What follows belongs to an exercise in optimizing a design on an open flow for small area, a short achievable clock period and few clock cycles; a production flow would make more cautious choices. The RTL was checked by simulation tests, not by an equivalence proof against the original design. The series may have gaps, and a smaller design here may also do less where the tests do not look.

===== flow/design.v =====
`timescale 1ns / 1ps
module MUL_DIV(
	input clk,
	input reset,
	input [31:0] SrcA,
	input [31:0] SrcB,
	input [2:0] Mul_Div_ctr,
	input Start,
	input EI_HILO_ctr,			 
	input ExcReq_E,				 
	output reg Busy,
	output reg [31:0] HI,
	output reg [31:0] LO
	);
	reg [3:0] count; 
	reg [2:0] MD_ctr;
	wire [31:0] SrcA_Ext;
	wire [31:0] SrcB_Ext;
	reg [31:0] SrcA_reg;
	reg [31:0] SrcB_reg;
	assign SrcA_Ext = ((Mul_Div_ctr == 3'b100) || (Mul_Div_ctr == 3'b110))?  $signed(SrcA): 
							((Mul_Div_ctr == 3'b011) || (Mul_Div_ctr == 3'b101))?  $unsigned(SrcA):
																									$unsigned(SrcA);
	assign SrcB_Ext = ((Mul_Div_ctr == 3'b100) || (Mul_Div_ctr == 3'b110))?  $signed(SrcB): 
							((Mul_Div_ctr == 3'b011) || (Mul_Div_ctr == 3'b101))?  $unsigned(SrcB):
																									$unsigned(SrcB);
	always@(posedge clk)                                                                         
		begin
			if(reset)
				begin
					count <= 0;
					MD_ctr <= 0;
					SrcA_reg <= 0;
					SrcB_reg <= 0;
					Busy <= 0;
					HI <= 0;
					LO <= 0;
				end
			else
				begin
					if(MD_ctr == 3'b011)
						begin
							if(Busy)																								  
								begin
									count <= count + 1;
								end
							if(count == 4'b0011)
								begin
									{HI, LO} <= SrcA_reg * SrcB_reg;
									Busy <= 0;
									count <= 0;
									MD_ctr <= 3'b000;
								end
						end
					else if(MD_ctr == 3'b100)
						begin
							if(Busy)																								  
								begin
									count <= count + 1;
								end
							if(count == 4'b0011)
								begin
									{HI, LO} <= $signed(SrcA_reg) * $signed(SrcB_reg);
									Busy <= 0;
									count <= 0;
									MD_ctr <= 3'b000;
								end
						end
					else if(MD_ctr == 3'b101)
						begin
							if(Busy)
								begin
									count <= count + 1;
								end
							if(count == 4'b1000)
								begin
									if(SrcB_reg == 32'b0)
										begin
											HI <= SrcA_reg;
											LO <= 32'hffffffff;
										end
									else
										begin
											HI <= SrcA_reg % SrcB_reg;
											LO <= SrcA_reg / SrcB_reg;
										end
									Busy <= 0;
									count <= 0;
									MD_ctr <= 3'b000;
								end
						end
					else if(MD_ctr == 3'b110)
						begin
							if(Busy)
								begin
									count <= count + 1;
								end
							if(count == 4'b1000)
								begin
									if(SrcB_reg == 32'b0)
										begin
											HI <= SrcA_reg;
											LO <= 32'hffffffff;
										end
									else if((SrcA_reg == 32'h80000000) && (SrcB_reg == 32'hffffffff))
										begin
											HI <= 32'b0;
											LO <= 32'h80000000;
										end
									else
										begin
											HI <= $signed(SrcA_reg) % $signed(SrcB_reg);
											LO <= $signed(SrcA_reg) / $signed(SrcB_reg);
										end
									Busy <= 0;
									count <= 0;
									MD_ctr <= 3'b000;
								end
						end
					else if((Mul_Div_ctr == 3'b001) && (EI_HILO_ctr == 0) && (ExcReq_E == 0))  HI <= SrcA;  
					else if((Mul_Div_ctr == 3'b010) && (EI_HILO_ctr == 0) && (ExcReq_E == 0)) LO <= SrcA;
					else if((Start) && (EI_HILO_ctr == 0) && (ExcReq_E == 0))
						begin
							Busy <= 1'b1;
							MD_ctr <= Mul_Div_ctr;
							SrcA_reg <= SrcA_Ext;
							SrcB_reg <= SrcB_Ext;																			   
						end
				end
		end
endmodule

===== flow/run.sh =====
#!/bin/bash
# synth_recipe.tcl (not shown) runs the flow's synth.tcl, then flattens the netlist and writes it again
# the make line also repeats each setting of config.mk as NAME=value (left out here)
make -C /OpenROAD-flow-scripts/flow DESIGN_CONFIG=/design/flow/config.mk WORK_HOME=/design/flow/orfs CLKGATE_MAP_FILE= SYNTH_SCRIPT=/design/flow/synth_recipe.tcl finish

===== flow/config.mk =====
export PLATFORM = sky130hd
export DESIGN_NAME = MUL_DIV
export DESIGN_NICKNAME = MUL_DIV
export VERILOG_FILES = /design/flow/design.v
export SDC_FILE = /design/flow/constraint.sdc
export NUM_CORES = 4
export LEC_CHECK = 0
export CAP_MARGIN = 40
export CORE_MARGIN = 2
export CORE_UTILIZATION = 40
export SLEW_MARGIN = 30

===== flow/constraint.sdc =====
create_clock -name core_clock -period 100.0 [get_ports {clk}]
set_input_delay 20.0000 -clock core_clock [delete_from_list [all_inputs] [get_ports {clk}]]
set_output_delay 20.0000 -clock core_clock [all_outputs]
set_load 0.01 [all_outputs]

### M1 wires, run 1

Bar = 200 µm. Supply wires on this layer in grey.
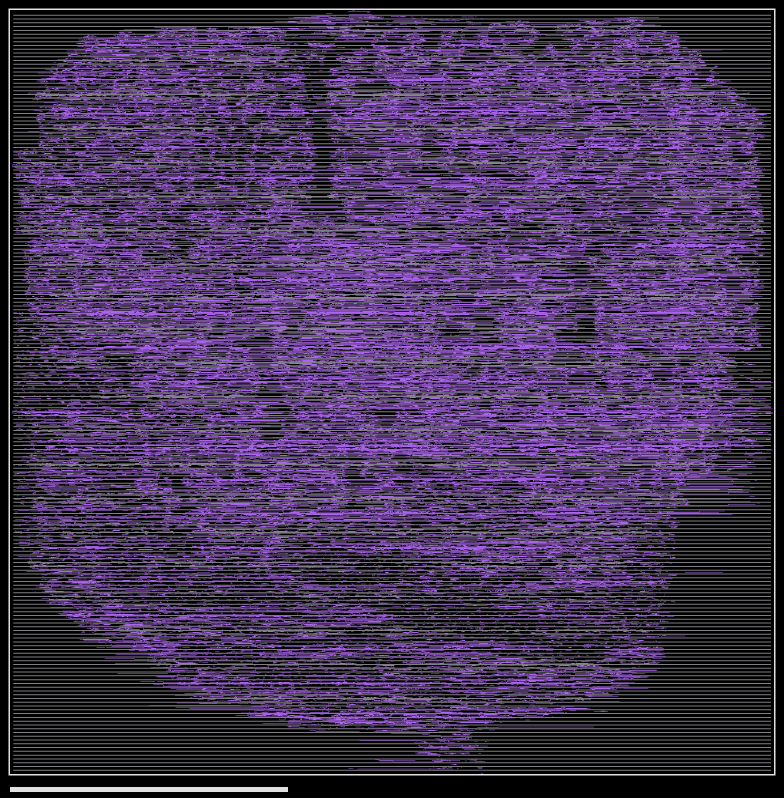
The layer carries 225 mm of wire. The wires run mostly horizontal. 17731 nets have wire on it.
Total Wirelength: 590000 µm
vias after detailed routing: 123000
met1 usage in global routing: 47.7%

### Signal wires on met2, run 1

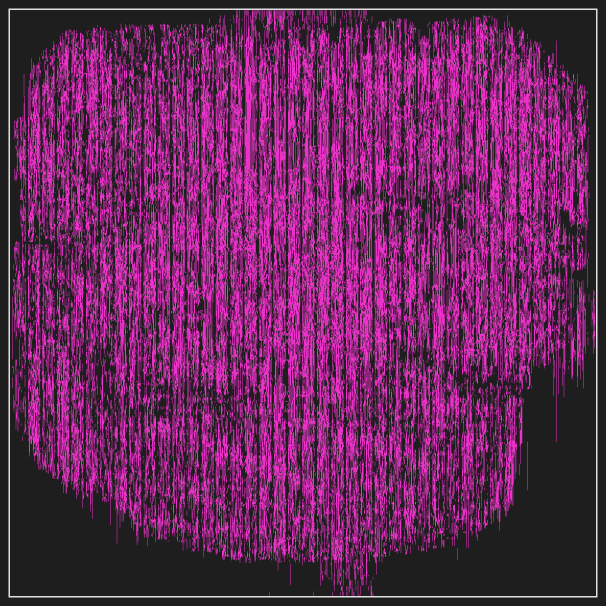
The wires run mostly vertical. The layer carries 243 mm of wire. The longest straight run is 209 µm.
met2 track demand over resource in global routing: 56.6%

==> run notes, run 1 <==
- Setup repair after global routing left no endpoint under its margin.
- The length of routed wiring on met1 is between 200000 and 250000 µm.
- The number of synthesized flops with an enable pin is 0.
- In this design, the critical path's most frequently occurring cell is sky130_fd_sc_hd__ha_1.
- The cell depth of the worst min-delay path is 2.
- Input and output buffers added on the ports amount to 136.
- The number of global-route vias before repair is 119000.
- The share of flip-flops with an asynchronous set or reset is 0%.
- The placed instances occupy a cell area of approximately 0.13 mm².
- The share of the synthesized area in compound gates (AO/OA/AOI/OAI) is 21.2%.
- The total nets after synthesis is 18800.
- The total global-route track usage is between 30% and 40%.
- The commonest cells after synthesis are sky130_fd_sc_hd__nand2_1 (2034), sky130_fd_sc_hd__inv_1 (1786), sky130_fd_sc_hd__fa_1 (1474).
- In the post-synthesis netlist, the biggest area contributors are sky130_fd_sc_hd__fa_1 (25%), sky130_fd_sc_hd__ha_1 (15%), sky130_fd_sc_hd__nand2_1 (6.4%).
- The most critical setup path has its startpoint at SrcB_reg[0]$_SDFFE_PP0P_.
- The final routed DRC violation total is 0.
- The top cell type's share of synthesized area is between 20% and 30%.
- The worst slew margin relative to its limit is 20.7%.
- Global routing finished with a remaining overflow of 0.
- Multi-input combinational cells in the finished layout were counted as between 10000 and 15000.
- Summing the areas of all and, or, nand and nor instances in the mapped netlist gives between 20% and 30% of the synthesized area.
- The number of endpoints failing setup at the final stage is 0.
- For hold timing, the worst endpoint is LO[23]$_SDFFE_PP0P_.
- At the worst endpoint, the required time is 100.47 ns.
- Once the floorplan was initialized, standard cells occupied between 40% and 50% of the core.
- In the detailed route, the total length drawn on met3 is 66800 µm.
- The inserted tap cell count is slightly below 4000.
- Across all register-to-register paths, the minimum setup slack is approximately 3.7 ns.
- Routed signal wires occupy layers up through met5.
- In this run the mean area of a mapped cell was roughly 7.6 µm².
- The run finished with no timing, DRC or antenna violations.
- For this run, the number of Yosys warnings is 1.
- Leaving out filler cells and counting taps, the final layout contains ~20000.
- After legalization and detailed placement, the total HPWL measured around 470000 µm.
- The number of vias per cell after detailed routing is ~6.3.
- The clock net in this run drives a total of 136 sinks.
- The path class of the tightest hold or removal check is reg2reg.
- The global routing stage identified its most utilized layer as met2.
- The count of hold-fix buffers inserted at cts is 0.
- The final layout contains approximately 19000 nets.
- The clock passes through at most 3 buffers.
- In the layout the commonest cells are sky130_fd_sc_hd__nand2_1 (2032), sky130_fd_sc_hd__inv_1 (1772), sky130_fd_sc_hd__fa_1 (1473).
- The sequential cells in the finished layout cover a total of ~0.0028 mm².
- The fraction of the mapped netlist area in adder cells is 40.0%.
- The count of pins over their slew limit is 0.
- The count of final hold-check violations came to 0.
- The number of cells on the worst reg-to-reg path is between 300 and 400.
- After detailed routing, the met2 layer carries 243000 µm of wire.
- STA classifies the critical path endpoint as a register.
- The most common cell after layout, fill and taps aside is sky130_fd_sc_hd__nand2_1.
- The number of antenna violations at the first check in global routing is 62.
- The family of cells with the greatest summed delay on the critical path is compound AO/OA/AOI/OAI gates.
- The number of storage elements in the synthesis netlist is 136.
- The number of buffer and inverter stages on the critical path is 30.
- The data-path buffer share of cell area in the final layout is between 3 and 4%.
- The start-to-end type of the worst setup path is reg2reg.
- In this run the most critical hold path is launched from LO[23]$_SDFFE_PP0P_.
Testbench counts for the RTL of run 1, summed over its fixed seeds: cycles 91,326.
### Signal wires on met3, run 1

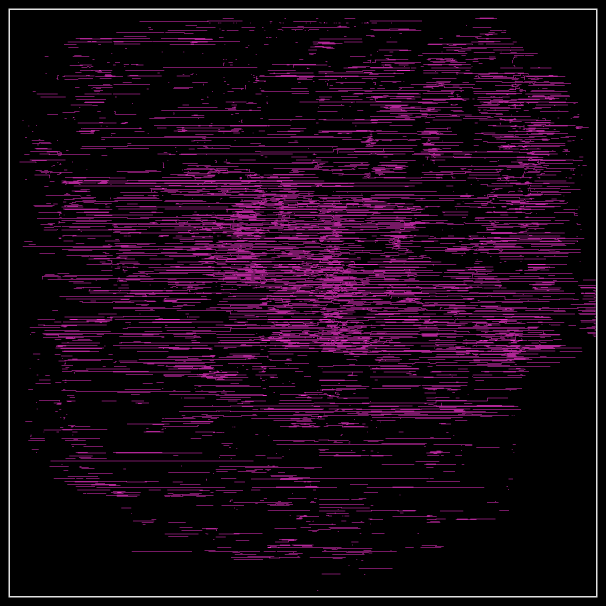
The layer holds 11% of the routed length. The longest straight run is 320 µm. The layer carries 66.8 mm of wire. 1856 nets have wire on it. The wires run mostly horizontal.
M3 GR Usage: 10.3%

## Run 2: files that changed since run 1, shown whole
==> flow/design.v <==
`timescale 1ns / 1ps
module MUL_DIV(
	input clk,
	input reset,
	input [31:0] SrcA,
	input [31:0] SrcB,
	input [2:0] Mul_Div_ctr,
	input Start,
	input EI_HILO_ctr,
	input ExcReq_E,
	output reg Busy,
	output reg [31:0] HI,
	output reg [31:0] LO
	);
	reg [31:0] M;        
	reg [4:0]  cnt;      
	reg        is_div;   
	reg        sgn;      
	reg        first;    
	reg        fix;      
	reg        negq, negr;
	reg        bm1;      
	function [4:0] clz32;
		input [31:0] x;
		reg [15:0] y16; reg [7:0] y8; reg [3:0] y4; reg [1:0] y2;
		reg z16, z8, z4, z2, z1;
		begin
			z16 = ~|x[31:16];  y16 = z16 ? x[15:0]  : x[31:16];
			z8  = ~|y16[15:8]; y8  = z8  ? y16[7:0] : y16[15:8];
			z4  = ~|y8[7:4];   y4  = z4  ? y8[3:0]  : y8[7:4];
			z2  = ~|y4[3:2];   y2  = z2  ? y4[1:0]  : y4[3:2];
			z1  = ~y2[1];
			clz32 = {z16, z8, z4, z2, z1};
		end
	endfunction
	function [31:0] cneg;
		input [31:0] x;
		input n;
		integer i;
		reg c;
		begin
			c = 1'b0;
			for (i = 0; i < 32; i = i + 1) begin
				cneg[i] = x[i] ^ (n & c);
				c = c | x[i];
			end
		end
	endfunction
	wire ok    = ~EI_HILO_ctr & ~ExcReq_E;
	wire capHI = ~Busy & ok & (Start | Mul_Div_ctr[0]);    
	wire capLO = ~Busy & ok & (Start | Mul_Div_ctr[1]);    
	wire last  = (cnt == 5'd0);
	wire [39:0] mt;
	wire [31:0] acc = first ? 32'b0 : HI;
	mul_step u_mul(.acc(acc), .hx(acc[31]), .m(M), .mx(sgn & M[31]),
	               .b(LO[7:0]), .bm1(bm1), .ext(~sgn & last & LO[7]), .t(mt));
	wire        sa  = sgn & HI[31];
	wire        sb  = sgn & M[31];
	wire [31:0] n1  = cneg(HI, first ? sa : negr);
	wire [31:0] n2  = cneg(first ? M : LO, first ? sb : negq);
	wire [4:0]  za = clz32(n1);
	wire [4:0]  zb = clz32(n2);
	wire        bzero = ~|M;
	wire [5:0]  nd = {1'b0, zb} - {1'b0, za};    
	wire        qzero = nd[5];                   
	wire [32:0] d1 = {1'b0, M} << {cnt[3:0], 1'b1};
	wire [31:0] d2 = d1[32:1];
	wire [33:0] c1, c3;
	wire [32:0] c2;
	wire [32:0] s1;
	wire [31:0] s2, s3;
	assign c1[0] = 1'b1;
	assign c2[0] = 1'b1;
	assign c3[0] = 1'b1;
	genvar gi;
	generate for (gi = 0; gi < 33; gi = gi + 1) begin : g_s1
		wire a = (gi < 32) ? HI[gi] : 1'b0;
		wire b = ~d1[gi];
		assign s1[gi]   = a ^ b ^ c1[gi];
		assign c1[gi+1] = (a & b) | (a & c1[gi]) | (b & c1[gi]);
	end endgenerate
	generate for (gi = 0; gi < 32; gi = gi + 1) begin : g_s23
		wire b = ~d2[gi];
		assign s2[gi]   = HI[gi] ^ b ^ c2[gi];
		assign c2[gi+1] = (HI[gi] & b) | (HI[gi] & c2[gi]) | (b & c2[gi]);
		assign s3[gi]   = s1[gi] ^ b ^ c3[gi];
		assign c3[gi+1] = (s1[gi] & b) | (s1[gi] & c3[gi]) | (b & c3[gi]);
	end endgenerate
	wire        q1 = c1[33];
	wire        q2 = q1 ? c3[32] : c2[32];
	wire [31:0] r2 = q1 ? (q2 ? s3 : s1[31:0]) : (q2 ? s2 : HI);
	always @(posedge clk) begin
		if (!Busy) begin
			M      <= SrcB;
			is_div <= Mul_Div_ctr[2] & (Mul_Div_ctr[1] | Mul_Div_ctr[0]);
			sgn    <= Mul_Div_ctr[2] & ~Mul_Div_ctr[0];
			first  <= 1'b1;
			fix    <= 1'b0;
			cnt    <= 5'd3;
			bm1    <= 1'b0;
		end else if (!is_div) begin
			first  <= 1'b0;
			bm1    <= LO[7];
			cnt    <= cnt - 5'd1;
		end else if (first) begin
			first  <= 1'b0;
			negq   <= sa ^ sb;
			negr   <= sa;
			M      <= n2;
			cnt    <= {1'b0, nd[4:1]};
		end else if (!fix) begin
			cnt    <= cnt - 5'd1;
			if (last) fix <= 1'b1;
		end
	end
	always @(posedge clk) begin
		if (reset) begin
			Busy <= 1'b0;
		end else if (!Busy) begin
			Busy <= Start & ok;
		end else if (!is_div) begin
			if (last) Busy <= 1'b0;
		end else if (first) begin
			if (bzero | qzero) Busy <= 1'b0;
		end else if (fix | (last & ~(negq | negr))) begin
			Busy <= 1'b0;
		end
	end
	always @(posedge clk) begin
		if (reset) begin
			HI <= 32'b0;
		end else if (!Busy) begin
			if (capHI) HI <= SrcA;
		end else if (!is_div) begin
			HI <= mt[39:8];
		end else if (first) begin
			if (!(bzero | qzero)) HI <= n1;
		end else if (fix) begin
			HI <= n1;
		end else begin
			HI <= r2;
		end
	end
	always @(posedge clk) begin
		if (reset) begin
			LO <= 32'b0;
		end else if (!Busy) begin
			if (capLO) LO <= SrcA;
		end else if (!is_div) begin
			LO <= {mt[7:0], LO[31:8]};
		end else if (first) begin
			LO <= {32{bzero}};
		end else if (fix) begin
			LO <= n2;
		end else begin
			LO <= {LO[29:0], q1, q2};
		end
	end
endmodule
module mul_step(
	input [31:0] acc, input hx,
	input [31:0] m, input mx,
	input [7:0] b, input bm1, input ext,
	output [39:0] t);
	wire w1;
	wire w2;
	wire w3;
	wire w4;
	wire w5;
	wire w6;
	wire w7;
	wire w8;
	wire w9;
	wire w10;
	wire w11;
	wire w12;
	wire w13;
	wire w14;
	wire w15;
	wire w16;
	wire w17;
	wire w18;
	wire w19;
	wire w20;
	wire w21;
	wire w22;
	wire w23;
	wire w24;
	wire w25;
	wire w26;
	wire w27;
	wire w28;
	wire w29;
	wire w30;
	wire w31;
	wire w32;
	wire w33;
	wire w34;
	wire w35;
	wire w36;
	wire w37;
	wire w38;
	wire w39;
	wire w40;
	wire w41;
	wire w42;
	wire w43;
	wire w44;
	wire w45;
	wire w46;
	wire w47;
	wire w48;
	wire w49;
	wire w50;
	wire w51;
	wire w52;
	wire w53;
	wire w54;
	wire w55;
	wire w56;
	wire w57;
	wire w58;
	wire w59;
	wire w60;
	wire w61;
	wire w62;
	wire w63;
	wire w64;
	wire w65;
	wire w66;
	wire w67;
	wire w68;
	wire w69;
	wire w70;
	wire w71;
	wire w72;
	wire w73;
	wire w74;
	wire w75;
	wire w76;
	wire w77;
	wire w78;
	wire w79;
	wire w80;
	wire w81;
	wire w82;
	wire w83;
	wire w84;
	wire w85;
	wire w86;
	wire w87;
	wire w88;
	wire w89;
	wire w90;
	wire w91;
	wire w92;
	wire w93;
	wire w94;
	wire w95;
	wire w96;
	wire w97;
	wire w98;
	wire w99;
	wire w100;
	wire w101;
	wire w102;
	wire w103;
	wire w104;
	wire w105;
	wire w106;
	wire w107;
	wire w108;
	wire w109;
	wire w110;
	wire w111;
	wire w112;
	wire w113;
	wire w114;
	wire w115;
	wire w116;
	wire w117;
	wire w118;
	wire w119;
	wire w120;
	wire w121;
	wire w122;
	wire w123;
	wire w124;
	wire w125;
	wire w126;
	wire w127;
	wire w128;
	wire w129;
	wire w130;
	wire w131;
	wire w132;
	wire w133;
	wire w134;
	wire w135;
	wire w136;
	wire w137;
	wire w138;
	wire w139;
	wire w140;
	wire w141;
	wire w142;
	wire w143;
	wire w144;
	wire w145;
	wire w146;
	wire w147;
	wire w148;
	wire w149;
	wire w150;
	wire w151;
	wire w152;
	wire w153;
	wire w154;
	wire w155;
	wire w156;
	wire w157;
	wire w158;
	wire w159;
	wire w160;
	wire w161;
	wire w162;
	wire w163;
	wire w164;
	wire w165;
	wire w166;
	wire w167;
	wire w168;
	wire w169;
	wire w170;
	wire w171;
	wire w172;
	wire w173;
	wire w174;
	wire w175;
	wire w176;
	wire w177;
	wire w178;
	wire w179;
	wire w180;
	wire w181;
	wire w182;
	wire w183;
	wire w184;
	wire w185;
	wire w186;
	wire w187;
	wire w188;
	wire w189;
	wire w190;
	wire w191;
	wire w192;
	wire w193;
	wire w194;
	wire w195;
	wire w196;
	wire w197;
	wire w198;
	wire w199;
	wire w200;
	wire w201;
	wire w202;
	wire w203;
	wire w204;
	wire w205;
	wire w206;
	wire w207;
	wire w208;
	wire w209;
	wire w210;
	wire w211;
	wire w212;
	wire w213;
	wire w214;
	wire w215;
	wire w216;
	wire w217;
	wire w218;
	wire w219;
	wire w220;
	wire w221;
	wire w222;
	wire w223;
	wire w224;
	wire w225;
	wire w226;
	wire w227;
	wire w228;
	wire w229;
	wire w230;
	wire w231;
	wire w232;
	wire w233;
	wire w234;
	wire w235;
	wire w236;
	wire w237;
	wire w238;
	wire w239;
	wire w240;
	wire w241;
	wire w242;
	wire w243;
	wire w244;
	wire w245;
	wire w246;
	wire w247;
	wire w248;
	wire w249;
	wire w250;
	wire w251;
	wire w252;
	wire w253;
	wire w254;
	wire w255;
	wire w256;
	wire w257;
	wire w258;
	wire w259;
	wire w260;
	wire w261;
	wire w262;
	wire w263;
	wire w264;
	wire w265;
	wire w266;
	wire w267;
	wire w268;
	wire w269;
	wire w270;
	wire w271;
	wire w272;
	wire w273;
	wire w274;
	wire w275;
	wire w276;
	wire w277;
	wire w278;
	wire w279;
	wire w280;
	wire w281;
	wire w282;
	wire w283;
	wire w284;
	wire w285;
	wire w286;
	wire w287;
	wire w288;
	wire w289;
	wire w290;
	wire w291;
	wire w292;
	wire w293;
	wire w294;
	wire w295;
	wire w296;
	wire w297;
	wire w298;
	wire w299;
	wire w300;
	wire w301;
	wire w302;
	wire w303;
	wire w304;
	wire w305;
	wire w306;
	wire w307;
	wire w308;
	wire w309;
	wire w310;
	wire w311;
	wire w312;
	wire w313;
	wire w314;
	wire w315;
	wire w316;
	wire w317;
	wire w318;
	wire w319;
	wire w320;
	wire w321;
	wire w322;
	wire w323;
	wire w324;
	wire w325;
	wire w326;
	wire w327;
	wire w328;
	wire w329;
	wire w330;
	wire w331;
	wire w332;
	wire w333;
	wire w334;
	wire w335;
	wire w336;
	wire w337;
	wire w338;
	wire w339;
	wire w340;
	wire w341;
	wire w342;
	wire w343;
	wire w344;
	wire w345;
	wire w346;
	wire w347;
	wire w348;
	wire w349;
	wire w350;
	wire w351;
	wire w352;
	wire w353;
	wire w354;
	wire w355;
	wire w356;
	wire w357;
	wire w358;
	wire w359;
	wire w360;
	wire w361;
	wire w362;
	wire w363;
	wire w364;
	wire w365;
	wire w366;
	wire w367;
	wire w368;
	wire w369;
	wire w370;
	wire w371;
	wire w372;
	wire w373;
	wire w374;
	wire w375;
	wire w376;
	wire w377;
	wire w378;
	wire w379;
	wire w380;
	wire w381;
	wire w382;
	wire w383;
	wire w384;
	wire w385;
	wire w386;
	wire w387;
	wire w388;
	wire w389;
	wire w390;
	wire w391;
	wire w392;
	wire w393;
	wire w394;
	wire w395;
	wire w396;
	wire w397;
	wire w398;
	wire w399;
	wire w400;
	wire w401;
	wire w402;
	wire w403;
	wire w404;
	wire w405;
	wire w406;
	wire w407;
	wire w408;
	wire w409;
	wire w410;
	wire w411;
	wire w412;
	wire w413;
	wire w414;
	wire w415;
	wire w416;
	wire w417;
	wire w418;
	wire w419;
	wire w420;
	wire w421;
	wire w422;
	wire w423;
	wire w424;
	wire w425;
	wire w426;
	wire w427;
	wire w428;
	wire w429;
	wire w430;
	wire w431;
	wire w432;
	wire w433;
	wire w434;
	wire w435;
	wire w436;
	wire w437;
	wire w438;
	wire w439;
	wire w440;
	wire w441;
	wire w442;
	wire w443;
	wire w444;
	wire w445;
	wire w446;
	wire w447;
	wire w448;
	wire w449;
	wire w450;
	wire w451;
	wire w452;
	wire w453;
	wire w454;
	wire w455;
	wire w456;
	wire w457;
	wire w458;
	wire w459;
	wire w460;
	wire w461;
	wire w462;
	wire w463;
	wire w464;
	wire w465;
	wire w466;
	wire w467;
	wire w468;
	wire w469;
	wire w470;
	wire w471;
	wire w472;
	wire w473;
	wire w474;
	wire w475;
	wire w476;
	wire w477;
	wire w478;
	wire w479;
	wire w480;
	wire w481;
	wire w482;
	wire w483;
	wire w484;
	wire w485;
	wire w486;
	wire w487;
	wire w488;
	wire w489;
	wire w490;
	wire w491;
	wire w492;
	wire w493;
	wire w494;
	wire w495;
	wire w496;
	wire w497;
	wire w498;
	wire w499;
	wire w500;
	wire w501;
	wire w502;
	wire w503;
	wire w504;
	wire w505;
	wire w506;
	wire w507;
	wire w508;
	wire w509;
	wire w510;
	wire w511;
	wire w512;
	wire w513;
	wire w514;
	wire w515;
	wire w516;
	wire w517;
	wire w518;
	wire w519;
	wire w520;
	assign w1 = ~hx;
	assign w2 = b[0] ^ bm1;
	assign w3 = (b[1] & ~b[0] & ~bm1) | (~b[1] & b[0] & bm1);
	assign w4 = ((w2 & m[0])) ^ b[1];
	assign w5 = ((w2 & m[1]) | (w3 & m[0])) ^ b[1];
	assign w6 = ((w2 & m[2]) | (w3 & m[1])) ^ b[1];
	assign w7 = ((w2 & m[3]) | (w3 & m[2])) ^ b[1];
	assign w8 = ((w2 & m[4]) | (w3 & m[3])) ^ b[1];
	assign w9 = ((w2 & m[5]) | (w3 & m[4])) ^ b[1];
	assign w10 = ((w2 & m[6]) | (w3 & m[5])) ^ b[1];
	assign w11 = ((w2 & m[7]) | (w3 & m[6])) ^ b[1];
	assign w12 = ((w2 & m[8]) | (w3 & m[7])) ^ b[1];
	assign w13 = ((w2 & m[9]) | (w3 & m[8])) ^ b[1];
	assign w14 = ((w2 & m[10]) | (w3 & m[9])) ^ b[1];
	assign w15 = ((w2 & m[11]) | (w3 & m[10])) ^ b[1];
	assign w16 = ((w2 & m[12]) | (w3 & m[11])) ^ b[1];
	assign w17 = ((w2 & m[13]) | (w3 & m[12])) ^ b[1];
	assign w18 = ((w2 & m[14]) | (w3 & m[13])) ^ b[1];
	assign w19 = ((w2 & m[15]) | (w3 & m[14])) ^ b[1];
	assign w20 = ((w2 & m[16]) | (w3 & m[15])) ^ b[1];
	assign w21 = ((w2 & m[17]) | (w3 & m[16])) ^ b[1];
	assign w22 = ((w2 & m[18]) | (w3 & m[17])) ^ b[1];
	assign w23 = ((w2 & m[19]) | (w3 & m[18])) ^ b[1];
	assign w24 = ((w2 & m[20]) | (w3 & m[19])) ^ b[1];
	assign w25 = ((w2 & m[21]) | (w3 & m[20])) ^ b[1];
	assign w26 = ((w2 & m[22]) | (w3 & m[21])) ^ b[1];
	assign w27 = ((w2 & m[23]) | (w3 & m[22])) ^ b[1];
	assign w28 = ((w2 & m[24]) | (w3 & m[23])) ^ b[1];
	assign w29 = ((w2 & m[25]) | (w3 & m[24])) ^ b[1];
	assign w30 = ((w2 & m[26]) | (w3 & m[25])) ^ b[1];
	assign w31 = ((w2 & m[27]) | (w3 & m[26])) ^ b[1];
	assign w32 = ((w2 & m[28]) | (w3 & m[27])) ^ b[1];
	assign w33 = ((w2 & m[29]) | (w3 & m[28])) ^ b[1];
	assign w34 = ((w2 & m[30]) | (w3 & m[29])) ^ b[1];
	assign w35 = ((w2 & m[31]) | (w3 & m[30])) ^ b[1];
	assign w36 = ((w2 & mx) | (w3 & m[31])) ^ b[1];
	assign w37 = ~(((w2 & mx) | (w3 & mx)) ^ b[1]);
	assign w38 = b[2] ^ b[1];
	assign w39 = (b[3] & ~b[2] & ~b[1]) | (~b[3] & b[2] & b[1]);
	assign w40 = ((w38 & m[0])) ^ b[3];
	assign w41 = ((w38 & m[1]) | (w39 & m[0])) ^ b[3];
	assign w42 = ((w38 & m[2]) | (w39 & m[1])) ^ b[3];
	assign w43 = ((w38 & m[3]) | (w39 & m[2])) ^ b[3];
	assign w44 = ((w38 & m[4]) | (w39 & m[3])) ^ b[3];
	assign w45 = ((w38 & m[5]) | (w39 & m[4])) ^ b[3];
	assign w46 = ((w38 & m[6]) | (w39 & m[5])) ^ b[3];
	assign w47 = ((w38 & m[7]) | (w39 & m[6])) ^ b[3];
	assign w48 = ((w38 & m[8]) | (w39 & m[7])) ^ b[3];
	assign w49 = ((w38 & m[9]) | (w39 & m[8])) ^ b[3];
	assign w50 = ((w38 & m[10]) | (w39 & m[9])) ^ b[3];
	assign w51 = ((w38 & m[11]) | (w39 & m[10])) ^ b[3];
	assign w52 = ((w38 & m[12]) | (w39 & m[11])) ^ b[3];
	assign w53 = ((w38 & m[13]) | (w39 & m[12])) ^ b[3];
	assign w54 = ((w38 & m[14]) | (w39 & m[13])) ^ b[3];
	assign w55 = ((w38 & m[15]) | (w39 & m[14])) ^ b[3];
	assign w56 = ((w38 & m[16]) | (w39 & m[15])) ^ b[3];
	assign w57 = ((w38 & m[17]) | (w39 & m[16])) ^ b[3];
	assign w58 = ((w38 & m[18]) | (w39 & m[17])) ^ b[3];
	assign w59 = ((w38 & m[19]) | (w39 & m[18])) ^ b[3];
	assign w60 = ((w38 & m[20]) | (w39 & m[19])) ^ b[3];
	assign w61 = ((w38 & m[21]) | (w39 & m[20])) ^ b[3];
	assign w62 = ((w38 & m[22]) | (w39 & m[21])) ^ b[3];
	assign w63 = ((w38 & m[23]) | (w39 & m[22])) ^ b[3];
	assign w64 = ((w38 & m[24]) | (w39 & m[23])) ^ b[3];
	assign w65 = ((w38 & m[25]) | (w39 & m[24])) ^ b[3];
	assign w66 = ((w38 & m[26]) | (w39 & m[25])) ^ b[3];
	assign w67 = ((w38 & m[27]) | (w39 & m[26])) ^ b[3];
	assign w68 = ((w38 & m[28]) | (w39 & m[27])) ^ b[3];
	assign w69 = ((w38 & m[29]) | (w39 & m[28])) ^ b[3];
	assign w70 = ((w38 & m[30]) | (w39 & m[29])) ^ b[3];
	assign w71 = ((w38 & m[31]) | (w39 & m[30])) ^ b[3];
	assign w72 = ((w38 & mx) | (w39 & m[31])) ^ b[3];
	assign w73 = ~(((w38 & mx) | (w39 & mx)) ^ b[3]);
	assign w74 = b[4] ^ b[3];
	assign w75 = (b[5] & ~b[4] & ~b[3]) | (~b[5] & b[4] & b[3]);
	assign w76 = ((w74 & m[0])) ^ b[5];
	assign w77 = ((w74 & m[1]) | (w75 & m[0])) ^ b[5];
	assign w78 = ((w74 & m[2]) | (w75 & m[1])) ^ b[5];
	assign w79 = ((w74 & m[3]) | (w75 & m[2])) ^ b[5];
	assign w80 = ((w74 & m[4]) | (w75 & m[3])) ^ b[5];
	assign w81 = ((w74 & m[5]) | (w75 & m[4])) ^ b[5];
	assign w82 = ((w74 & m[6]) | (w75 & m[5])) ^ b[5];
	assign w83 = ((w74 & m[7]) | (w75 & m[6])) ^ b[5];
	assign w84 = ((w74 & m[8]) | (w75 & m[7])) ^ b[5];
	assign w85 = ((w74 & m[9]) | (w75 & m[8])) ^ b[5];
	assign w86 = ((w74 & m[10]) | (w75 & m[9])) ^ b[5];
	assign w87 = ((w74 & m[11]) | (w75 & m[10])) ^ b[5];
	assign w88 = ((w74 & m[12]) | (w75 & m[11])) ^ b[5];
	assign w89 = ((w74 & m[13]) | (w75 & m[12])) ^ b[5];
	assign w90 = ((w74 & m[14]) | (w75 & m[13])) ^ b[5];
	assign w91 = ((w74 & m[15]) | (w75 & m[14])) ^ b[5];
	assign w92 = ((w74 & m[16]) | (w75 & m[15])) ^ b[5];
	assign w93 = ((w74 & m[17]) | (w75 & m[16])) ^ b[5];
	assign w94 = ((w74 & m[18]) | (w75 & m[17])) ^ b[5];
	assign w95 = ((w74 & m[19]) | (w75 & m[18])) ^ b[5];
	assign w96 = ((w74 & m[20]) | (w75 & m[19])) ^ b[5];
	assign w97 = ((w74 & m[21]) | (w75 & m[20])) ^ b[5];
	assign w98 = ((w74 & m[22]) | (w75 & m[21])) ^ b[5];
	assign w99 = ((w74 & m[23]) | (w75 & m[22])) ^ b[5];
	assign w100 = ((w74 & m[24]) | (w75 & m[23])) ^ b[5];
	assign w101 = ((w74 & m[25]) | (w75 & m[24])) ^ b[5];
	assign w102 = ((w74 & m[26]) | (w75 & m[25])) ^ b[5];
	assign w103 = ((w74 & m[27]) | (w75 & m[26])) ^ b[5];
	assign w104 = ((w74 & m[28]) | (w75 & m[27])) ^ b[5];
	assign w105 = ((w74 & m[29]) | (w75 & m[28])) ^ b[5];
	assign w106 = ((w74 & m[30]) | (w75 & m[29])) ^ b[5];
	assign w107 = ((w74 & m[31]) | (w75 & m[30])) ^ b[5];
	assign w108 = ((w74 & mx) | (w75 & m[31])) ^ b[5];
	assign w109 = ~(((w74 & mx) | (w75 & mx)) ^ b[5]);
	assign w110 = b[6] ^ b[5];
	assign w111 = (b[7] & ~b[6] & ~b[5]) | (~b[7] & b[6] & b[5]);
	assign w112 = ((w110 & m[0])) ^ b[7];
	assign w113 = ((w110 & m[1]) | (w111 & m[0])) ^ b[7];
	assign w114 = ((w110 & m[2]) | (w111 & m[1])) ^ b[7];
	assign w115 = ((w110 & m[3]) | (w111 & m[2])) ^ b[7];
	assign w116 = ((w110 & m[4]) | (w111 & m[3])) ^ b[7];
	assign w117 = ((w110 & m[5]) | (w111 & m[4])) ^ b[7];
	assign w118 = ((w110 & m[6]) | (w111 & m[5])) ^ b[7];
	assign w119 = ((w110 & m[7]) | (w111 & m[6])) ^ b[7];
	assign w120 = ((w110 & m[8]) | (w111 & m[7])) ^ b[7];
	assign w121 = ((w110 & m[9]) | (w111 & m[8])) ^ b[7];
	assign w122 = ((w110 & m[10]) | (w111 & m[9])) ^ b[7];
	assign w123 = ((w110 & m[11]) | (w111 & m[10])) ^ b[7];
	assign w124 = ((w110 & m[12]) | (w111 & m[11])) ^ b[7];
	assign w125 = ((w110 & m[13]) | (w111 & m[12])) ^ b[7];
	assign w126 = ((w110 & m[14]) | (w111 & m[13])) ^ b[7];
	assign w127 = ((w110 & m[15]) | (w111 & m[14])) ^ b[7];
	assign w128 = ((w110 & m[16]) | (w111 & m[15])) ^ b[7];
	assign w129 = ((w110 & m[17]) | (w111 & m[16])) ^ b[7];
	assign w130 = ((w110 & m[18]) | (w111 & m[17])) ^ b[7];
	assign w131 = ((w110 & m[19]) | (w111 & m[18])) ^ b[7];
	assign w132 = ((w110 & m[20]) | (w111 & m[19])) ^ b[7];
	assign w133 = ((w110 & m[21]) | (w111 & m[20])) ^ b[7];
	assign w134 = ((w110 & m[22]) | (w111 & m[21])) ^ b[7];
	assign w135 = ((w110 & m[23]) | (w111 & m[22])) ^ b[7];
	assign w136 = ((w110 & m[24]) | (w111 & m[23])) ^ b[7];
	assign w137 = ((w110 & m[25]) | (w111 & m[24])) ^ b[7];
	assign w138 = ((w110 & m[26]) | (w111 & m[25])) ^ b[7];
	assign w139 = ((w110 & m[27]) | (w111 & m[26])) ^ b[7];
	assign w140 = ((w110 & m[28]) | (w111 & m[27])) ^ b[7];
	assign w141 = ((w110 & m[29]) | (w111 & m[28])) ^ b[7];
	assign w142 = ((w110 & m[30]) | (w111 & m[29])) ^ b[7];
	assign w143 = ((w110 & m[31]) | (w111 & m[30])) ^ b[7];
	assign w144 = ((w110 & mx) | (w111 & m[31])) ^ b[7];
	assign w145 = ((w110 & mx) | (w111 & mx)) ^ b[7];
	assign w146 = m[0] & ext;
	assign w147 = m[1] & ext;
	assign w148 = m[2] & ext;
	assign w149 = m[3] & ext;
	assign w150 = m[4] & ext;
	assign w151 = m[5] & ext;
	assign w152 = m[6] & ext;
	assign w153 = m[7] & ext;
	assign w154 = m[8] & ext;
	assign w155 = m[9] & ext;
	assign w156 = m[10] & ext;
	assign w157 = m[11] & ext;
	assign w158 = m[12] & ext;
	assign w159 = m[13] & ext;
	assign w160 = m[14] & ext;
	assign w161 = m[15] & ext;
	assign w162 = m[16] & ext;
	assign w163 = m[17] & ext;
	assign w164 = m[18] & ext;
	assign w165 = m[19] & ext;
	assign w166 = m[20] & ext;
	assign w167 = m[21] & ext;
	assign w168 = m[22] & ext;
	assign w169 = m[23] & ext;
	assign w170 = m[24] & ext;
	assign w171 = m[25] & ext;
	assign w172 = m[26] & ext;
	assign w173 = m[27] & ext;
	assign w174 = m[28] & ext;
	assign w175 = m[29] & ext;
	assign w176 = m[30] & ext;
	assign w177 = m[31] & ext;
	assign w178 = acc[0] ^ w4 ^ b[1];
	assign w179 = (acc[0] & w4) | (acc[0] & b[1]) | (w4 & b[1]);
	assign w180 = acc[2] ^ w6 ^ w40;
	assign w181 = (acc[2] & w6) | (acc[2] & w40) | (w6 & w40);
	assign w182 = acc[3] ^ w7 ^ w41;
	assign w183 = (acc[3] & w7) | (acc[3] & w41) | (w7 & w41);
	assign w184 = acc[4] ^ w8 ^ w42;
	assign w185 = (acc[4] & w8) | (acc[4] & w42) | (w8 & w42);
	assign w186 = acc[5] ^ w9 ^ w43;
	assign w187 = (acc[5] & w9) | (acc[5] & w43) | (w9 & w43);
	assign w188 = acc[6] ^ w10 ^ w44;
	assign w189 = (acc[6] & w10) | (acc[6] & w44) | (w10 & w44);
	assign w190 = w78 ^ w112 ^ b[7];
	assign w191 = (w78 & w112) | (w78 & b[7]) | (w112 & b[7]);
	assign w192 = acc[7] ^ w11 ^ w45;
	assign w193 = (acc[7] & w11) | (acc[7] & w45) | (w11 & w45);
	assign w194 = acc[8] ^ w12 ^ w46;
	assign w195 = (acc[8] & w12) | (acc[8] & w46) | (w12 & w46);
	assign w196 = w80 ^ w114 ^ w146;
	assign w197 = (w80 & w114) | (w80 & w146) | (w114 & w146);
	assign w198 = acc[9] ^ w13 ^ w47;
	assign w199 = (acc[9] & w13) | (acc[9] & w47) | (w13 & w47);
	assign w200 = w81 ^ w115 ^ w147;
	assign w201 = (w81 & w115) | (w81 & w147) | (w115 & w147);
	assign w202 = acc[10] ^ w14 ^ w48;
	assign w203 = (acc[10] & w14) | (acc[10] & w48) | (w14 & w48);
	assign w204 = w82 ^ w116 ^ w148;
	assign w205 = (w82 & w116) | (w82 & w148) | (w116 & w148);
	assign w206 = acc[11] ^ w15 ^ w49;
	assign w207 = (acc[11] & w15) | (acc[11] & w49) | (w15 & w49);
	assign w208 = w83 ^ w117 ^ w149;
	assign w209 = (w83 & w117) | (w83 & w149) | (w117 & w149);
	assign w210 = acc[12] ^ w16 ^ w50;
	assign w211 = (acc[12] & w16) | (acc[12] & w50) | (w16 & w50);
	assign w212 = w84 ^ w118 ^ w150;
	assign w213 = (w84 & w118) | (w84 & w150) | (w118 & w150);
	assign w214 = acc[13] ^ w17 ^ w51;
	assign w215 = (acc[13] & w17) | (acc[13] & w51) | (w17 & w51);
	assign w216 = w85 ^ w119 ^ w151;
	assign w217 = (w85 & w119) | (w85 & w151) | (w119 & w151);
	assign w218 = acc[14] ^ w18 ^ w52;
	assign w219 = (acc[14] & w18) | (acc[14] & w52) | (w18 & w52);
	assign w220 = w86 ^ w120 ^ w152;
	assign w221 = (w86 & w120) | (w86 & w152) | (w120 & w152);
	assign w222 = acc[15] ^ w19 ^ w53;
	assign w223 = (acc[15] & w19) | (acc[15] & w53) | (w19 & w53);
	assign w224 = w87 ^ w121 ^ w153;
	assign w225 = (w87 & w121) | (w87 & w153) | (w121 & w153);
	assign w226 = acc[16] ^ w20 ^ w54;
	assign w227 = (acc[16] & w20) | (acc[16] & w54) | (w20 & w54);
	assign w228 = w88 ^ w122 ^ w154;
	assign w229 = (w88 & w122) | (w88 & w154) | (w122 & w154);
	assign w230 = acc[17] ^ w21 ^ w55;
	assign w231 = (acc[17] & w21) | (acc[17] & w55) | (w21 & w55);
	assign w232 = w89 ^ w123 ^ w155;
	assign w233 = (w89 & w123) | (w89 & w155) | (w123 & w155);
	assign w234 = acc[18] ^ w22 ^ w56;
	assign w235 = (acc[18] & w22) | (acc[18] & w56) | (w22 & w56);
	assign w236 = w90 ^ w124 ^ w156;
	assign w237 = (w90 & w124) | (w90 & w156) | (w124 & w156);
	assign w238 = acc[19] ^ w23 ^ w57;
	assign w239 = (acc[19] & w23) | (acc[19] & w57) | (w23 & w57);
	assign w240 = w91 ^ w125 ^ w157;
	assign w241 = (w91 & w125) | (w91 & w157) | (w125 & w157);
	assign w242 = acc[20] ^ w24 ^ w58;
	assign w243 = (acc[20] & w24) | (acc[20] & w58) | (w24 & w58);
	assign w244 = w92 ^ w126 ^ w158;
	assign w245 = (w92 & w126) | (w92 & w158) | (w126 & w158);
	assign w246 = acc[21] ^ w25 ^ w59;
	assign w247 = (acc[21] & w25) | (acc[21] & w59) | (w25 & w59);
	assign w248 = w93 ^ w127 ^ w159;
	assign w249 = (w93 & w127) | (w93 & w159) | (w127 & w159);
	assign w250 = acc[22] ^ w26 ^ w60;
	assign w251 = (acc[22] & w26) | (acc[22] & w60) | (w26 & w60);
	assign w252 = w94 ^ w128 ^ w160;
	assign w253 = (w94 & w128) | (w94 & w160) | (w128 & w160);
	assign w254 = acc[23] ^ w27 ^ w61;
	assign w255 = (acc[23] & w27) | (acc[23] & w61) | (w27 & w61);
	assign w256 = w95 ^ w129 ^ w161;
	assign w257 = (w95 & w129) | (w95 & w161) | (w129 & w161);
	assign w258 = acc[24] ^ w28 ^ w62;
	assign w259 = (acc[24] & w28) | (acc[24] & w62) | (w28 & w62);
	assign w260 = w96 ^ w130 ^ w162;
	assign w261 = (w96 & w130) | (w96 & w162) | (w130 & w162);
	assign w262 = acc[25] ^ w29 ^ w63;
	assign w263 = (acc[25] & w29) | (acc[25] & w63) | (w29 & w63);
	assign w264 = w97 ^ w131 ^ w163;
	assign w265 = (w97 & w131) | (w97 & w163) | (w131 & w163);
	assign w266 = acc[26] ^ w30 ^ w64;
	assign w267 = (acc[26] & w30) | (acc[26] & w64) | (w30 & w64);
	assign w268 = w98 ^ w132 ^ w164;
	assign w269 = (w98 & w132) | (w98 & w164) | (w132 & w164);
	assign w270 = acc[27] ^ w31 ^ w65;
	assign w271 = (acc[27] & w31) | (acc[27] & w65) | (w31 & w65);
	assign w272 = w99 ^ w133 ^ w165;
	assign w273 = (w99 & w133) | (w99 & w165) | (w133 & w165);
	assign w274 = acc[28] ^ w32 ^ w66;
	assign w275 = (acc[28] & w32) | (acc[28] & w66) | (w32 & w66);
	assign w276 = w100 ^ w134 ^ w166;
	assign w277 = (w100 & w134) | (w100 & w166) | (w134 & w166);
	assign w278 = acc[29] ^ w33 ^ w67;
	assign w279 = (acc[29] & w33) | (acc[29] & w67) | (w33 & w67);
	assign w280 = w101 ^ w135 ^ w167;
	assign w281 = (w101 & w135) | (w101 & w167) | (w135 & w167);
	assign w282 = acc[30] ^ w34 ^ w68;
	assign w283 = (acc[30] & w34) | (acc[30] & w68) | (w34 & w68);
	assign w284 = w102 ^ w136 ^ w168;
	assign w285 = (w102 & w136) | (w102 & w168) | (w136 & w168);
	assign w286 = acc[31] ^ w35 ^ w69;
	assign w287 = (acc[31] & w35) | (acc[31] & w69) | (w35 & w69);
	assign w288 = w103 ^ w137 ^ w169;
	assign w289 = (w103 & w137) | (w103 & w169) | (w137 & w169);
	assign w290 = w1 ^ w36 ^ w70;
	assign w291 = (w1 & w36) | (w1 & w70) | (w36 & w70);
	assign w292 = w104 ^ w138 ^ w170;
	assign w293 = (w104 & w138) | (w104 & w170) | (w138 & w170);
	assign w294 = w37 ^ w71 ^ w105;
	assign w295 = (w37 & w71) | (w37 & w105) | (w71 & w105);
	assign w296 = w72 ^ w106 ^ w140;
	assign w297 = (w72 & w106) | (w72 & w140) | (w106 & w140);
	assign w298 = w73 ^ w107 ^ w141;
	assign w299 = (w73 & w107) | (w73 & w141) | (w107 & w141);
	assign w300 = w108 ^ w142 ^ w174;
	assign w301 = (w108 & w142) | (w108 & w174) | (w142 & w174);
	assign w302 = w109 ^ w143 ^ w175;
	assign w303 = (w109 & w143) | (w109 & w175) | (w143 & w175);
	assign w304 = w144 ^ w176 ^ 1'b1;
	assign w305 = (w144 & w176) | (w144 & 1'b1) | (w176 & 1'b1);
	assign w306 = w145 ^ w177 ^ 1'b1;
	assign w307 = w179 ^ acc[1] ^ w5;
	assign w308 = (w179 & acc[1]) | (w179 & w5) | (acc[1] & w5);
	assign w309 = w183 ^ w184 ^ w76;
	assign w310 = (w183 & w184) | (w183 & w76) | (w184 & w76);
	assign w311 = w185 ^ w186 ^ w77;
	assign w312 = (w185 & w186) | (w185 & w77) | (w186 & w77);
	assign w313 = w187 ^ w188 ^ w190;
	assign w314 = (w187 & w188) | (w187 & w190) | (w188 & w190);
	assign w315 = w189 ^ w191 ^ w192;
	assign w316 = (w189 & w191) | (w189 & w192) | (w191 & w192);
	assign w317 = w193 ^ w194 ^ w196;
	assign w318 = (w193 & w194) | (w193 & w196) | (w194 & w196);
	assign w319 = w195 ^ w197 ^ w198;
	assign w320 = (w195 & w197) | (w195 & w198) | (w197 & w198);
	assign w321 = w199 ^ w201 ^ w202;
	assign w322 = (w199 & w201) | (w199 & w202) | (w201 & w202);
	assign w323 = w203 ^ w205 ^ w206;
	assign w324 = (w203 & w205) | (w203 & w206) | (w205 & w206);
	assign w325 = w207 ^ w209 ^ w210;
	assign w326 = (w207 & w209) | (w207 & w210) | (w209 & w210);
	assign w327 = w211 ^ w213 ^ w214;
	assign w328 = (w211 & w213) | (w211 & w214) | (w213 & w214);
	assign w329 = w215 ^ w217 ^ w218;
	assign w330 = (w215 & w217) | (w215 & w218) | (w217 & w218);
	assign w331 = w219 ^ w221 ^ w222;
	assign w332 = (w219 & w221) | (w219 & w222) | (w221 & w222);
	assign w333 = w223 ^ w225 ^ w226;
	assign w334 = (w223 & w225) | (w223 & w226) | (w225 & w226);
	assign w335 = w227 ^ w229 ^ w230;
	assign w336 = (w227 & w229) | (w227 & w230) | (w229 & w230);
	assign w337 = w231 ^ w233 ^ w234;
	assign w338 = (w231 & w233) | (w231 & w234) | (w233 & w234);
	assign w339 = w235 ^ w237 ^ w238;
	assign w340 = (w235 & w237) | (w235 & w238) | (w237 & w238);
	assign w341 = w239 ^ w241 ^ w242;
	assign w342 = (w239 & w241) | (w239 & w242) | (w241 & w242);
	assign w343 = w243 ^ w245 ^ w246;
	assign w344 = (w243 & w245) | (w243 & w246) | (w245 & w246);
	assign w345 = w247 ^ w249 ^ w250;
	assign w346 = (w247 & w249) | (w247 & w250) | (w249 & w250);
	assign w347 = w251 ^ w253 ^ w254;
	assign w348 = (w251 & w253) | (w251 & w254) | (w253 & w254);
	assign w349 = w255 ^ w257 ^ w258;
	assign w350 = (w255 & w257) | (w255 & w258) | (w257 & w258);
	assign w351 = w259 ^ w261 ^ w262;
	assign w352 = (w259 & w261) | (w259 & w262) | (w261 & w262);
	assign w353 = w263 ^ w265 ^ w266;
	assign w354 = (w263 & w265) | (w263 & w266) | (w265 & w266);
	assign w355 = w267 ^ w269 ^ w270;
	assign w356 = (w267 & w269) | (w267 & w270) | (w269 & w270);
	assign w357 = w271 ^ w273 ^ w274;
	assign w358 = (w271 & w273) | (w271 & w274) | (w273 & w274);
	assign w359 = w275 ^ w277 ^ w278;
	assign w360 = (w275 & w277) | (w275 & w278) | (w277 & w278);
	assign w361 = w279 ^ w281 ^ w282;
	assign w362 = (w279 & w281) | (w279 & w282) | (w281 & w282);
	assign w363 = w283 ^ w285 ^ w286;
	assign w364 = (w283 & w285) | (w283 & w286) | (w285 & w286);
	assign w365 = w287 ^ w289 ^ w290;
	assign w366 = (w287 & w289) | (w287 & w290) | (w289 & w290);
	assign w367 = w291 ^ w293 ^ w294;
	assign w368 = (w291 & w293) | (w291 & w294) | (w293 & w294);
	assign w369 = w295 ^ w296 ^ w172;
	assign w370 = (w295 & w296) | (w295 & w172) | (w296 & w172);
	assign w371 = w297 ^ w298 ^ w173;
	assign w372 = (w297 & w298) | (w297 & w173) | (w298 & w173);
	assign w373 = w299 ^ w300 ^ 1'b1;
	assign w374 = (w299 & w300) | (w299 & 1'b1) | (w300 & 1'b1);
	assign w375 = w308 ^ w180 ^ b[3];
	assign w376 = (w308 & w180) | (w308 & b[3]) | (w180 & b[3]);
	assign w377 = w314 ^ w315 ^ w79;
	assign w378 = (w314 & w315) | (w314 & w79) | (w315 & w79);
	assign w379 = w318 ^ w319 ^ w200;
	assign w380 = (w318 & w319) | (w318 & w200) | (w319 & w200);
	assign w381 = w320 ^ w321 ^ w204;
	assign w382 = (w320 & w321) | (w320 & w204) | (w321 & w204);
	assign w383 = w322 ^ w323 ^ w208;
	assign w384 = (w322 & w323) | (w322 & w208) | (w323 & w208);
	assign w385 = w324 ^ w325 ^ w212;
	assign w386 = (w324 & w325) | (w324 & w212) | (w325 & w212);
	assign w387 = w326 ^ w327 ^ w216;
	assign w388 = (w326 & w327) | (w326 & w216) | (w327 & w216);
	assign w389 = w328 ^ w329 ^ w220;
	assign w390 = (w328 & w329) | (w328 & w220) | (w329 & w220);
	assign w391 = w330 ^ w331 ^ w224;
	assign w392 = (w330 & w331) | (w330 & w224) | (w331 & w224);
	assign w393 = w332 ^ w333 ^ w228;
	assign w394 = (w332 & w333) | (w332 & w228) | (w333 & w228);
	assign w395 = w334 ^ w335 ^ w232;
	assign w396 = (w334 & w335) | (w334 & w232) | (w335 & w232);
	assign w397 = w336 ^ w337 ^ w236;
	assign w398 = (w336 & w337) | (w336 & w236) | (w337 & w236);
	assign w399 = w338 ^ w339 ^ w240;
	assign w400 = (w338 & w339) | (w338 & w240) | (w339 & w240);
	assign w401 = w340 ^ w341 ^ w244;
	assign w402 = (w340 & w341) | (w340 & w244) | (w341 & w244);
	assign w403 = w342 ^ w343 ^ w248;
	assign w404 = (w342 & w343) | (w342 & w248) | (w343 & w248);
	assign w405 = w344 ^ w345 ^ w252;
	assign w406 = (w344 & w345) | (w344 & w252) | (w345 & w252);
	assign w407 = w346 ^ w347 ^ w256;
	assign w408 = (w346 & w347) | (w346 & w256) | (w347 & w256);
	assign w409 = w348 ^ w349 ^ w260;
	assign w410 = (w348 & w349) | (w348 & w260) | (w349 & w260);
	assign w411 = w350 ^ w351 ^ w264;
	assign w412 = (w350 & w351) | (w350 & w264) | (w351 & w264);
	assign w413 = w352 ^ w353 ^ w268;
	assign w414 = (w352 & w353) | (w352 & w268) | (w353 & w268);
	assign w415 = w354 ^ w355 ^ w272;
	assign w416 = (w354 & w355) | (w354 & w272) | (w355 & w272);
	assign w417 = w356 ^ w357 ^ w276;
	assign w418 = (w356 & w357) | (w356 & w276) | (w357 & w276);
	assign w419 = w358 ^ w359 ^ w280;
	assign w420 = (w358 & w359) | (w358 & w280) | (w359 & w280);
	assign w421 = w360 ^ w361 ^ w284;
	assign w422 = (w360 & w361) | (w360 & w284) | (w361 & w284);
	assign w423 = w362 ^ w363 ^ w288;
	assign w424 = (w362 & w363) | (w362 & w288) | (w363 & w288);
	assign w425 = w364 ^ w365 ^ w292;
	assign w426 = (w364 & w365) | (w364 & w292) | (w365 & w292);
	assign w427 = w366 ^ w367 ^ w139;
	assign w428 = (w366 & w367) | (w366 & w139) | (w367 & w139);
	assign w429 = w368 ^ w369 ^ 1'b1;
	assign w430 = (w368 & w369) | (w368 & 1'b1) | (w369 & 1'b1);
	assign w431 = w374 ^ w301 ^ w302;
	assign w432 = (w374 & w301) | (w374 & w302) | (w301 & w302);
	assign w433 = w376 ^ w181 ^ w182;
	assign w434 = (w376 & w181) | (w376 & w182) | (w181 & w182);
	assign w435 = w378 ^ w316 ^ w317;
	assign w436 = (w378 & w316) | (w378 & w317) | (w316 & w317);
	assign w437 = w424 ^ w425 ^ 1'b1;
	assign w438 = (w424 & w425) | (w424 & 1'b1) | (w425 & 1'b1);
	assign w439 = w426 ^ w427 ^ w171;
	assign w440 = (w426 & w427) | (w426 & w171) | (w427 & w171);
	assign w441 = w430 ^ w370 ^ w371;
	assign w442 = (w430 & w370) | (w430 & w371) | (w370 & w371);
	assign w443 = w432 ^ w303 ^ w304;
	assign w444 = (w432 & w303) | (w432 & w304) | (w303 & w304);
	assign w445 = w434 ^ w309 ^ b[5];
	assign w446 = (w434 & w309) | (w434 & b[5]) | (w309 & b[5]);
	assign w447 = w440 ^ w428 ^ w429;
	assign w448 = (w440 & w428) | (w440 & w429) | (w428 & w429);
	assign w449 = w442 ^ w372 ^ w373;
	assign w450 = (w442 & w372) | (w442 & w373) | (w372 & w373);
	assign w451 = w444 ^ w305 ^ w306;
	assign w452 = w446 ^ w310 ^ w311;
	assign w453 = (w446 & w310) | (w446 & w311) | (w310 & w311);
	assign w454 = w453 ^ w312 ^ w313;
	assign w455 = (w453 & w312) | (w453 & w313) | (w312 & w313);
	assign w456 = w455 ^ w377 ^ w113;
	assign w457 = (w455 & w377) | (w455 & w113) | (w377 & w113);
	assign w458 = w457 ^ w435;
	assign w459 = w457 & w435;
	assign w460 = w436 ^ w379 ^ w459;
	assign w461 = (w436 & w379) | (w436 & w459) | (w379 & w459);
	assign w462 = w380 ^ w381 ^ w461;
	assign w463 = (w380 & w381) | (w380 & w461) | (w381 & w461);
	assign w464 = w382 ^ w383 ^ w463;
	assign w465 = (w382 & w383) | (w382 & w463) | (w383 & w463);
	assign w466 = w384 ^ w385 ^ w465;
	assign w467 = (w384 & w385) | (w384 & w465) | (w385 & w465);
	assign w468 = w386 ^ w387 ^ w467;
	assign w469 = (w386 & w387) | (w386 & w467) | (w387 & w467);
	assign w470 = w388 ^ w389 ^ w469;
	assign w471 = (w388 & w389) | (w388 & w469) | (w389 & w469);
	assign w472 = w390 ^ w391 ^ w471;
	assign w473 = (w390 & w391) | (w390 & w471) | (w391 & w471);
	assign w474 = w392 ^ w393 ^ w473;
	assign w475 = (w392 & w393) | (w392 & w473) | (w393 & w473);
	assign w476 = w394 ^ w395 ^ w475;
	assign w477 = (w394 & w395) | (w394 & w475) | (w395 & w475);
	assign w478 = w396 ^ w397 ^ w477;
	assign w479 = (w396 & w397) | (w396 & w477) | (w397 & w477);
	assign w480 = w398 ^ w399 ^ w479;
	assign w481 = (w398 & w399) | (w398 & w479) | (w399 & w479);
	assign w482 = w400 ^ w401 ^ w481;
	assign w483 = (w400 & w401) | (w400 & w481) | (w401 & w481);
	assign w484 = w402 ^ w403 ^ w483;
	assign w485 = (w402 & w403) | (w402 & w483) | (w403 & w483);
	assign w486 = w404 ^ w405 ^ w485;
	assign w487 = (w404 & w405) | (w404 & w485) | (w405 & w485);
	assign w488 = w406 ^ w407 ^ w487;
	assign w489 = (w406 & w407) | (w406 & w487) | (w407 & w487);
	assign w490 = w408 ^ w409 ^ w489;
	assign w491 = (w408 & w409) | (w408 & w489) | (w409 & w489);
	assign w492 = w410 ^ w411 ^ w491;
	assign w493 = (w410 & w411) | (w410 & w491) | (w411 & w491);
	assign w494 = w412 ^ w413 ^ w493;
	assign w495 = (w412 & w413) | (w412 & w493) | (w413 & w493);
	assign w496 = w414 ^ w415 ^ w495;
	assign w497 = (w414 & w415) | (w414 & w495) | (w415 & w495);
	assign w498 = w416 ^ w417 ^ w497;
	assign w499 = (w416 & w417) | (w416 & w497) | (w417 & w497);
	assign w500 = w418 ^ w419 ^ w499;
	assign w501 = (w418 & w419) | (w418 & w499) | (w419 & w499);
	assign w502 = w420 ^ w421 ^ w501;
	assign w503 = (w420 & w421) | (w420 & w501) | (w421 & w501);
	assign w504 = w422 ^ w423 ^ w503;
	assign w505 = (w422 & w423) | (w422 & w503) | (w423 & w503);
	assign w506 = w437 ^ w505;
	assign w507 = w437 & w505;
	assign w508 = w438 ^ w439 ^ w507;
	assign w509 = (w438 & w439) | (w438 & w507) | (w439 & w507);
	assign w510 = w447 ^ w509;
	assign w511 = w447 & w509;
	assign w512 = w448 ^ w441 ^ w511;
	assign w513 = (w448 & w441) | (w448 & w511) | (w441 & w511);
	assign w514 = w449 ^ w513;
	assign w515 = w449 & w513;
	assign w516 = w450 ^ w431 ^ w515;
	assign w517 = (w450 & w431) | (w450 & w515) | (w431 & w515);
	assign w518 = w443 ^ w517;
	assign w519 = w443 & w517;
	assign w520 = w451 ^ w519;
	assign t[0] = w178;
	assign t[1] = w307;
	assign t[2] = w375;
	assign t[3] = w433;
	assign t[4] = w445;
	assign t[5] = w452;
	assign t[6] = w454;
	assign t[7] = w456;
	assign t[8] = w458;
	assign t[9] = w460;
	assign t[10] = w462;
	assign t[11] = w464;
	assign t[12] = w466;
	assign t[13] = w468;
	assign t[14] = w470;
	assign t[15] = w472;
	assign t[16] = w474;
	assign t[17] = w476;
	assign t[18] = w478;
	assign t[19] = w480;
	assign t[20] = w482;
	assign t[21] = w484;
	assign t[22] = w486;
	assign t[23] = w488;
	assign t[24] = w490;
	assign t[25] = w492;
	assign t[26] = w494;
	assign t[27] = w496;
	assign t[28] = w498;
	assign t[29] = w500;
	assign t[30] = w502;
	assign t[31] = w504;
	assign t[32] = w506;
	assign t[33] = w508;
	assign t[34] = w510;
	assign t[35] = w512;
	assign t[36] = w514;
	assign t[37] = w516;
	assign t[38] = w518;
	assign t[39] = w520;
endmodule
==> flow/config.mk <==
export PLATFORM = sky130hd
export DESIGN_NAME = MUL_DIV
export DESIGN_NICKNAME = MUL_DIV
export VERILOG_FILES = /design/flow/design.v
export SDC_FILE = /design/flow/constraint.sdc
export NUM_CORES = 4
export LEC_CHECK = 0
export ABC_AREA = 1
export CAP_MARGIN = 10
export CORE_MARGIN = 2
export CORE_UTILIZATION = 60
export SLEW_MARGIN = 10
==> run 2 against run 1 <==
Net effect:
- sequential share of layout area up 9.7 points
- worst setup slack better by 74 ns
- die area down 89%
- flip-flop and latch count down 27
- wire length down 86%
- via count down 83%
- global-route usage up 9.9 points
- core utilization up 23 points
- count of clock-buffer cells in the layout down 17
- critical endpoint is now HI[7]$_SDFFE_PP0P_
==> run notes, run 2 <==
- The cell depth of the worst min-delay path is 2 (unchanged).
- Leading cell types by count after synthesis: sky130_fd_sc_hd__nand2_1 (574), sky130_fd_sc_hd__inv_1 (327), sky130_fd_sc_hd__fa_1 (252) (was sky130_fd_sc_hd__nand2_1 (2034), sky130_fd_sc_hd__inv_1 (1786), sky130_fd_sc_hd__fa_1 (1474)).
- The count of pins over their slew limit came to 0 (unchanged).
- The number of gates given a new drive strength after cts came to 0 (unchanged).
- The number of endpoints failing setup at the final stage is 0 (unchanged).
- The met1 routing resource usage after global routing is 60.3% (was 47.7%).
- The met2 layer usage reported by global route came to 69.5% (was 56.6%).
- The cell type with the highest occurrence count on the critical path is sky130_fd_sc_hd__o21ai_0 (was sky130_fd_sc_hd__ha_1).
- The signal arrival time at the worst endpoint is 22.23 ns (was 96.76 ns).
- The total global-route track usage came to 48.1% (was 38.2%).
- RSZ-0062 raised after global routing: no (unchanged).
- The number of signal-net buffers in the layout is 180 (was 568).
- The buffer levels on the longest clock path is 2 (was 3).
- The number of diodes added for antenna fixing is 9 (was 23).
- The share of flip-flops with an asynchronous set or reset came to 0% (unchanged).
- The biggest area consumer among cell classes is multi-input combinational cells (unchanged).
- The final setup slack of the worst path is 78.04 ns (was 3.71 ns).
- The worst setup timing slack at the placement stage is 77.74 ns (was 3.50 ns).
- The final wirelength is 82200 µm (was 590000 µm).
- The number of warnings reported in the yosys synthesis log is 1 (unchanged).
- The top cell type's share of synthesized area is 25.5% (was 24.7%).
- The routed wire length on met3 is 12100 µm (was 66800 µm).
- The element type at the critical path end is a register (unchanged).
- The setup slack of the worst register-to-register path is 81.54 ns (was 3.71 ns).
- The cell count after placement is 3152 (was 19600).
- The routed length on met2 is 34300 µm (was 243000 µm).
- The length of routed wiring on met1 is 29000 µm (was 225000 µm).
- The most instantiated flip-flop cell in the synthesis netlist is sky130_fd_sc_hd__dfxtp_1 (unchanged).
- The family of cells with the greatest summed delay on the critical path is buffers and inverters (was compound AO/OA/AOI/OAI gates).
- The peak fanout along the critical path was 62 (was 45).
- The clock input transition at the sequential cells of the worst setup and hold paths is 0.09 ns (was 0.06 ns).
- The total nets after synthesis was 3080 (was 18800).
- The wire length of the first global-routing pass is 122000 µm (was 842000 µm).
- The wire length per cell is 25.9 µm (was 29.9 µm).
- The critical path startpoint is ExcReq_E (was SrcB_reg[0]$_SDFFE_PP0P_).
- The worst slew margin relative to its limit is 27.1% (was 20.7%).
- The number of antenna violations at the first check in global routing was 9 (was 62).
- The number of optimization iterations in the first detailed-route pass is 7 (was 9).
- The buffer count from post-CTS setup fixing is 0 (unchanged).
- Cell types with the largest area share after synthesis: sky130_fd_sc_hd__fa_1 (25%), sky130_fd_sc_hd__nand2_1 (11%), sky130_fd_sc_hd__xor2_1 (7.5%) (was sky130_fd_sc_hd__fa_1 (25%), sky130_fd_sc_hd__ha_1 (15%), sky130_fd_sc_hd__nand2_1 (6.4%)).
- The TritonCTS clock tree is built (unchanged).
- The number of buffer and inverter stages on the critical path came to 3 (was 30).
- The height of the die is 186 µm (was 551 µm).
- The number of nets in the finished design was 3062 (was 18800).
- The most common cell in the netlist was sky130_fd_sc_hd__nand2_1 (unchanged).
- The die outline width is 186 µm (was 551 µm).
- The uppermost layer routed is met5 (unchanged).
- The number of synthesized flops with an enable pin is 36 (was 0).
- The sequential fraction of total cell area came to 11.9% (was 2.19%).
- The count of vias placed by the detailed router came to 20900 (was 123000).
- The number of core rows is 66 (was 200).
- The clock buffer count in the final layout is 12 (was 29).
- The flip-flop and latch area is 0.00255 mm² (was 0.00281 mm²).
- The data-path buffer share of cell area in the final layout is 7.89% (was 3.66%).
- The final critical path time including I/O delays and setup is 21.96 ns (was 96.29 ns).
- The combinational family with the most area after synthesis was adder cells (unchanged).
- The inserted tap cell count is 442 (was 3939).
- The number of port buffers is 136 (unchanged).
- The share of cell area taken by muxes after synthesis came to 0.354% (was 1.55%).
- The basic-gate share of the synthesized area counting and, or, nand and nor cells was 23.0% (was 20.0%).
- The fraction of final layout cells sized beyond drive strength 1 is 6.49% (was 6.19%).
- The synthesized-area fraction occupied by xor and xnor cells was 7.64% (was 7.11%).
- The effective utilization at floorplan is 60.9% (was 40.2%).
- The required time of the critical path is 100.27 ns (was 100.47 ns).
- Commonest cells after routing, fill and taps aside: sky130_fd_sc_hd__nand2_1 (574), sky130_fd_sc_hd__inv_1 (326), sky130_fd_sc_hd__fa_1 (252) (was sky130_fd_sc_hd__nand2_1 (2032), sky130_fd_sc_hd__inv_1 (1772), sky130_fd_sc_hd__fa_1 (1473)).
- The die area is 0.0345 mm² (was 0.303 mm²).
- The number of instances in the synthesized netlist came to 2739 (was 15800).
- The final core utilization is 65.9% (was 43.1%).
- The total number of sequential cells is 109 (was 136).
- The count of multi-input combinational gates is 2062 (was 13200).
- The final routed DRC violation total is 0 (unchanged).
- The final worst hold slack is 0.481 ns (was 0.450 ns).
- The worst hold path class is reg2reg (unchanged).
- The worst reg2reg path depth came to 57 (was 347).
- The sum of net half-perimeters after detailed placement is 62900 µm (was 470000 µm).
- The most common cell after layout, fill and taps aside is sky130_fd_sc_hd__nand2_1 (unchanged).
- The residual antenna-violating net count after detailed routing is 0 (unchanged).
- The start-to-end type of the worst setup path is in2reg (was reg2reg).
- The footprint of the multi-input gates is 0.0150 mm² (was 0.108 mm²).
- The global routing met3 resource utilization is 17.3% (was 10.3%).
- The setup skew after layout was 0.0252 ns (was 0.0463 ns).
- The maximum frequency from static timing analysis is 0.0455 GHz (was 0.0104 GHz).
- The number of storage elements in the synthesis netlist is 109 (was 136).
- The share of the synthesized area in compound gates (AO/OA/AOI/OAI) came to 17.8% (was 21.2%).
- The launch instance of the worst min-delay path is cnt[4]$_SDFFE_PN0P_ (was LO[23]$_SDFFE_PP0P_).
- The most used routing layer is met2 (unchanged).
- The cell count along the critical path is 9 (was 347).
- The number of global-route vias before repair is 19900 (was 119000).
- Outcome: timing/DRC/antenna clean (unchanged).
- The count of non-filler cells in the finished layout was 3177 (was 19700).
- The count of hold-fix buffers inserted at cts came to 0 (unchanged).
- The placed cell area is 0.0211 mm² (was 0.127 mm²).
- The count of final hold-check violations is 0 (unchanged).
- The hold path endpoint was cnt[4]$_SDFFE_PN0P_ (was LO[23]$_SDFFE_PP0P_).
- The fraction of the mapped netlist area in adder cells is 26.5% (was 40.0%).
- The number of vias per cell after detailed routing came to 6.59 (was 6.25).
- The average cell area after synthesis was 7.24 µm² (was 7.55 µm²).
- The remaining global-route overflow was 0 (unchanged).
Testbench counts for the RTL of run 2, summed over its fixed seeds: cycles 67,513.
### Signal wires on met2, run 2

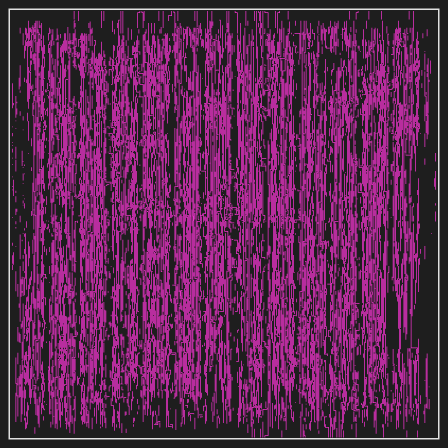
The layer carries 34.3 mm of wire. The wires run mostly vertical. 2562 nets have wire on it.

### Clock tree after CTS, run 2

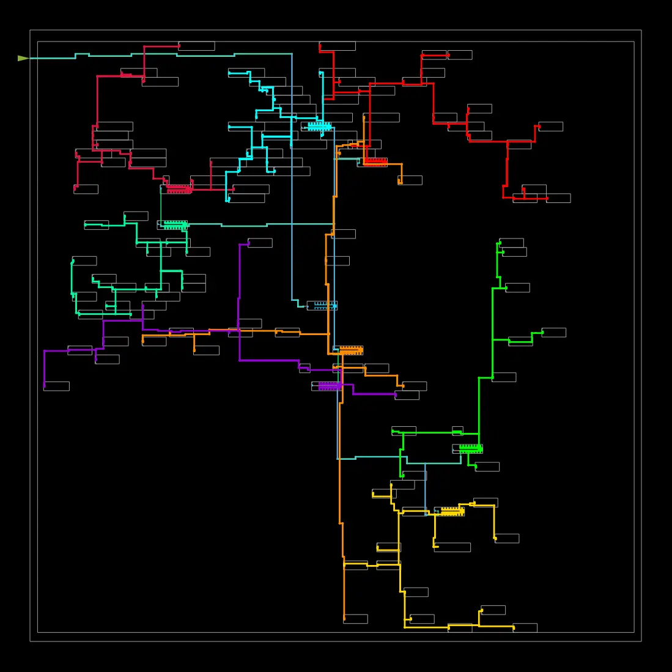
clock buffers created by TritonCTS: 9
Clock H-tree levels: 3
clock tree root buffer cell: sky130_fd_sc_hd__clkbuf_16
Sinks on Clock Net: 109

### M1 wires, run 2

Bar = 50 µm. Supply wires on this layer in grey.
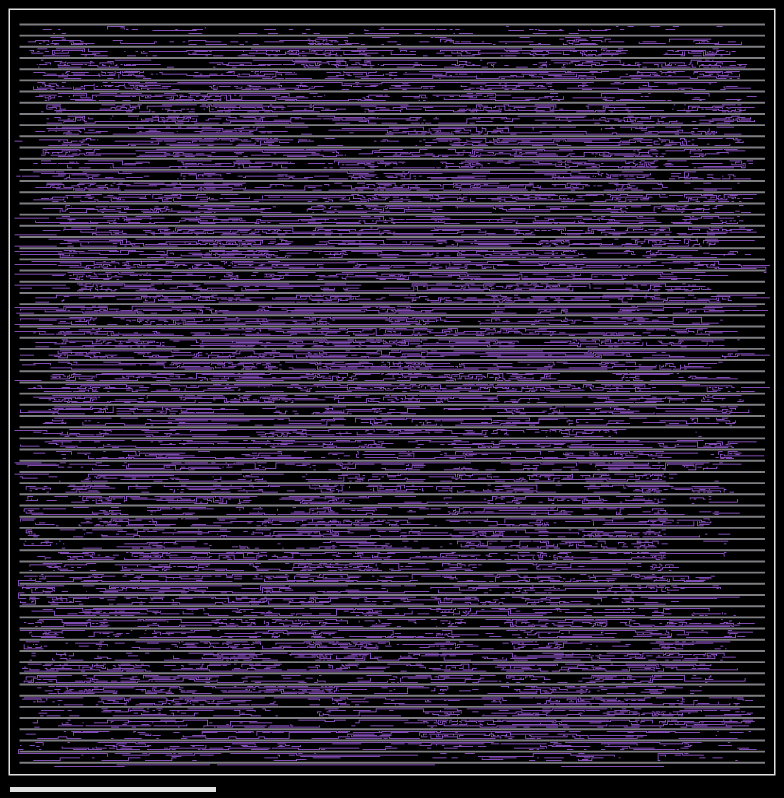
The layer holds 35% of the routed length. The wires run mostly horizontal.

--- run 3 (diff from run 2) ---
--- a/flow/config.mk
+++ b/flow/config.mk
@@ -7,6 +7,6 @@
 export LEC_CHECK = 0
 export ABC_AREA = 1
-export CAP_MARGIN = 10
+export CAP_MARGIN = 40
 export CORE_MARGIN = 2
-export CORE_UTILIZATION = 60
-export SLEW_MARGIN = 10
+export CORE_UTILIZATION = 40
+export SLEW_MARGIN = 30
==> run 3 against run 2 <==
Net effect:
- area after synthesis stayed put
- wire length is 5.3% higher
- clock skew is 0.0062 ns lower
- via count is 4.4% lower
- first-iteration DRC count is 19% lower
- non-clock buffer count is 5 higher
- register-to-register slack better by 1.3 ns
- maximum frequency is 0.24% lower
- critical endpoint is now HI[9]$_SDFFE_PP0P_
- still clean on timing, DRC and antenna
- largest cell class unchanged
==> run notes, run 3 <==
- The number of optimization iterations in the first detailed-route pass is 7 (unchanged).
- The worst reg2reg path depth is 57 (unchanged).
- The number of antenna violations at the first check in global routing is 6 (was 9).
- The launch instance of the worst min-delay path was cnt[4]$_SDFFE_PN0P_ (unchanged).
- The number of core rows is 81 (was 66).
- The clock input transition at the sequential cells of the worst setup and hold paths was 0.09 ns (about the same).
- The stage delay of the slowest cell on the critical path is 0.61 ns (was 0.62 ns).
- The share of the synthesized area in compound gates (AO/OA/AOI/OAI) is 17.8% (unchanged).
- The effective utilization at floorplan is 40.5% (was 60.9%).
- The flip-flop and latch area was 0.00255 mm² (unchanged).
- The count of pins over their slew limit is 0 (unchanged).
- The critical path startpoint is ExcReq_E (unchanged).
- The number of diodes added for antenna fixing is 2 (was 9).
- The transition at the pin with the smallest max-transition slack was 0.854 ns (was 1.09 ns).
- The count of final hold-check violations is 0 (unchanged).
- The most instantiated flip-flop cell in the synthesis netlist is sky130_fd_sc_hd__dfxtp_1 (unchanged).
- The number of vias per cell after detailed routing was 5.90 (was 6.59).
- The placed cell area is 0.0214 mm² (was 0.0211 mm²).
- The multi-input logic portion of the cell area is 68.8% (was 69.8%).
- The footprint of the multi-input gates is 0.0150 mm² (about the same).
- The inserted tap cell count was 664 (was 442).
- The final core utilization is 44.5% (was 65.9%).
- The endpoint of the lowest-slack register-to-register path is HI[31]$_SDFFE_PP0P_ (unchanged).
- The final critical path time including I/O delays and setup is 22.01 ns (was 21.96 ns).
- The wire length of the first global-routing pass is 127000 µm (was 122000 µm).
- The number of buffer and inverter stages on the critical path was 3 (unchanged).
- The start-to-end type of the worst setup path is in2reg (unchanged).
- The synthesized-area fraction occupied by xor and xnor cells is 7.64% (unchanged).
- The number of gates given a new drive strength after cts was 0 (unchanged).
- The clock buffer count in the final layout is 14 (was 12).
- The routed length on met2 is 38500 µm (was 34300 µm).
- Commonest cells after routing, fill and taps aside: sky130_fd_sc_hd__nand2_1 (573), sky130_fd_sc_hd__inv_1 (326), sky130_fd_sc_hd__fa_1 (252) (was sky130_fd_sc_hd__nand2_1 (574), sky130_fd_sc_hd__inv_1 (326), sky130_fd_sc_hd__fa_1 (252)).
- The die area is 0.0513 mm² (was 0.0345 mm²).
- The cell depth of the worst min-delay path is 2 (unchanged).
- The setup skew after layout is 0.0190 ns (was 0.0252 ns).
- The data-path buffer share of cell area in the final layout came to 8.00% (was 7.89%).
- The sequential fraction of total cell area is 11.7% (was 11.9%).
- The signal arrival time at the worst endpoint came to 22.29 ns (was 22.23 ns).
- The share of flip-flops with an asynchronous set or reset came to 0% (unchanged).
- The number of signal-net buffers in the layout is 185 (was 180).
- RSZ-0062 raised after global routing: no (unchanged).
- The sum of net half-perimeters after detailed placement is 68700 µm (was 62900 µm).
- The TritonCTS clock tree is built (unchanged).
- The number of instances in the synthesized netlist is 2739 (unchanged).
- The most used routing layer was met2 (unchanged).
- The worst hold path class is reg2reg (unchanged).
- The fraction of final layout cells sized beyond drive strength 1 is 6.77% (was 6.49%).
- The CTS sink count is 109 (unchanged).
- The worst slew margin relative to its limit is 42.9% (was 27.1%).
- The average cell area after synthesis is 7.24 µm² (unchanged).
- The die outline width is 227 µm (was 186 µm).
- The count of non-filler cells in the finished layout is 3397 (was 3177).
- The hold path endpoint is cnt[4]$_SDFFE_PN0P_ (unchanged).
- Cell types with the largest area share after synthesis: sky130_fd_sc_hd__fa_1 (25%), sky130_fd_sc_hd__nand2_1 (11%), sky130_fd_sc_hd__xor2_1 (7.5%) (unchanged).
- The TritonCTS buffer count is 9 (unchanged).
- The biggest area consumer among cell classes is multi-input combinational cells (unchanged).
- The setup slack of the worst register-to-register path was 82.83 ns (was 81.54 ns).
- The number of storage elements in the synthesis netlist is 109 (unchanged).
- The cell count after placement came to 3379 (was 3152).
- Outcome: timing/DRC/antenna clean (unchanged).
- The buffer count from post-CTS setup fixing was 0 (unchanged).
- The count of hold-fix buffers inserted at cts is 0 (unchanged).
- The number of port buffers was 136 (unchanged).
- The number of global-route vias before repair is 19600 (was 19900).
- The top cell type's share of synthesized area came to 25.5% (unchanged).
- The met2 layer usage reported by global route is 53.1% (was 69.5%).
- The number of warnings reported in the yosys synthesis log is 1 (unchanged).
- The deepest level of the CTS H-tree is 3 (unchanged).
- The number of synthesized flops with an enable pin is 36 (unchanged).
- The final routed DRC violation total is 0 (unchanged).
- The total global-route track usage was 34.0% (was 48.1%).
- The count of multi-input combinational gates was 2062 (unchanged).
- The fraction of the mapped netlist area in adder cells is 26.5% (unchanged).
- The wire length per cell is 25.5 µm (was 25.9 µm).
- The maximum frequency from static timing analysis came to 0.0454 GHz (was 0.0455 GHz).
- The share of cell area taken by muxes after synthesis came to 0.354% (unchanged).
- The clock tree root buffer cell was sky130_fd_sc_hd__clkbuf_16 (unchanged).
- The buffer levels on the longest clock path is 2 (unchanged).
- The total nets after synthesis is 3080 (unchanged).
- The number of nets in the finished design is 3067 (was 3062).
- The cell type with the highest occurrence count on the critical path is sky130_fd_sc_hd__o21ai_0 (unchanged).
- The required time of the critical path is 100.28 ns (was 100.27 ns).
- The worst setup timing slack at the placement stage is 77.61 ns (was 77.74 ns).
- The family of cells with the greatest summed delay on the critical path is buffers and inverters (unchanged).
- The most common cell after layout, fill and taps aside was sky130_fd_sc_hd__nand2_1 (unchanged).
- The basic-gate share of the synthesized area counting and, or, nand and nor cells is 23.0% (unchanged).
- The element type at the critical path end is a register (unchanged).
- The height of the die is 227 µm (was 186 µm).
- The most common cell in the netlist is sky130_fd_sc_hd__nand2_1 (unchanged).
- The final setup slack of the worst path came to 77.99 ns (was 78.04 ns).
- The combinational family with the most area after synthesis is adder cells (unchanged).
- The residual antenna-violating net count after detailed routing is 0 (unchanged).
- Leading cell types by count after synthesis: sky130_fd_sc_hd__nand2_1 (574), sky130_fd_sc_hd__inv_1 (327), sky130_fd_sc_hd__fa_1 (252) (unchanged).
### Signal wires on met3, run 3

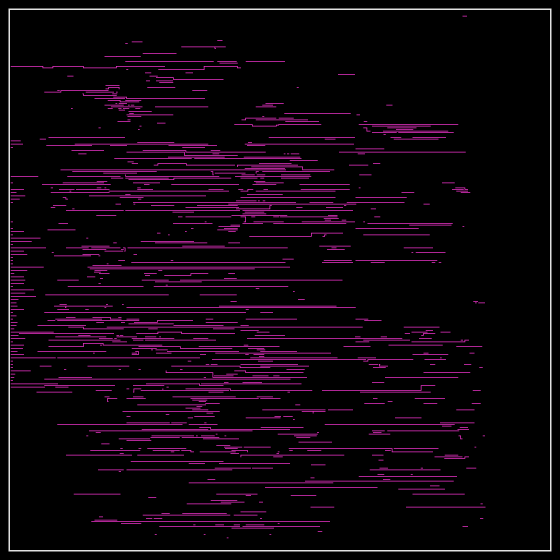
The layer holds 10% of the routed length. The longest straight run is 107 µm.
Total Wirelength: 86500 µm
vias after detailed routing: 20000
M3 GR Usage: 7.32%

### M1 wires, run 3

Bar = 50 µm. Supply wires on this layer in grey.
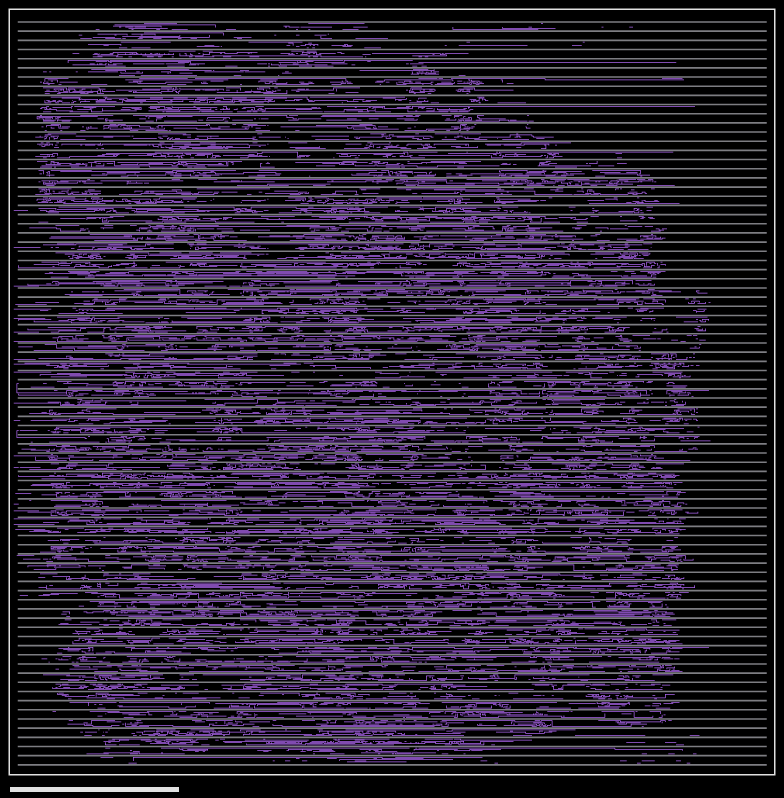
2828 nets have wire on it. The longest straight run is 83.7 µm. The layer carries 33.7 mm of wire.
met1 usage in global routing: 44.1%

### The routed nets, run 3

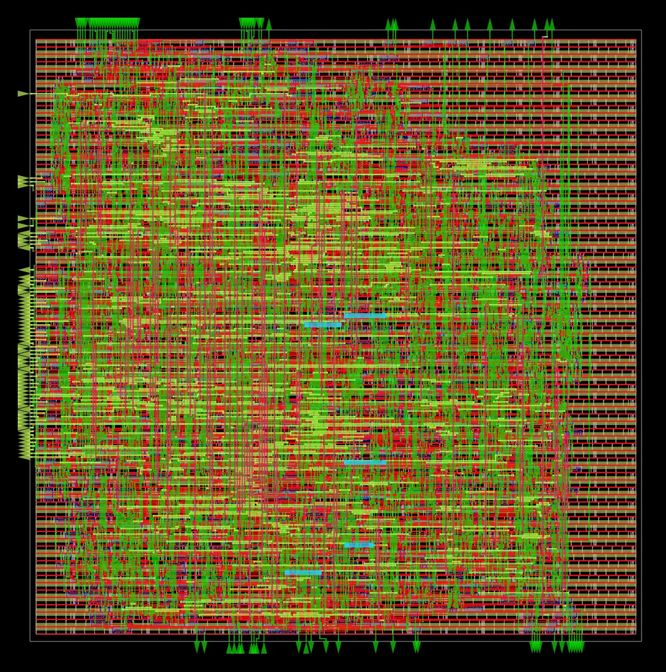
WL met1: 33700 µm
highest metal layer with signal wires: met5
metal3 WL: 8860 µm

--- run 4 (diff from run 3) ---
==> flow/flow/run.sh (new file) <==
#!/bin/bash
# Own layout flow: the standard flow (standard.sh) unchanged, except that the
# ports are buffered with sky130_fd_sc_hd__buf_1 instead of ORFS's default choice
# (clkdlybuf4s50_1). make's full output goes to synth.log and layout.log here;
# each ORFS step's log is in orfs/logs/.
set -euo pipefail
bash standard.sh synth > synth.log 2>&1
bash standard.sh "BUFFER_PORTS_ARGS=-buffer_cell sky130_fd_sc_hd__buf_1" finish > layout.log 2>&1
==> flow/standard.sh (new file) <==
#!/bin/bash
# synth_recipe.tcl (not shown) runs the flow's synth.tcl, then flattens the netlist and writes it again
# the make line also repeats each setting of config.mk as NAME=value (left out here)
make -C /OpenROAD-flow-scripts/flow DESIGN_CONFIG=/design/flow/config.mk WORK_HOME=/design/flow/orfs CLKGATE_MAP_FILE= SYNTH_SCRIPT=/design/flow/synth_recipe.tcl "${@:-finish}"
removed: flow/run.sh
==> run 4 against run 3 <==
Net effect:
- critical path type unchanged
- area after synthesis did not move
- flip-flop and latch count did not move
- largest cell class unchanged
- first-iteration DRC count rose by 9.7%
- die area did not move
- worst hold slack got worse by 0.0052 ns
- maximum frequency rose by 1.3%
- non-clock buffer count rose by 2
- worst setup slack improved by 0.28 ns
==> run notes, run 4 <==
- Outcome: timing/DRC/antenna clean (unchanged).
- The sequential fraction of total cell area came to 12.2% (was 11.7%).
- The final core utilization is 42.7% (was 44.5%).
- The endpoint of the lowest-slack register-to-register path is HI[31]$_SDFFE_PP0P_ (unchanged).
- The remaining global-route overflow is 0 (unchanged).
- The basic-gate share of the synthesized area counting and, or, nand and nor cells is 23.0% (unchanged).
- The length of routed wiring on met1 was 33700 µm (about the same).
- The clock input transition at the sequential cells of the worst setup and hold paths is 0.08 ns (was 0.09 ns).
- The number of nets in the finished design is 3069 (was 3067).
- The number of warnings reported in the yosys synthesis log is 1 (unchanged).
- The clock tree root buffer cell is sky130_fd_sc_hd__clkbuf_16 (unchanged).
- The uppermost layer routed is met5 (unchanged).
- The most common cell after layout, fill and taps aside was sky130_fd_sc_hd__nand2_1 (unchanged).
- The most instantiated flip-flop cell in the synthesis netlist is sky130_fd_sc_hd__dfxtp_1 (unchanged).
- The critical path startpoint is ExcReq_E (unchanged).
- The sum of net half-perimeters after detailed placement is 67800 µm (was 68700 µm).
- The share of the synthesized area in compound gates (AO/OA/AOI/OAI) came to 17.8% (unchanged).
- The TritonCTS clock tree is built (unchanged).
- The count of non-filler cells in the finished layout is 3398 (was 3397).
- The global routing met3 resource utilization is 7.24% (was 7.32%).
- The element type at the critical path end is a register (unchanged).
- The effective utilization at floorplan is 40.5% (unchanged).
- The footprint of the multi-input gates came to 0.0150 mm² (about the same).
- The final setup slack of the worst path is 78.27 ns (was 77.99 ns).
- The fraction of final layout cells sized beyond drive strength 1 was 6.84% (was 6.77%).
- The number of gates given a new drive strength after cts is 0 (unchanged).
- The share of cell area taken by muxes after synthesis was 0.354% (unchanged).
- The number of port buffers is 136 (unchanged).
- The number of vias per cell after detailed routing is 5.89 (was 5.90).
- The met1 routing resource usage after global routing is 43.7% (was 44.1%).
- The stage delay of the slowest cell on the critical path is 0.62 ns (was 0.61 ns).
- The biggest area consumer among cell classes is multi-input combinational cells (unchanged).
- The met2 layer usage reported by global route was 52.6% (was 53.1%).
- RSZ-0062 raised after global routing: no (unchanged).
- The multi-input logic portion of the cell area is 71.6% (was 68.8%).
- The signal arrival time at the worst endpoint is 22.02 ns (was 22.29 ns).
- The inserted tap cell count is 664 (unchanged).
- The average cell area after synthesis is 7.24 µm² (unchanged).
- The count of hold-fix buffers inserted at cts came to 0 (unchanged).
- The die outline width is 227 µm (unchanged).
- The required time of the critical path is 100.28 ns (about the same).
- The worst setup timing slack at the placement stage is 77.90 ns (was 77.61 ns).
- The routed length on met2 was 38400 µm (was 38500 µm).
- The flip-flop and latch area is 0.00255 mm² (about the same).
- The number of storage elements in the synthesis netlist is 109 (unchanged).
- The number of optimization iterations in the first detailed-route pass was 6 (was 7).
- The start-to-end type of the worst setup path is in2reg (unchanged).
- The residual antenna-violating net count after detailed routing is 0 (unchanged).
- The final worst hold slack is 0.467 ns (was 0.472 ns).
- The number of core rows is 81 (unchanged).
- The number of buffer and inverter stages on the critical path came to 3 (unchanged).
- The setup skew after layout is 0.0174 ns (was 0.0190 ns).
- The TritonCTS buffer count was 9 (unchanged).
- The cell count along the critical path is 9 (unchanged).
- The total nets after synthesis is 3080 (unchanged).
- The top cell type's share of synthesized area is 25.5% (unchanged).
- The total global-route track usage is 33.7% (was 34.0%).
- The number of endpoints failing setup at the final stage is 0 (unchanged).
- The count of multi-input combinational gates is 2062 (unchanged).
- The wire length of the first global-routing pass is 127000 µm (about the same).
- The data-path buffer share of cell area in the final layout is 4.36% (was 8.00%).
- The number of signal-net buffers in the layout is 187 (was 185).
- The fraction of the mapped netlist area in adder cells is 26.5% (unchanged).
- The family of cells with the greatest summed delay on the critical path is buffers and inverters (unchanged).
- The combinational family with the most area after synthesis was adder cells (unchanged).
- The number of synthesized flops with an enable pin is 36 (unchanged).
- The routed wire length on met3 is 8460 µm (was 8860 µm).
- The final routed DRC violation total came to 0 (unchanged).
- Leading cell types by count after synthesis: sky130_fd_sc_hd__nand2_1 (574), sky130_fd_sc_hd__inv_1 (327), sky130_fd_sc_hd__fa_1 (252) (unchanged).
- The count of final hold-check violations is 0 (unchanged).
- The peak fanout along the critical path came to 62 (unchanged).
- The worst hold path class is reg2reg (unchanged).
- The launch instance of the worst min-delay path was cnt[4]$_SDFFE_PN0P_ (unchanged).
- The most common cell in the netlist is sky130_fd_sc_hd__nand2_1 (unchanged).
### Signal wires on met2, run 4

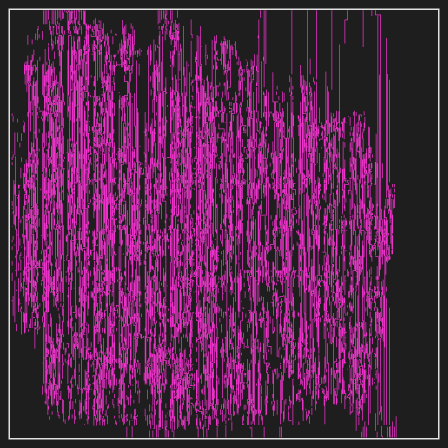
The layer holds 45% of the routed length. The layer carries 38.4 mm of wire. The wires run mostly vertical. 2515 nets have wire on it.
Total Wirelength: 86100 µm
vias after detailed routing: 20000

### Clock tree after CTS, run 4

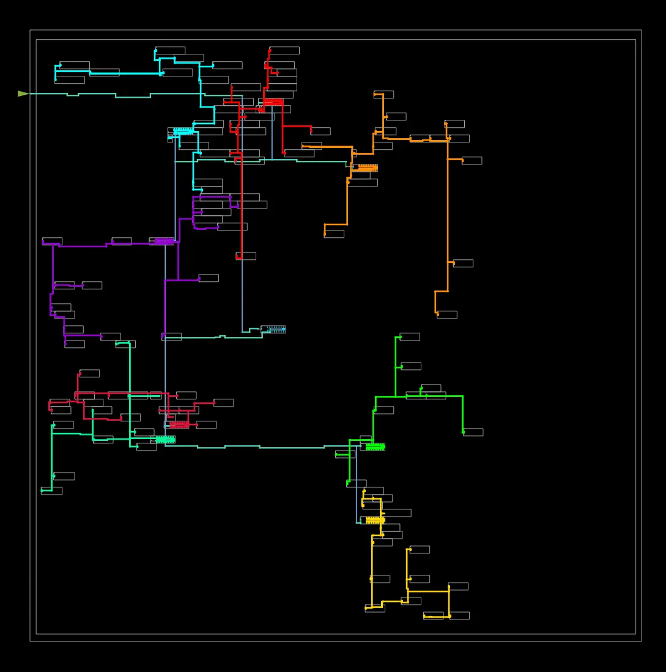
sequential cell count of the final layout: 109

### M1 wires, run 4

Bar = 50 µm. Supply wires on this layer in grey.
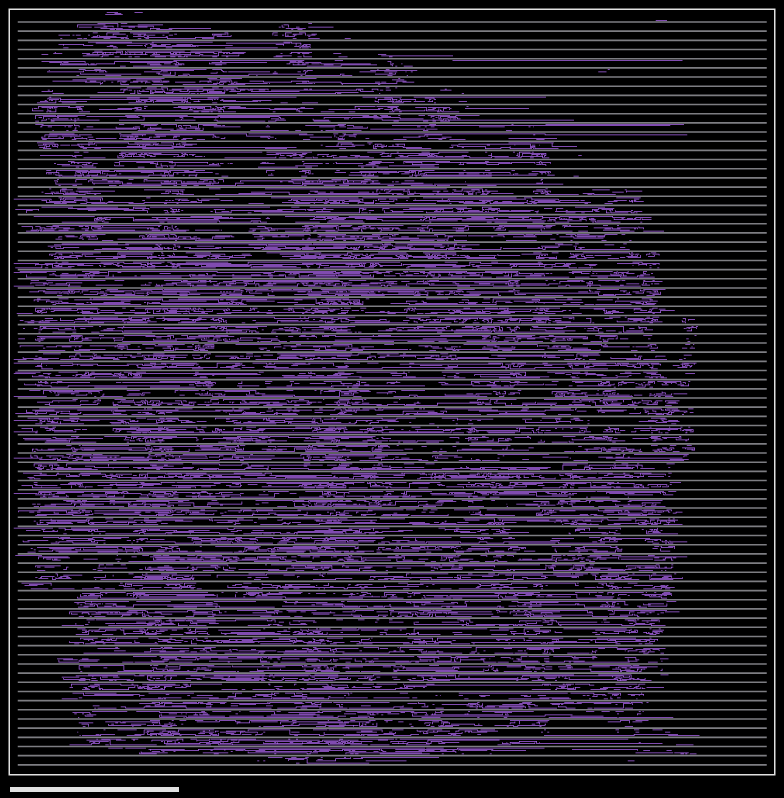
The wires run mostly horizontal. The layer holds 39% of the routed length. The longest straight run is 82.3 µm. 2846 nets have wire on it. The layer carries 33.7 mm of wire.

--- run 5 (diff from run 4) ---
==> flow/flow/run.sh (replaced) <==
#!/bin/bash
# Own layout flow: the standard flow (standard.sh) with two changes:
#  - synthesis uses flow/synth.tcl: synth_recipe.tcl with Yosys's synth -noabc
#    (same registers, names and cell types as the standard synthesis);
#  - the ports are buffered with sky130_fd_sc_hd__buf_1 instead of ORFS's
#    default choice (clkdlybuf4s50_1).
# make's full output goes to synth.log and layout.log here; each ORFS step's
# log is in orfs/logs/.
set -euo pipefail
here=$(pwd)
bash standard.sh "SYNTH_SCRIPT=$here/flow/synth.tcl" synth > synth.log 2>&1
bash standard.sh "SYNTH_SCRIPT=$here/flow/synth.tcl" "BUFFER_PORTS_ARGS=-buffer_cell sky130_fd_sc_hd__buf_1" finish > layout.log 2>&1
==> flow/flow/synth.tcl (new file) <==
# The standard flow's synthesis script (synth_recipe.tcl) with one change: Yosys's generic
# synth runs without its quick ABC pass (-noabc), so the full adders written in
# the RTL reach extract_fa as written; ORFS's own ABC mapping follows as usual.
proc synth {args} { yosys synth -nofsm -noshare -noabc {*}$args }
source $::env(SCRIPTS_DIR)/synth.tcl
# left out here: clear keep_hierarchy, flatten, clean up, hide names made inside functions, write 1_2_yosys.v
==> run 5 against run 4 <==
Net effect:
- still clean on timing, DRC and antenna
- flip-flop and latch count stayed put
- area after synthesis down 4.7%
- register-to-register slack lost 1.9 ns
- count of clock-buffer cells in the layout decreased by 1
- sequential share of layout area rose by 0.56 points
- via count shrank 4.1%
- core utilization grew 0.30 points
- critical path type unchanged
==> run notes, run 5 <==
- Outcome: timing/DRC/antenna clean (unchanged).
- The number of buffer and inverter stages on the critical path was 4 (was 3).
- The number of global-route vias before repair was 18600 (was 19500).
- The worst slew margin relative to its limit is 32.9% (was 43.9%).
- The final routed DRC violation total is 0 (unchanged).
- The average cell area after synthesis is 7.46 µm² (was 7.24 µm²).
- The height of the die is 221 µm (was 227 µm).
- The wire length of the first global-routing pass is 121000 µm (was 127000 µm).
- The sum of net half-perimeters after detailed placement is 64000 µm (was 67800 µm).
- The share of cell area taken by muxes after synthesis came to 0.318% (was 0.354%).
- The synthesized-area fraction occupied by xor and xnor cells is 8.29% (was 7.64%).
- The placed cell area is 0.0197 mm² (was 0.0206 mm²).
- The number of core rows is 79 (was 81).
- The worst reg2reg path depth is 48 (was 57).
- The number of warnings reported in the yosys synthesis log is 1 (unchanged).
- The fraction of final layout cells sized beyond drive strength 1 was 6.53% (was 6.84%).
- The maximum frequency from static timing analysis is 0.0463 GHz (was 0.0460 GHz).
- The total negative setup slack is 0 ns (unchanged).
- The most used routing layer is met2 (unchanged).
- The number of signal-net buffers in the layout is 190 (was 187).
- The number of vias per cell after detailed routing is 6.12 (was 5.89).
- The number of antenna violations at the first check in global routing is 3 (was 6).
- The count of multi-input combinational gates is 1999 (was 2062).
- The TritonCTS clock tree is built (unchanged).
- The cell count after placement is 3115 (was 3381).
- The sequential fraction of total cell area is 12.7% (was 12.2%).
- RSZ-0062 raised after global routing: no (unchanged).
- The fraction of the mapped netlist area in adder cells was 28.3% (was 26.5%).
- The share of the synthesized area in compound gates (AO/OA/AOI/OAI) is 19.4% (was 17.8%).
- The die area is 0.0490 mm² (was 0.0513 mm²).
- The setup slack of the worst register-to-register path was 80.88 ns (was 82.77 ns).
- The uppermost layer routed was met5 (unchanged).
- The most instantiated flip-flop cell in the synthesis netlist is sky130_fd_sc_hd__dfxtp_1 (unchanged).
- The remaining global-route overflow came to 0 (unchanged).
- The setup skew after layout is 0.0148 ns (was 0.0174 ns).
- The clock tree root buffer cell was sky130_fd_sc_hd__clkbuf_16 (unchanged).
- The cell count along the critical path came to 10 (was 9).
- The met1 routing resource usage after global routing was 44.2% (was 43.7%).
- The final core utilization is 43.0% (was 42.7%).
- The most common cell in the netlist is sky130_fd_sc_hd__nand2_1 (unchanged).
- The transition at the pin with the smallest max-transition slack is 0.996 ns (was 0.841 ns).
- The number of port buffers came to 136 (unchanged).
- The footprint of the multi-input gates is 0.0147 mm² (was 0.0150 mm²).
- The endpoint of the lowest-slack register-to-register path is HI[31]$_SDFFE_PP0P_ (unchanged).
- The length of routed wiring on met1 came to 32300 µm (was 33700 µm).
- The element type at the critical path end was a register (unchanged).
- The residual antenna-violating net count after detailed routing is 0 (unchanged).
- The inserted tap cell count came to 607 (was 664).
- The final setup slack of the worst path is 78.41 ns (was 78.27 ns).
- The cell type with the highest occurrence count on the critical path is sky130_fd_sc_hd__o21ai_0 (unchanged).
- The clock buffer count in the final layout came to 9 (was 10).
- The data-path buffer share of cell area in the final layout was 4.74% (was 4.36%).
- The routed length on met2 was 34700 µm (was 38400 µm).
- The launch instance of the worst min-delay path was cnt[4]$_SDFFE_PN0P_ (unchanged).
- The CTS sink count came to 109 (unchanged).
- The buffer levels on the longest clock path is 2 (unchanged).
- The wire length per cell came to 26.1 µm (was 25.3 µm).
- Commonest cells after routing, fill and taps aside: sky130_fd_sc_hd__nand2_1 (549), sky130_fd_sc_hd__o21ai_0 (268), sky130_fd_sc_hd__fa_1 (254) (was sky130_fd_sc_hd__nand2_1 (574), sky130_fd_sc_hd__inv_1 (326), sky130_fd_sc_hd__fa_1 (252)).
- The family of cells with the greatest summed delay on the critical path is buffers and inverters (unchanged).
- The multi-input logic portion of the cell area was 73.2% (was 71.6%).
- The peak fanout along the critical path is 59 (was 62).
- The combinational family with the most area after synthesis is adder cells (unchanged).
- The number of gates given a new drive strength after cts is 0 (unchanged).
- Cell types with the largest area share after synthesis: sky130_fd_sc_hd__fa_1 (27%), sky130_fd_sc_hd__nand2_1 (11%), sky130_fd_sc_hd__xor2_1 (8.2%) (was sky130_fd_sc_hd__fa_1 (25%), sky130_fd_sc_hd__nand2_1 (11%), sky130_fd_sc_hd__xor2_1 (7.5%)).
- The die outline width came to 221 µm (was 227 µm).
- The effective utilization at floorplan is 40.6% (was 40.5%).
- The share of flip-flops with an asynchronous set or reset is 0% (unchanged).
- The cell depth of the worst min-delay path came to 2 (unchanged).
- The worst hold path class is reg2reg (unchanged).
- The deepest level of the CTS H-tree came to 3 (unchanged).
- The number of synthesized flops with an enable pin is 36 (unchanged).
- The stage delay of the slowest cell on the critical path came to 0.44 ns (was 0.62 ns).
- The required time of the critical path came to 100.28 ns (about the same).
- The count of pins over their slew limit was 0 (unchanged).
- The TritonCTS buffer count came to 9 (unchanged).
- The placeable core region is 0.0466 mm² (was 0.0490 mm²).
- The count of final hold-check violations came to 0 (unchanged).
- The basic-gate share of the synthesized area counting and, or, nand and nor cells is 21.0% (was 23.0%).
- The number of storage elements in the synthesis netlist was 109 (unchanged).
- The signal arrival time at the worst endpoint is 21.87 ns (was 22.02 ns).
- The top cell type's share of synthesized area is 26.9% (was 25.5%).
- The most common cell after layout, fill and taps aside is sky130_fd_sc_hd__nand2_1 (unchanged).
- The hold path endpoint is cnt[4]$_SDFFE_PN0P_ (unchanged).
- The total number of sequential cells is 109 (unchanged).
- The number of instances in the synthesized netlist was 2531 (was 2739).
- The final worst hold slack is 0.467 ns (about the same).
- The count of non-filler cells in the finished layout is 3135 (was 3398).
- The routed wire length on met3 came to 10200 µm (was 8460 µm).
- Leading cell types by count after synthesis: sky130_fd_sc_hd__nand2_1 (549), sky130_fd_sc_hd__o21ai_0 (268), sky130_fd_sc_hd__fa_1 (254) (was sky130_fd_sc_hd__nand2_1 (574), sky130_fd_sc_hd__inv_1 (327), sky130_fd_sc_hd__fa_1 (252)).
- The number of endpoints failing setup at the final stage is 0 (unchanged).
- The start-to-end type of the worst setup path is in2reg (unchanged).
- The critical path startpoint is EI_HILO_ctr (was ExcReq_E).
- The count of hold-fix buffers inserted at cts is 0 (unchanged).
- The clock input transition at the sequential cells of the worst setup and hold paths came to 0.09 ns (was 0.08 ns).
### Metal 4, run 5

Supply wires on this layer in grey.
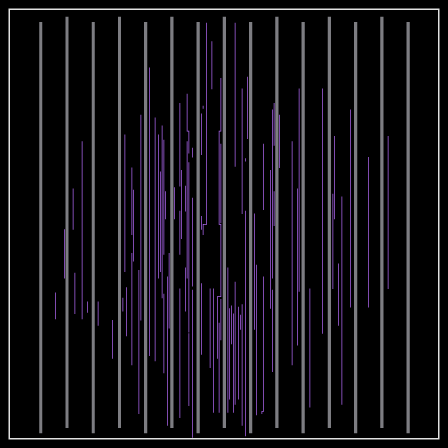
The layer holds 5.7% of the routed length. The longest straight run is 149 µm. The layer carries 4630 µm of wire. The wires run mostly vertical.
Total Wirelength: 81700 µm
vias after detailed routing: 19200

### Clock tree after CTS, run 5

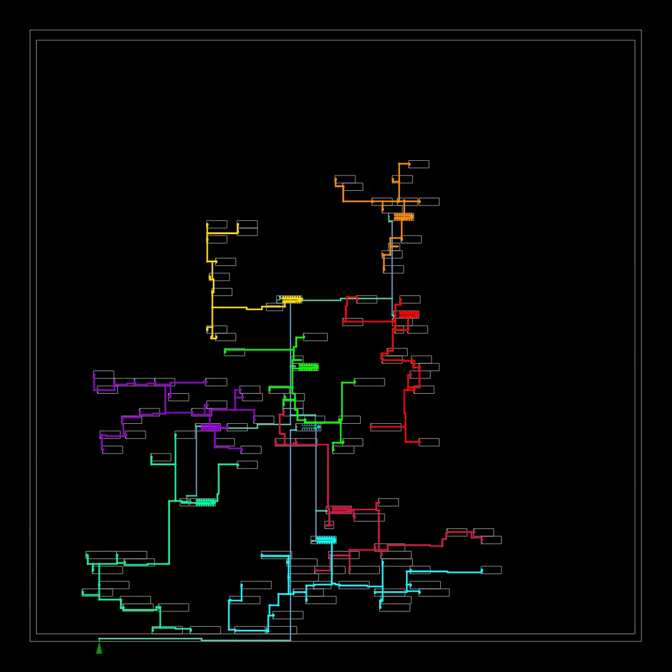

### Signal wires on met3, run 5

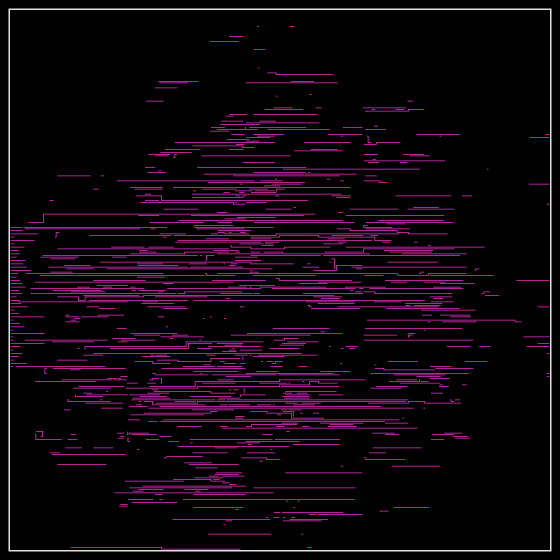
The layer carries 10200 µm of wire. The longest straight run is 111 µm. The layer holds 12% of the routed length.
M3 GR Usage: 9.12%

==> run 6: too many edits to list; what changed since run 5 <==
flow/design.v: 1245 -> 1767 lines; modules unchanged: 0
  MUL_DIV: edited, 158 -> 130 lines
  mul_step: edited, 1086 -> 1636 lines
==> module MUL_DIV as of run 6 <==
module MUL_DIV(
	input clk,
	input reset,
	input [31:0] SrcA,
	input [31:0] SrcB,
	input [2:0] Mul_Div_ctr,
	input Start,
	input EI_HILO_ctr,
	input ExcReq_E,
	output reg Busy,
	output reg [31:0] HI,
	output reg [31:0] LO
	);
	localparam MTHI = 3'b001, MTLO = 3'b010, MULT = 3'b100, DIVU = 3'b101, DIV = 3'b110;
	reg [31:0] M;        
	reg [4:0]  cnt;      
	reg        is_div;   
	reg        sgn;      
	reg        setup;    
	reg        fix;      
	reg        negq, negr;
	function [4:0] clz32;
		input [31:0] x;
		reg [15:0] y16; reg [7:0] y8; reg [3:0] y4; reg [1:0] y2;
		reg z16, z8, z4, z2, z1;
		begin
			z16 = ~|x[31:16];  y16 = z16 ? x[15:0]  : x[31:16];
			z8  = ~|y16[15:8]; y8  = z8  ? y16[7:0] : y16[15:8];
			z4  = ~|y8[7:4];   y4  = z4  ? y8[3:0]  : y8[7:4];
			z2  = ~|y4[3:2];   y2  = z2  ? y4[1:0]  : y4[3:2];
			z1  = ~y2[1];
			clz32 = {z16, z8, z4, z2, z1};
		end
	endfunction
	function [31:0] cneg;
		input [31:0] x;
		input n;
		integer i;
		reg c;
		begin
			c = 1'b0;
			for (i = 0; i < 32; i = i + 1) begin
				cneg[i] = x[i] ^ (n & c);
				c = c | x[i];
			end
		end
	endfunction
	wire take    = ~Busy & ~EI_HILO_ctr & ~ExcReq_E;
	wire cmd_sgn = (Mul_Div_ctr == MULT) | (Mul_Div_ctr == DIV);
	wire cmd_div = (Mul_Div_ctr == DIVU) | (Mul_Div_ctr == DIV);
	wire last    = (cnt == 5'd0);
	wire [39:0] mt;
	mul_step u_mul(.acc(HI), .hx(sgn & HI[31]), .m(M), .mx(sgn & M[31]),
	               .dig(LO[7:0]), .neg7(sgn & last), .t(mt));
	wire        sa  = sgn & HI[31];
	wire        sb  = sgn & M[31];
	wire [31:0] n1  = cneg(HI, setup ? sa : negr);
	wire [31:0] n2  = cneg(setup ? M : LO, setup ? sb : negq);
	wire [4:0]  za = clz32(n1);
	wire [4:0]  zb = clz32(n2);
	wire        bzero = ~|M;
	wire [5:0]  nd = {1'b0, zb} - {1'b0, za};    
	wire        qzero = nd[5];                   
	wire [31:0] dsh = M << cnt;
	wire [32:0] dt;
	wire [32:0] dc;
	assign dc[0] = 1'b1;
	genvar gi;
	generate for (gi = 0; gi < 32; gi = gi + 1) begin : g_sub
		assign dt[gi]   = HI[gi] ^ ~dsh[gi] ^ dc[gi];
		assign dc[gi+1] = (HI[gi] & ~dsh[gi]) | (HI[gi] & dc[gi]) | (~dsh[gi] & dc[gi]);
	end endgenerate
	wire        q = dc[32];                       
	always @(posedge clk) begin
		if (reset) begin
			Busy <= 1'b0;
			HI <= 32'b0;
			LO <= 32'b0;
		end else if (!Busy) begin
			if (take) begin
				if (Mul_Div_ctr == MTHI) HI <= SrcA;
				if (Mul_Div_ctr == MTLO) LO <= SrcA;
				if (Start) begin
					Busy   <= 1'b1;
					is_div <= cmd_div;
					sgn    <= cmd_sgn;
					setup  <= cmd_div;
					fix    <= 1'b0;
					cnt    <= 5'd3;
					M      <= SrcB;
					LO     <= SrcA;
					HI     <= cmd_div ? SrcA : 32'b0;
				end
			end
		end else if (!is_div) begin
			HI  <= mt[39:8];
			LO  <= {mt[7:0], LO[31:8]};
			cnt <= cnt - 5'd1;
			if (last) Busy <= 1'b0;
		end else if (setup) begin
			setup <= 1'b0;
			negq  <= sa ^ sb;
			negr  <= sa;
			if (bzero) begin
				LO   <= 32'hffffffff;
				Busy <= 1'b0;
			end else if (qzero) begin
				LO   <= 32'b0;
				Busy <= 1'b0;
			end else begin
				HI  <= n1;
				M   <= n2;
				LO  <= 32'b0;
				cnt <= nd[4:0];
			end
		end else if (fix) begin
			HI   <= n1;
			LO   <= n2;
			Busy <= 1'b0;
		end else begin
			if (q) HI <= dt[31:0];
			LO  <= {LO[30:0], q};
			cnt <= cnt - 5'd1;
			if (last) begin
				if (negq | negr) fix <= 1'b1;
				else Busy <= 1'b0;
			end
		end
	end
endmodule
==> flow/run.sh (new file) <==
#!/bin/bash
# synth_recipe.tcl (not shown) runs the flow's synth.tcl, then flattens the netlist and writes it again
# the make line also repeats each setting of config.mk as NAME=value (left out here)
make -C /OpenROAD-flow-scripts/flow DESIGN_CONFIG=/design/flow/config.mk WORK_HOME=/design/flow/orfs CLKGATE_MAP_FILE= SYNTH_SCRIPT=/design/flow/synth_recipe.tcl finish
--- a/flow/config.mk
+++ b/flow/config.mk
@@ -6,5 +6,4 @@
 export NUM_CORES = 4
 export LEC_CHECK = 0
-export ABC_AREA = 1
 export CAP_MARGIN = 40
 export CORE_MARGIN = 2
removed: flow/flow/run.sh
removed: flow/flow/synth.tcl
removed: flow/standard.sh
==> run 6 against run 5 <==
Net effect:
- die area rose by 2.5%
- largest cell class unchanged
- cell count fell by 7.1%
- still clean
- via count fell by 5.9%
- first-iteration DRC count fell by 13%
- worst hold slack improved by 0.087 ns
- non-clock buffer count rose by 14
- wire length fell by 2.5%
==> run notes, run 6 <==
- The most common cell in the netlist is sky130_fd_sc_hd__fa_1 (was sky130_fd_sc_hd__nand2_1).
- The flip-flop and latch area is 0.00259 mm² (was 0.00255 mm²).
- The inserted tap cell count is 615 (was 607).
- The share of the synthesized area in compound gates (AO/OA/AOI/OAI) was 16.1% (was 19.4%).
- The number of diodes added for antenna fixing is 0 (unchanged).
- The wire length of the first global-routing pass was 118000 µm (was 121000 µm).
- The most common cell after layout, fill and taps aside is sky130_fd_sc_hd__fa_1 (was sky130_fd_sc_hd__nand2_1).
- The share of cell area taken by muxes after synthesis is 7.94% (was 0.318%).
- The worst hold path class is reg2reg (unchanged).
- The multi-input logic portion of the cell area is 70.0% (was 73.2%).
- The die area came to 0.0502 mm² (was 0.0490 mm²).
- The number of synthesized flops with an enable pin is 43 (was 36).
- The number of endpoints failing setup at the final stage is 0 (unchanged).
- The worst setup timing slack at the placement stage is 77.43 ns (was 78.09 ns).
- The number of instances in the synthesized netlist came to 2254 (was 2531).
- The final worst hold slack is 0.554 ns (was 0.467 ns).
- The total global-route track usage is 31.8% (was 32.8%).
- The TritonCTS buffer count is 9 (unchanged).
- The share of flip-flops with an asynchronous set or reset is 0% (unchanged).
- The number of gates given a new drive strength after cts was 0 (unchanged).
- Commonest cells after routing, fill and taps aside: sky130_fd_sc_hd__fa_1 (288), sky130_fd_sc_hd__nand2_1 (282), sky130_fd_sc_hd__inv_1 (229) (was sky130_fd_sc_hd__nand2_1 (549), sky130_fd_sc_hd__o21ai_0 (268), sky130_fd_sc_hd__fa_1 (254)).
- Cell types with the largest area share after synthesis: sky130_fd_sc_hd__fa_1 (30%), sky130_fd_sc_hd__dfxtp_1 (6.7%), sky130_fd_sc_hd__edfxtp_1 (6.7%) (was sky130_fd_sc_hd__fa_1 (27%), sky130_fd_sc_hd__nand2_1 (11%), sky130_fd_sc_hd__xor2_1 (8.2%)).
- Outcome: timing/DRC/antenna clean (unchanged).
- The number of vias per cell after detailed routing was 6.21 (was 6.12).
- The hold path endpoint is HI[10]$_SDFFE_PP0P_ (was cnt[4]$_SDFFE_PN0P_).
- The synthesized-area fraction occupied by xor and xnor cells is 4.55% (was 8.29%).
- The footprint of the multi-input gates is 0.0152 mm² (was 0.0147 mm²).
- The number of port buffers was 136 (unchanged).
- The fraction of final layout cells sized beyond drive strength 1 is 9.45% (was 6.53%).
- The final core utilization is 45.4% (was 43.0%).
- The number of nets in the finished design is 2666 (was 2870).
- The number of global-route vias before repair is 17600 (was 18600).
- The wire length per cell is 27.4 µm (was 26.1 µm).
- RSZ-0062 raised after global routing: no (unchanged).
- The count of multi-input combinational gates was 1733 (was 1999).
- The length of routed wiring on met1 is 33200 µm (was 32300 µm).
- The clock tree root buffer cell is sky130_fd_sc_hd__clkbuf_16 (unchanged).
- The uppermost layer routed is met5 (unchanged).
- The met2 layer usage reported by global route is 46.4% (was 48.3%).
- The sequential fraction of total cell area is 12.0% (was 12.7%).
- The peak fanout along the critical path came to 62 (was 59).
- The most used routing layer is met2 (unchanged).
- The count of non-filler cells in the finished layout was 2912 (was 3135).
- The basic-gate share of the synthesized area counting and, or, nand and nor cells is 19.0% (was 21.0%).
- Leading cell types by count after synthesis: sky130_fd_sc_hd__fa_1 (288), sky130_fd_sc_hd__nand2_1 (283), sky130_fd_sc_hd__inv_1 (229) (was sky130_fd_sc_hd__nand2_1 (549), sky130_fd_sc_hd__o21ai_0 (268), sky130_fd_sc_hd__fa_1 (254)).
- The stage delay of the slowest cell on the critical path is 0.53 ns (was 0.44 ns).
- The final critical path time including I/O delays and setup was 22.22 ns (was 21.59 ns).
- The number of core rows is 80 (was 79).
- The height of the die came to 224 µm (was 221 µm).
- The biggest area consumer among cell classes was multi-input combinational cells (unchanged).
- The signal arrival time at the worst endpoint is 22.46 ns (was 21.87 ns).
- The final routed DRC violation total is 0 (unchanged).
- The global routing met3 resource utilization came to 7.52% (was 9.12%).
- The average cell area after synthesis was 8.59 µm² (was 7.46 µm²).
- The fraction of the mapped netlist area in adder cells is 30.7% (was 28.3%).
- The buffer levels on the longest clock path is 2 (unchanged).
- The start-to-end type of the worst setup path is in2reg (unchanged).
- The setup skew after layout was 0.0167 ns (was 0.0148 ns).
- The number of signal-net buffers in the layout is 204 (was 190).
- The count of final hold-check violations is 0 (unchanged).
- The buffer count from post-CTS setup fixing was 0 (unchanged).
Testbench counts for the RTL of run 6, summed over its fixed seeds: cycles 79,156.
### Signal wires on met3, run 6

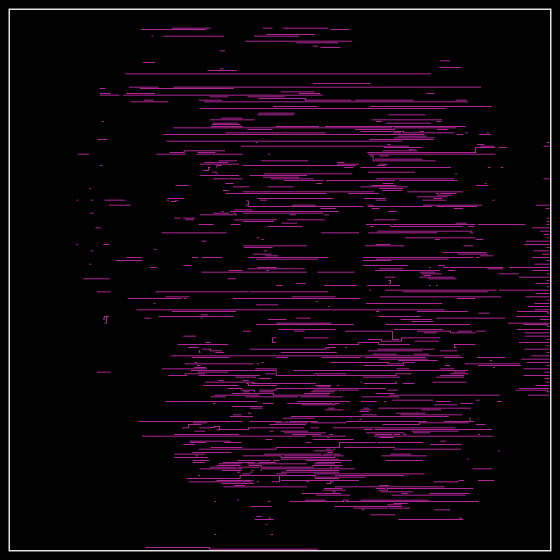
The wires run mostly horizontal. 375 nets have wire on it.

### Metal 4, run 6

Supply wires on this layer in grey.
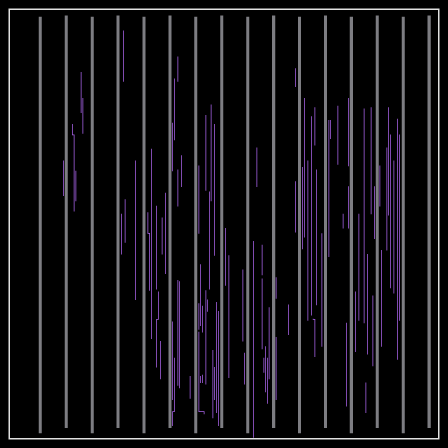
The layer holds 4.5% of the routed length. The layer carries 3600 µm of wire.

### M1 wires, run 6

Bar = 50 µm. Supply wires on this layer in grey.
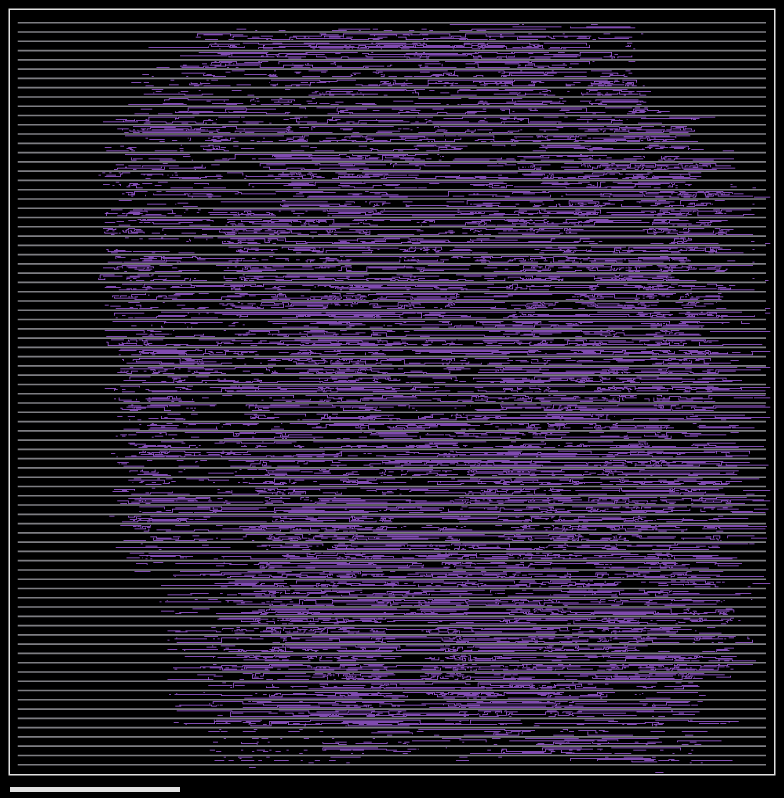
2429 nets have wire on it. The layer holds 42% of the routed length. The layer carries 33.2 mm of wire.
met1 usage in global routing: 45.0%
vias after detailed routing: 18100
Total Wirelength: 79700 µm


==> screenshots <==
Clock tree after CTS.
panel A
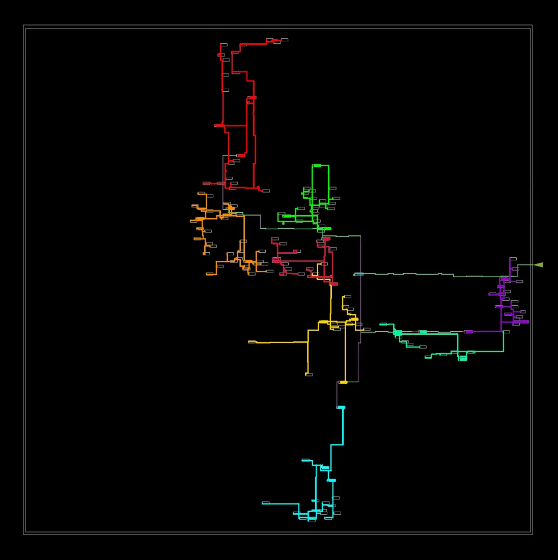
panel B
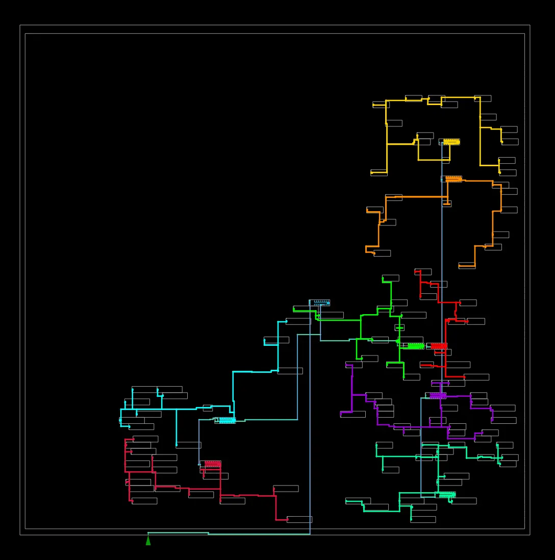
panel C
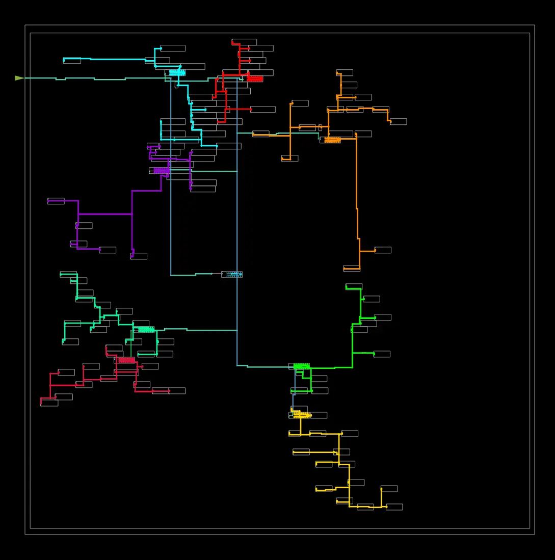
run 1 -> panel A
run 3 -> panel C
run 6 -> panel B
The one with the most sequential cells is panel A.


==> notes/layouts.md <==
Pictures saved along the way, in no particular order.

Metal 4.
Supply wires on this layer in grey.
picture 1
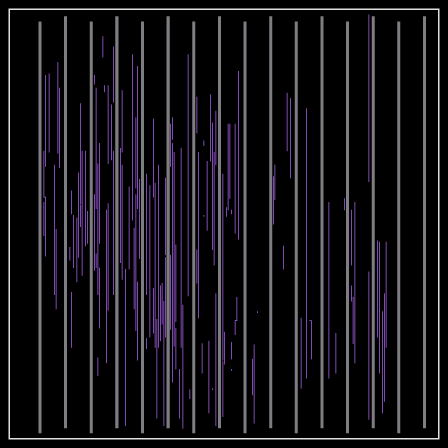
picture 2
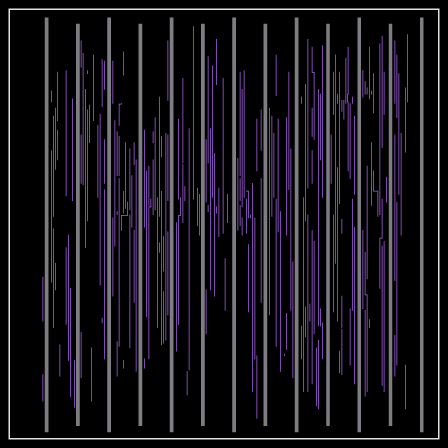
picture 3
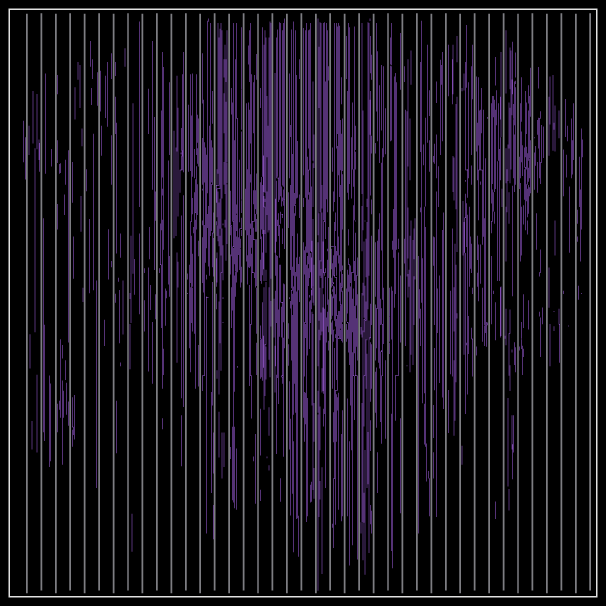
picture 1: run 3
picture 2: run 2
picture 3: run 1

port drivers added, routing unchanged:
The results above use ideal ports. As a check the final layouts listed here were re-extracted and re-timed, cells and wires unchanged. Step 1 sets driving cells, clkbuf_16 on the clock port and buf_2 on the other inputs (assumed; they add their load-dependent delay and slew). Step 2 moves the port delays by t, midway between the first and last clock arrival at a register: inputs arrive t later, outputs are due t later. That takes back most of the time a late clock gives input paths. a / b / c = no drivers / after step 1 / after step 2; a / b = the first two.
| run | t, ns | slack for setup (ns) | pins driven straight from the clock port |
|---|---|---|---|
| run 1 | 0.627 | 3.706 / 3.706 / 3.706 | 1 |
| run 2 | 0.428 | 78.042 / 78.065 / 77.637 | 1 |
| run 3 | 0.438 | 77.990 / 78.022 / 77.584 | 1 |
| run 4 | 0.449 | 78.267 / 78.300 / 77.851 | 1 |
| run 5 | 0.416 | 78.412 / 78.437 / 78.021 | 1 |
| run 6 | 0.440 | 77.783 / 77.806 / 77.367 | 1 |
After both steps setup and hold are still met in every run listed.
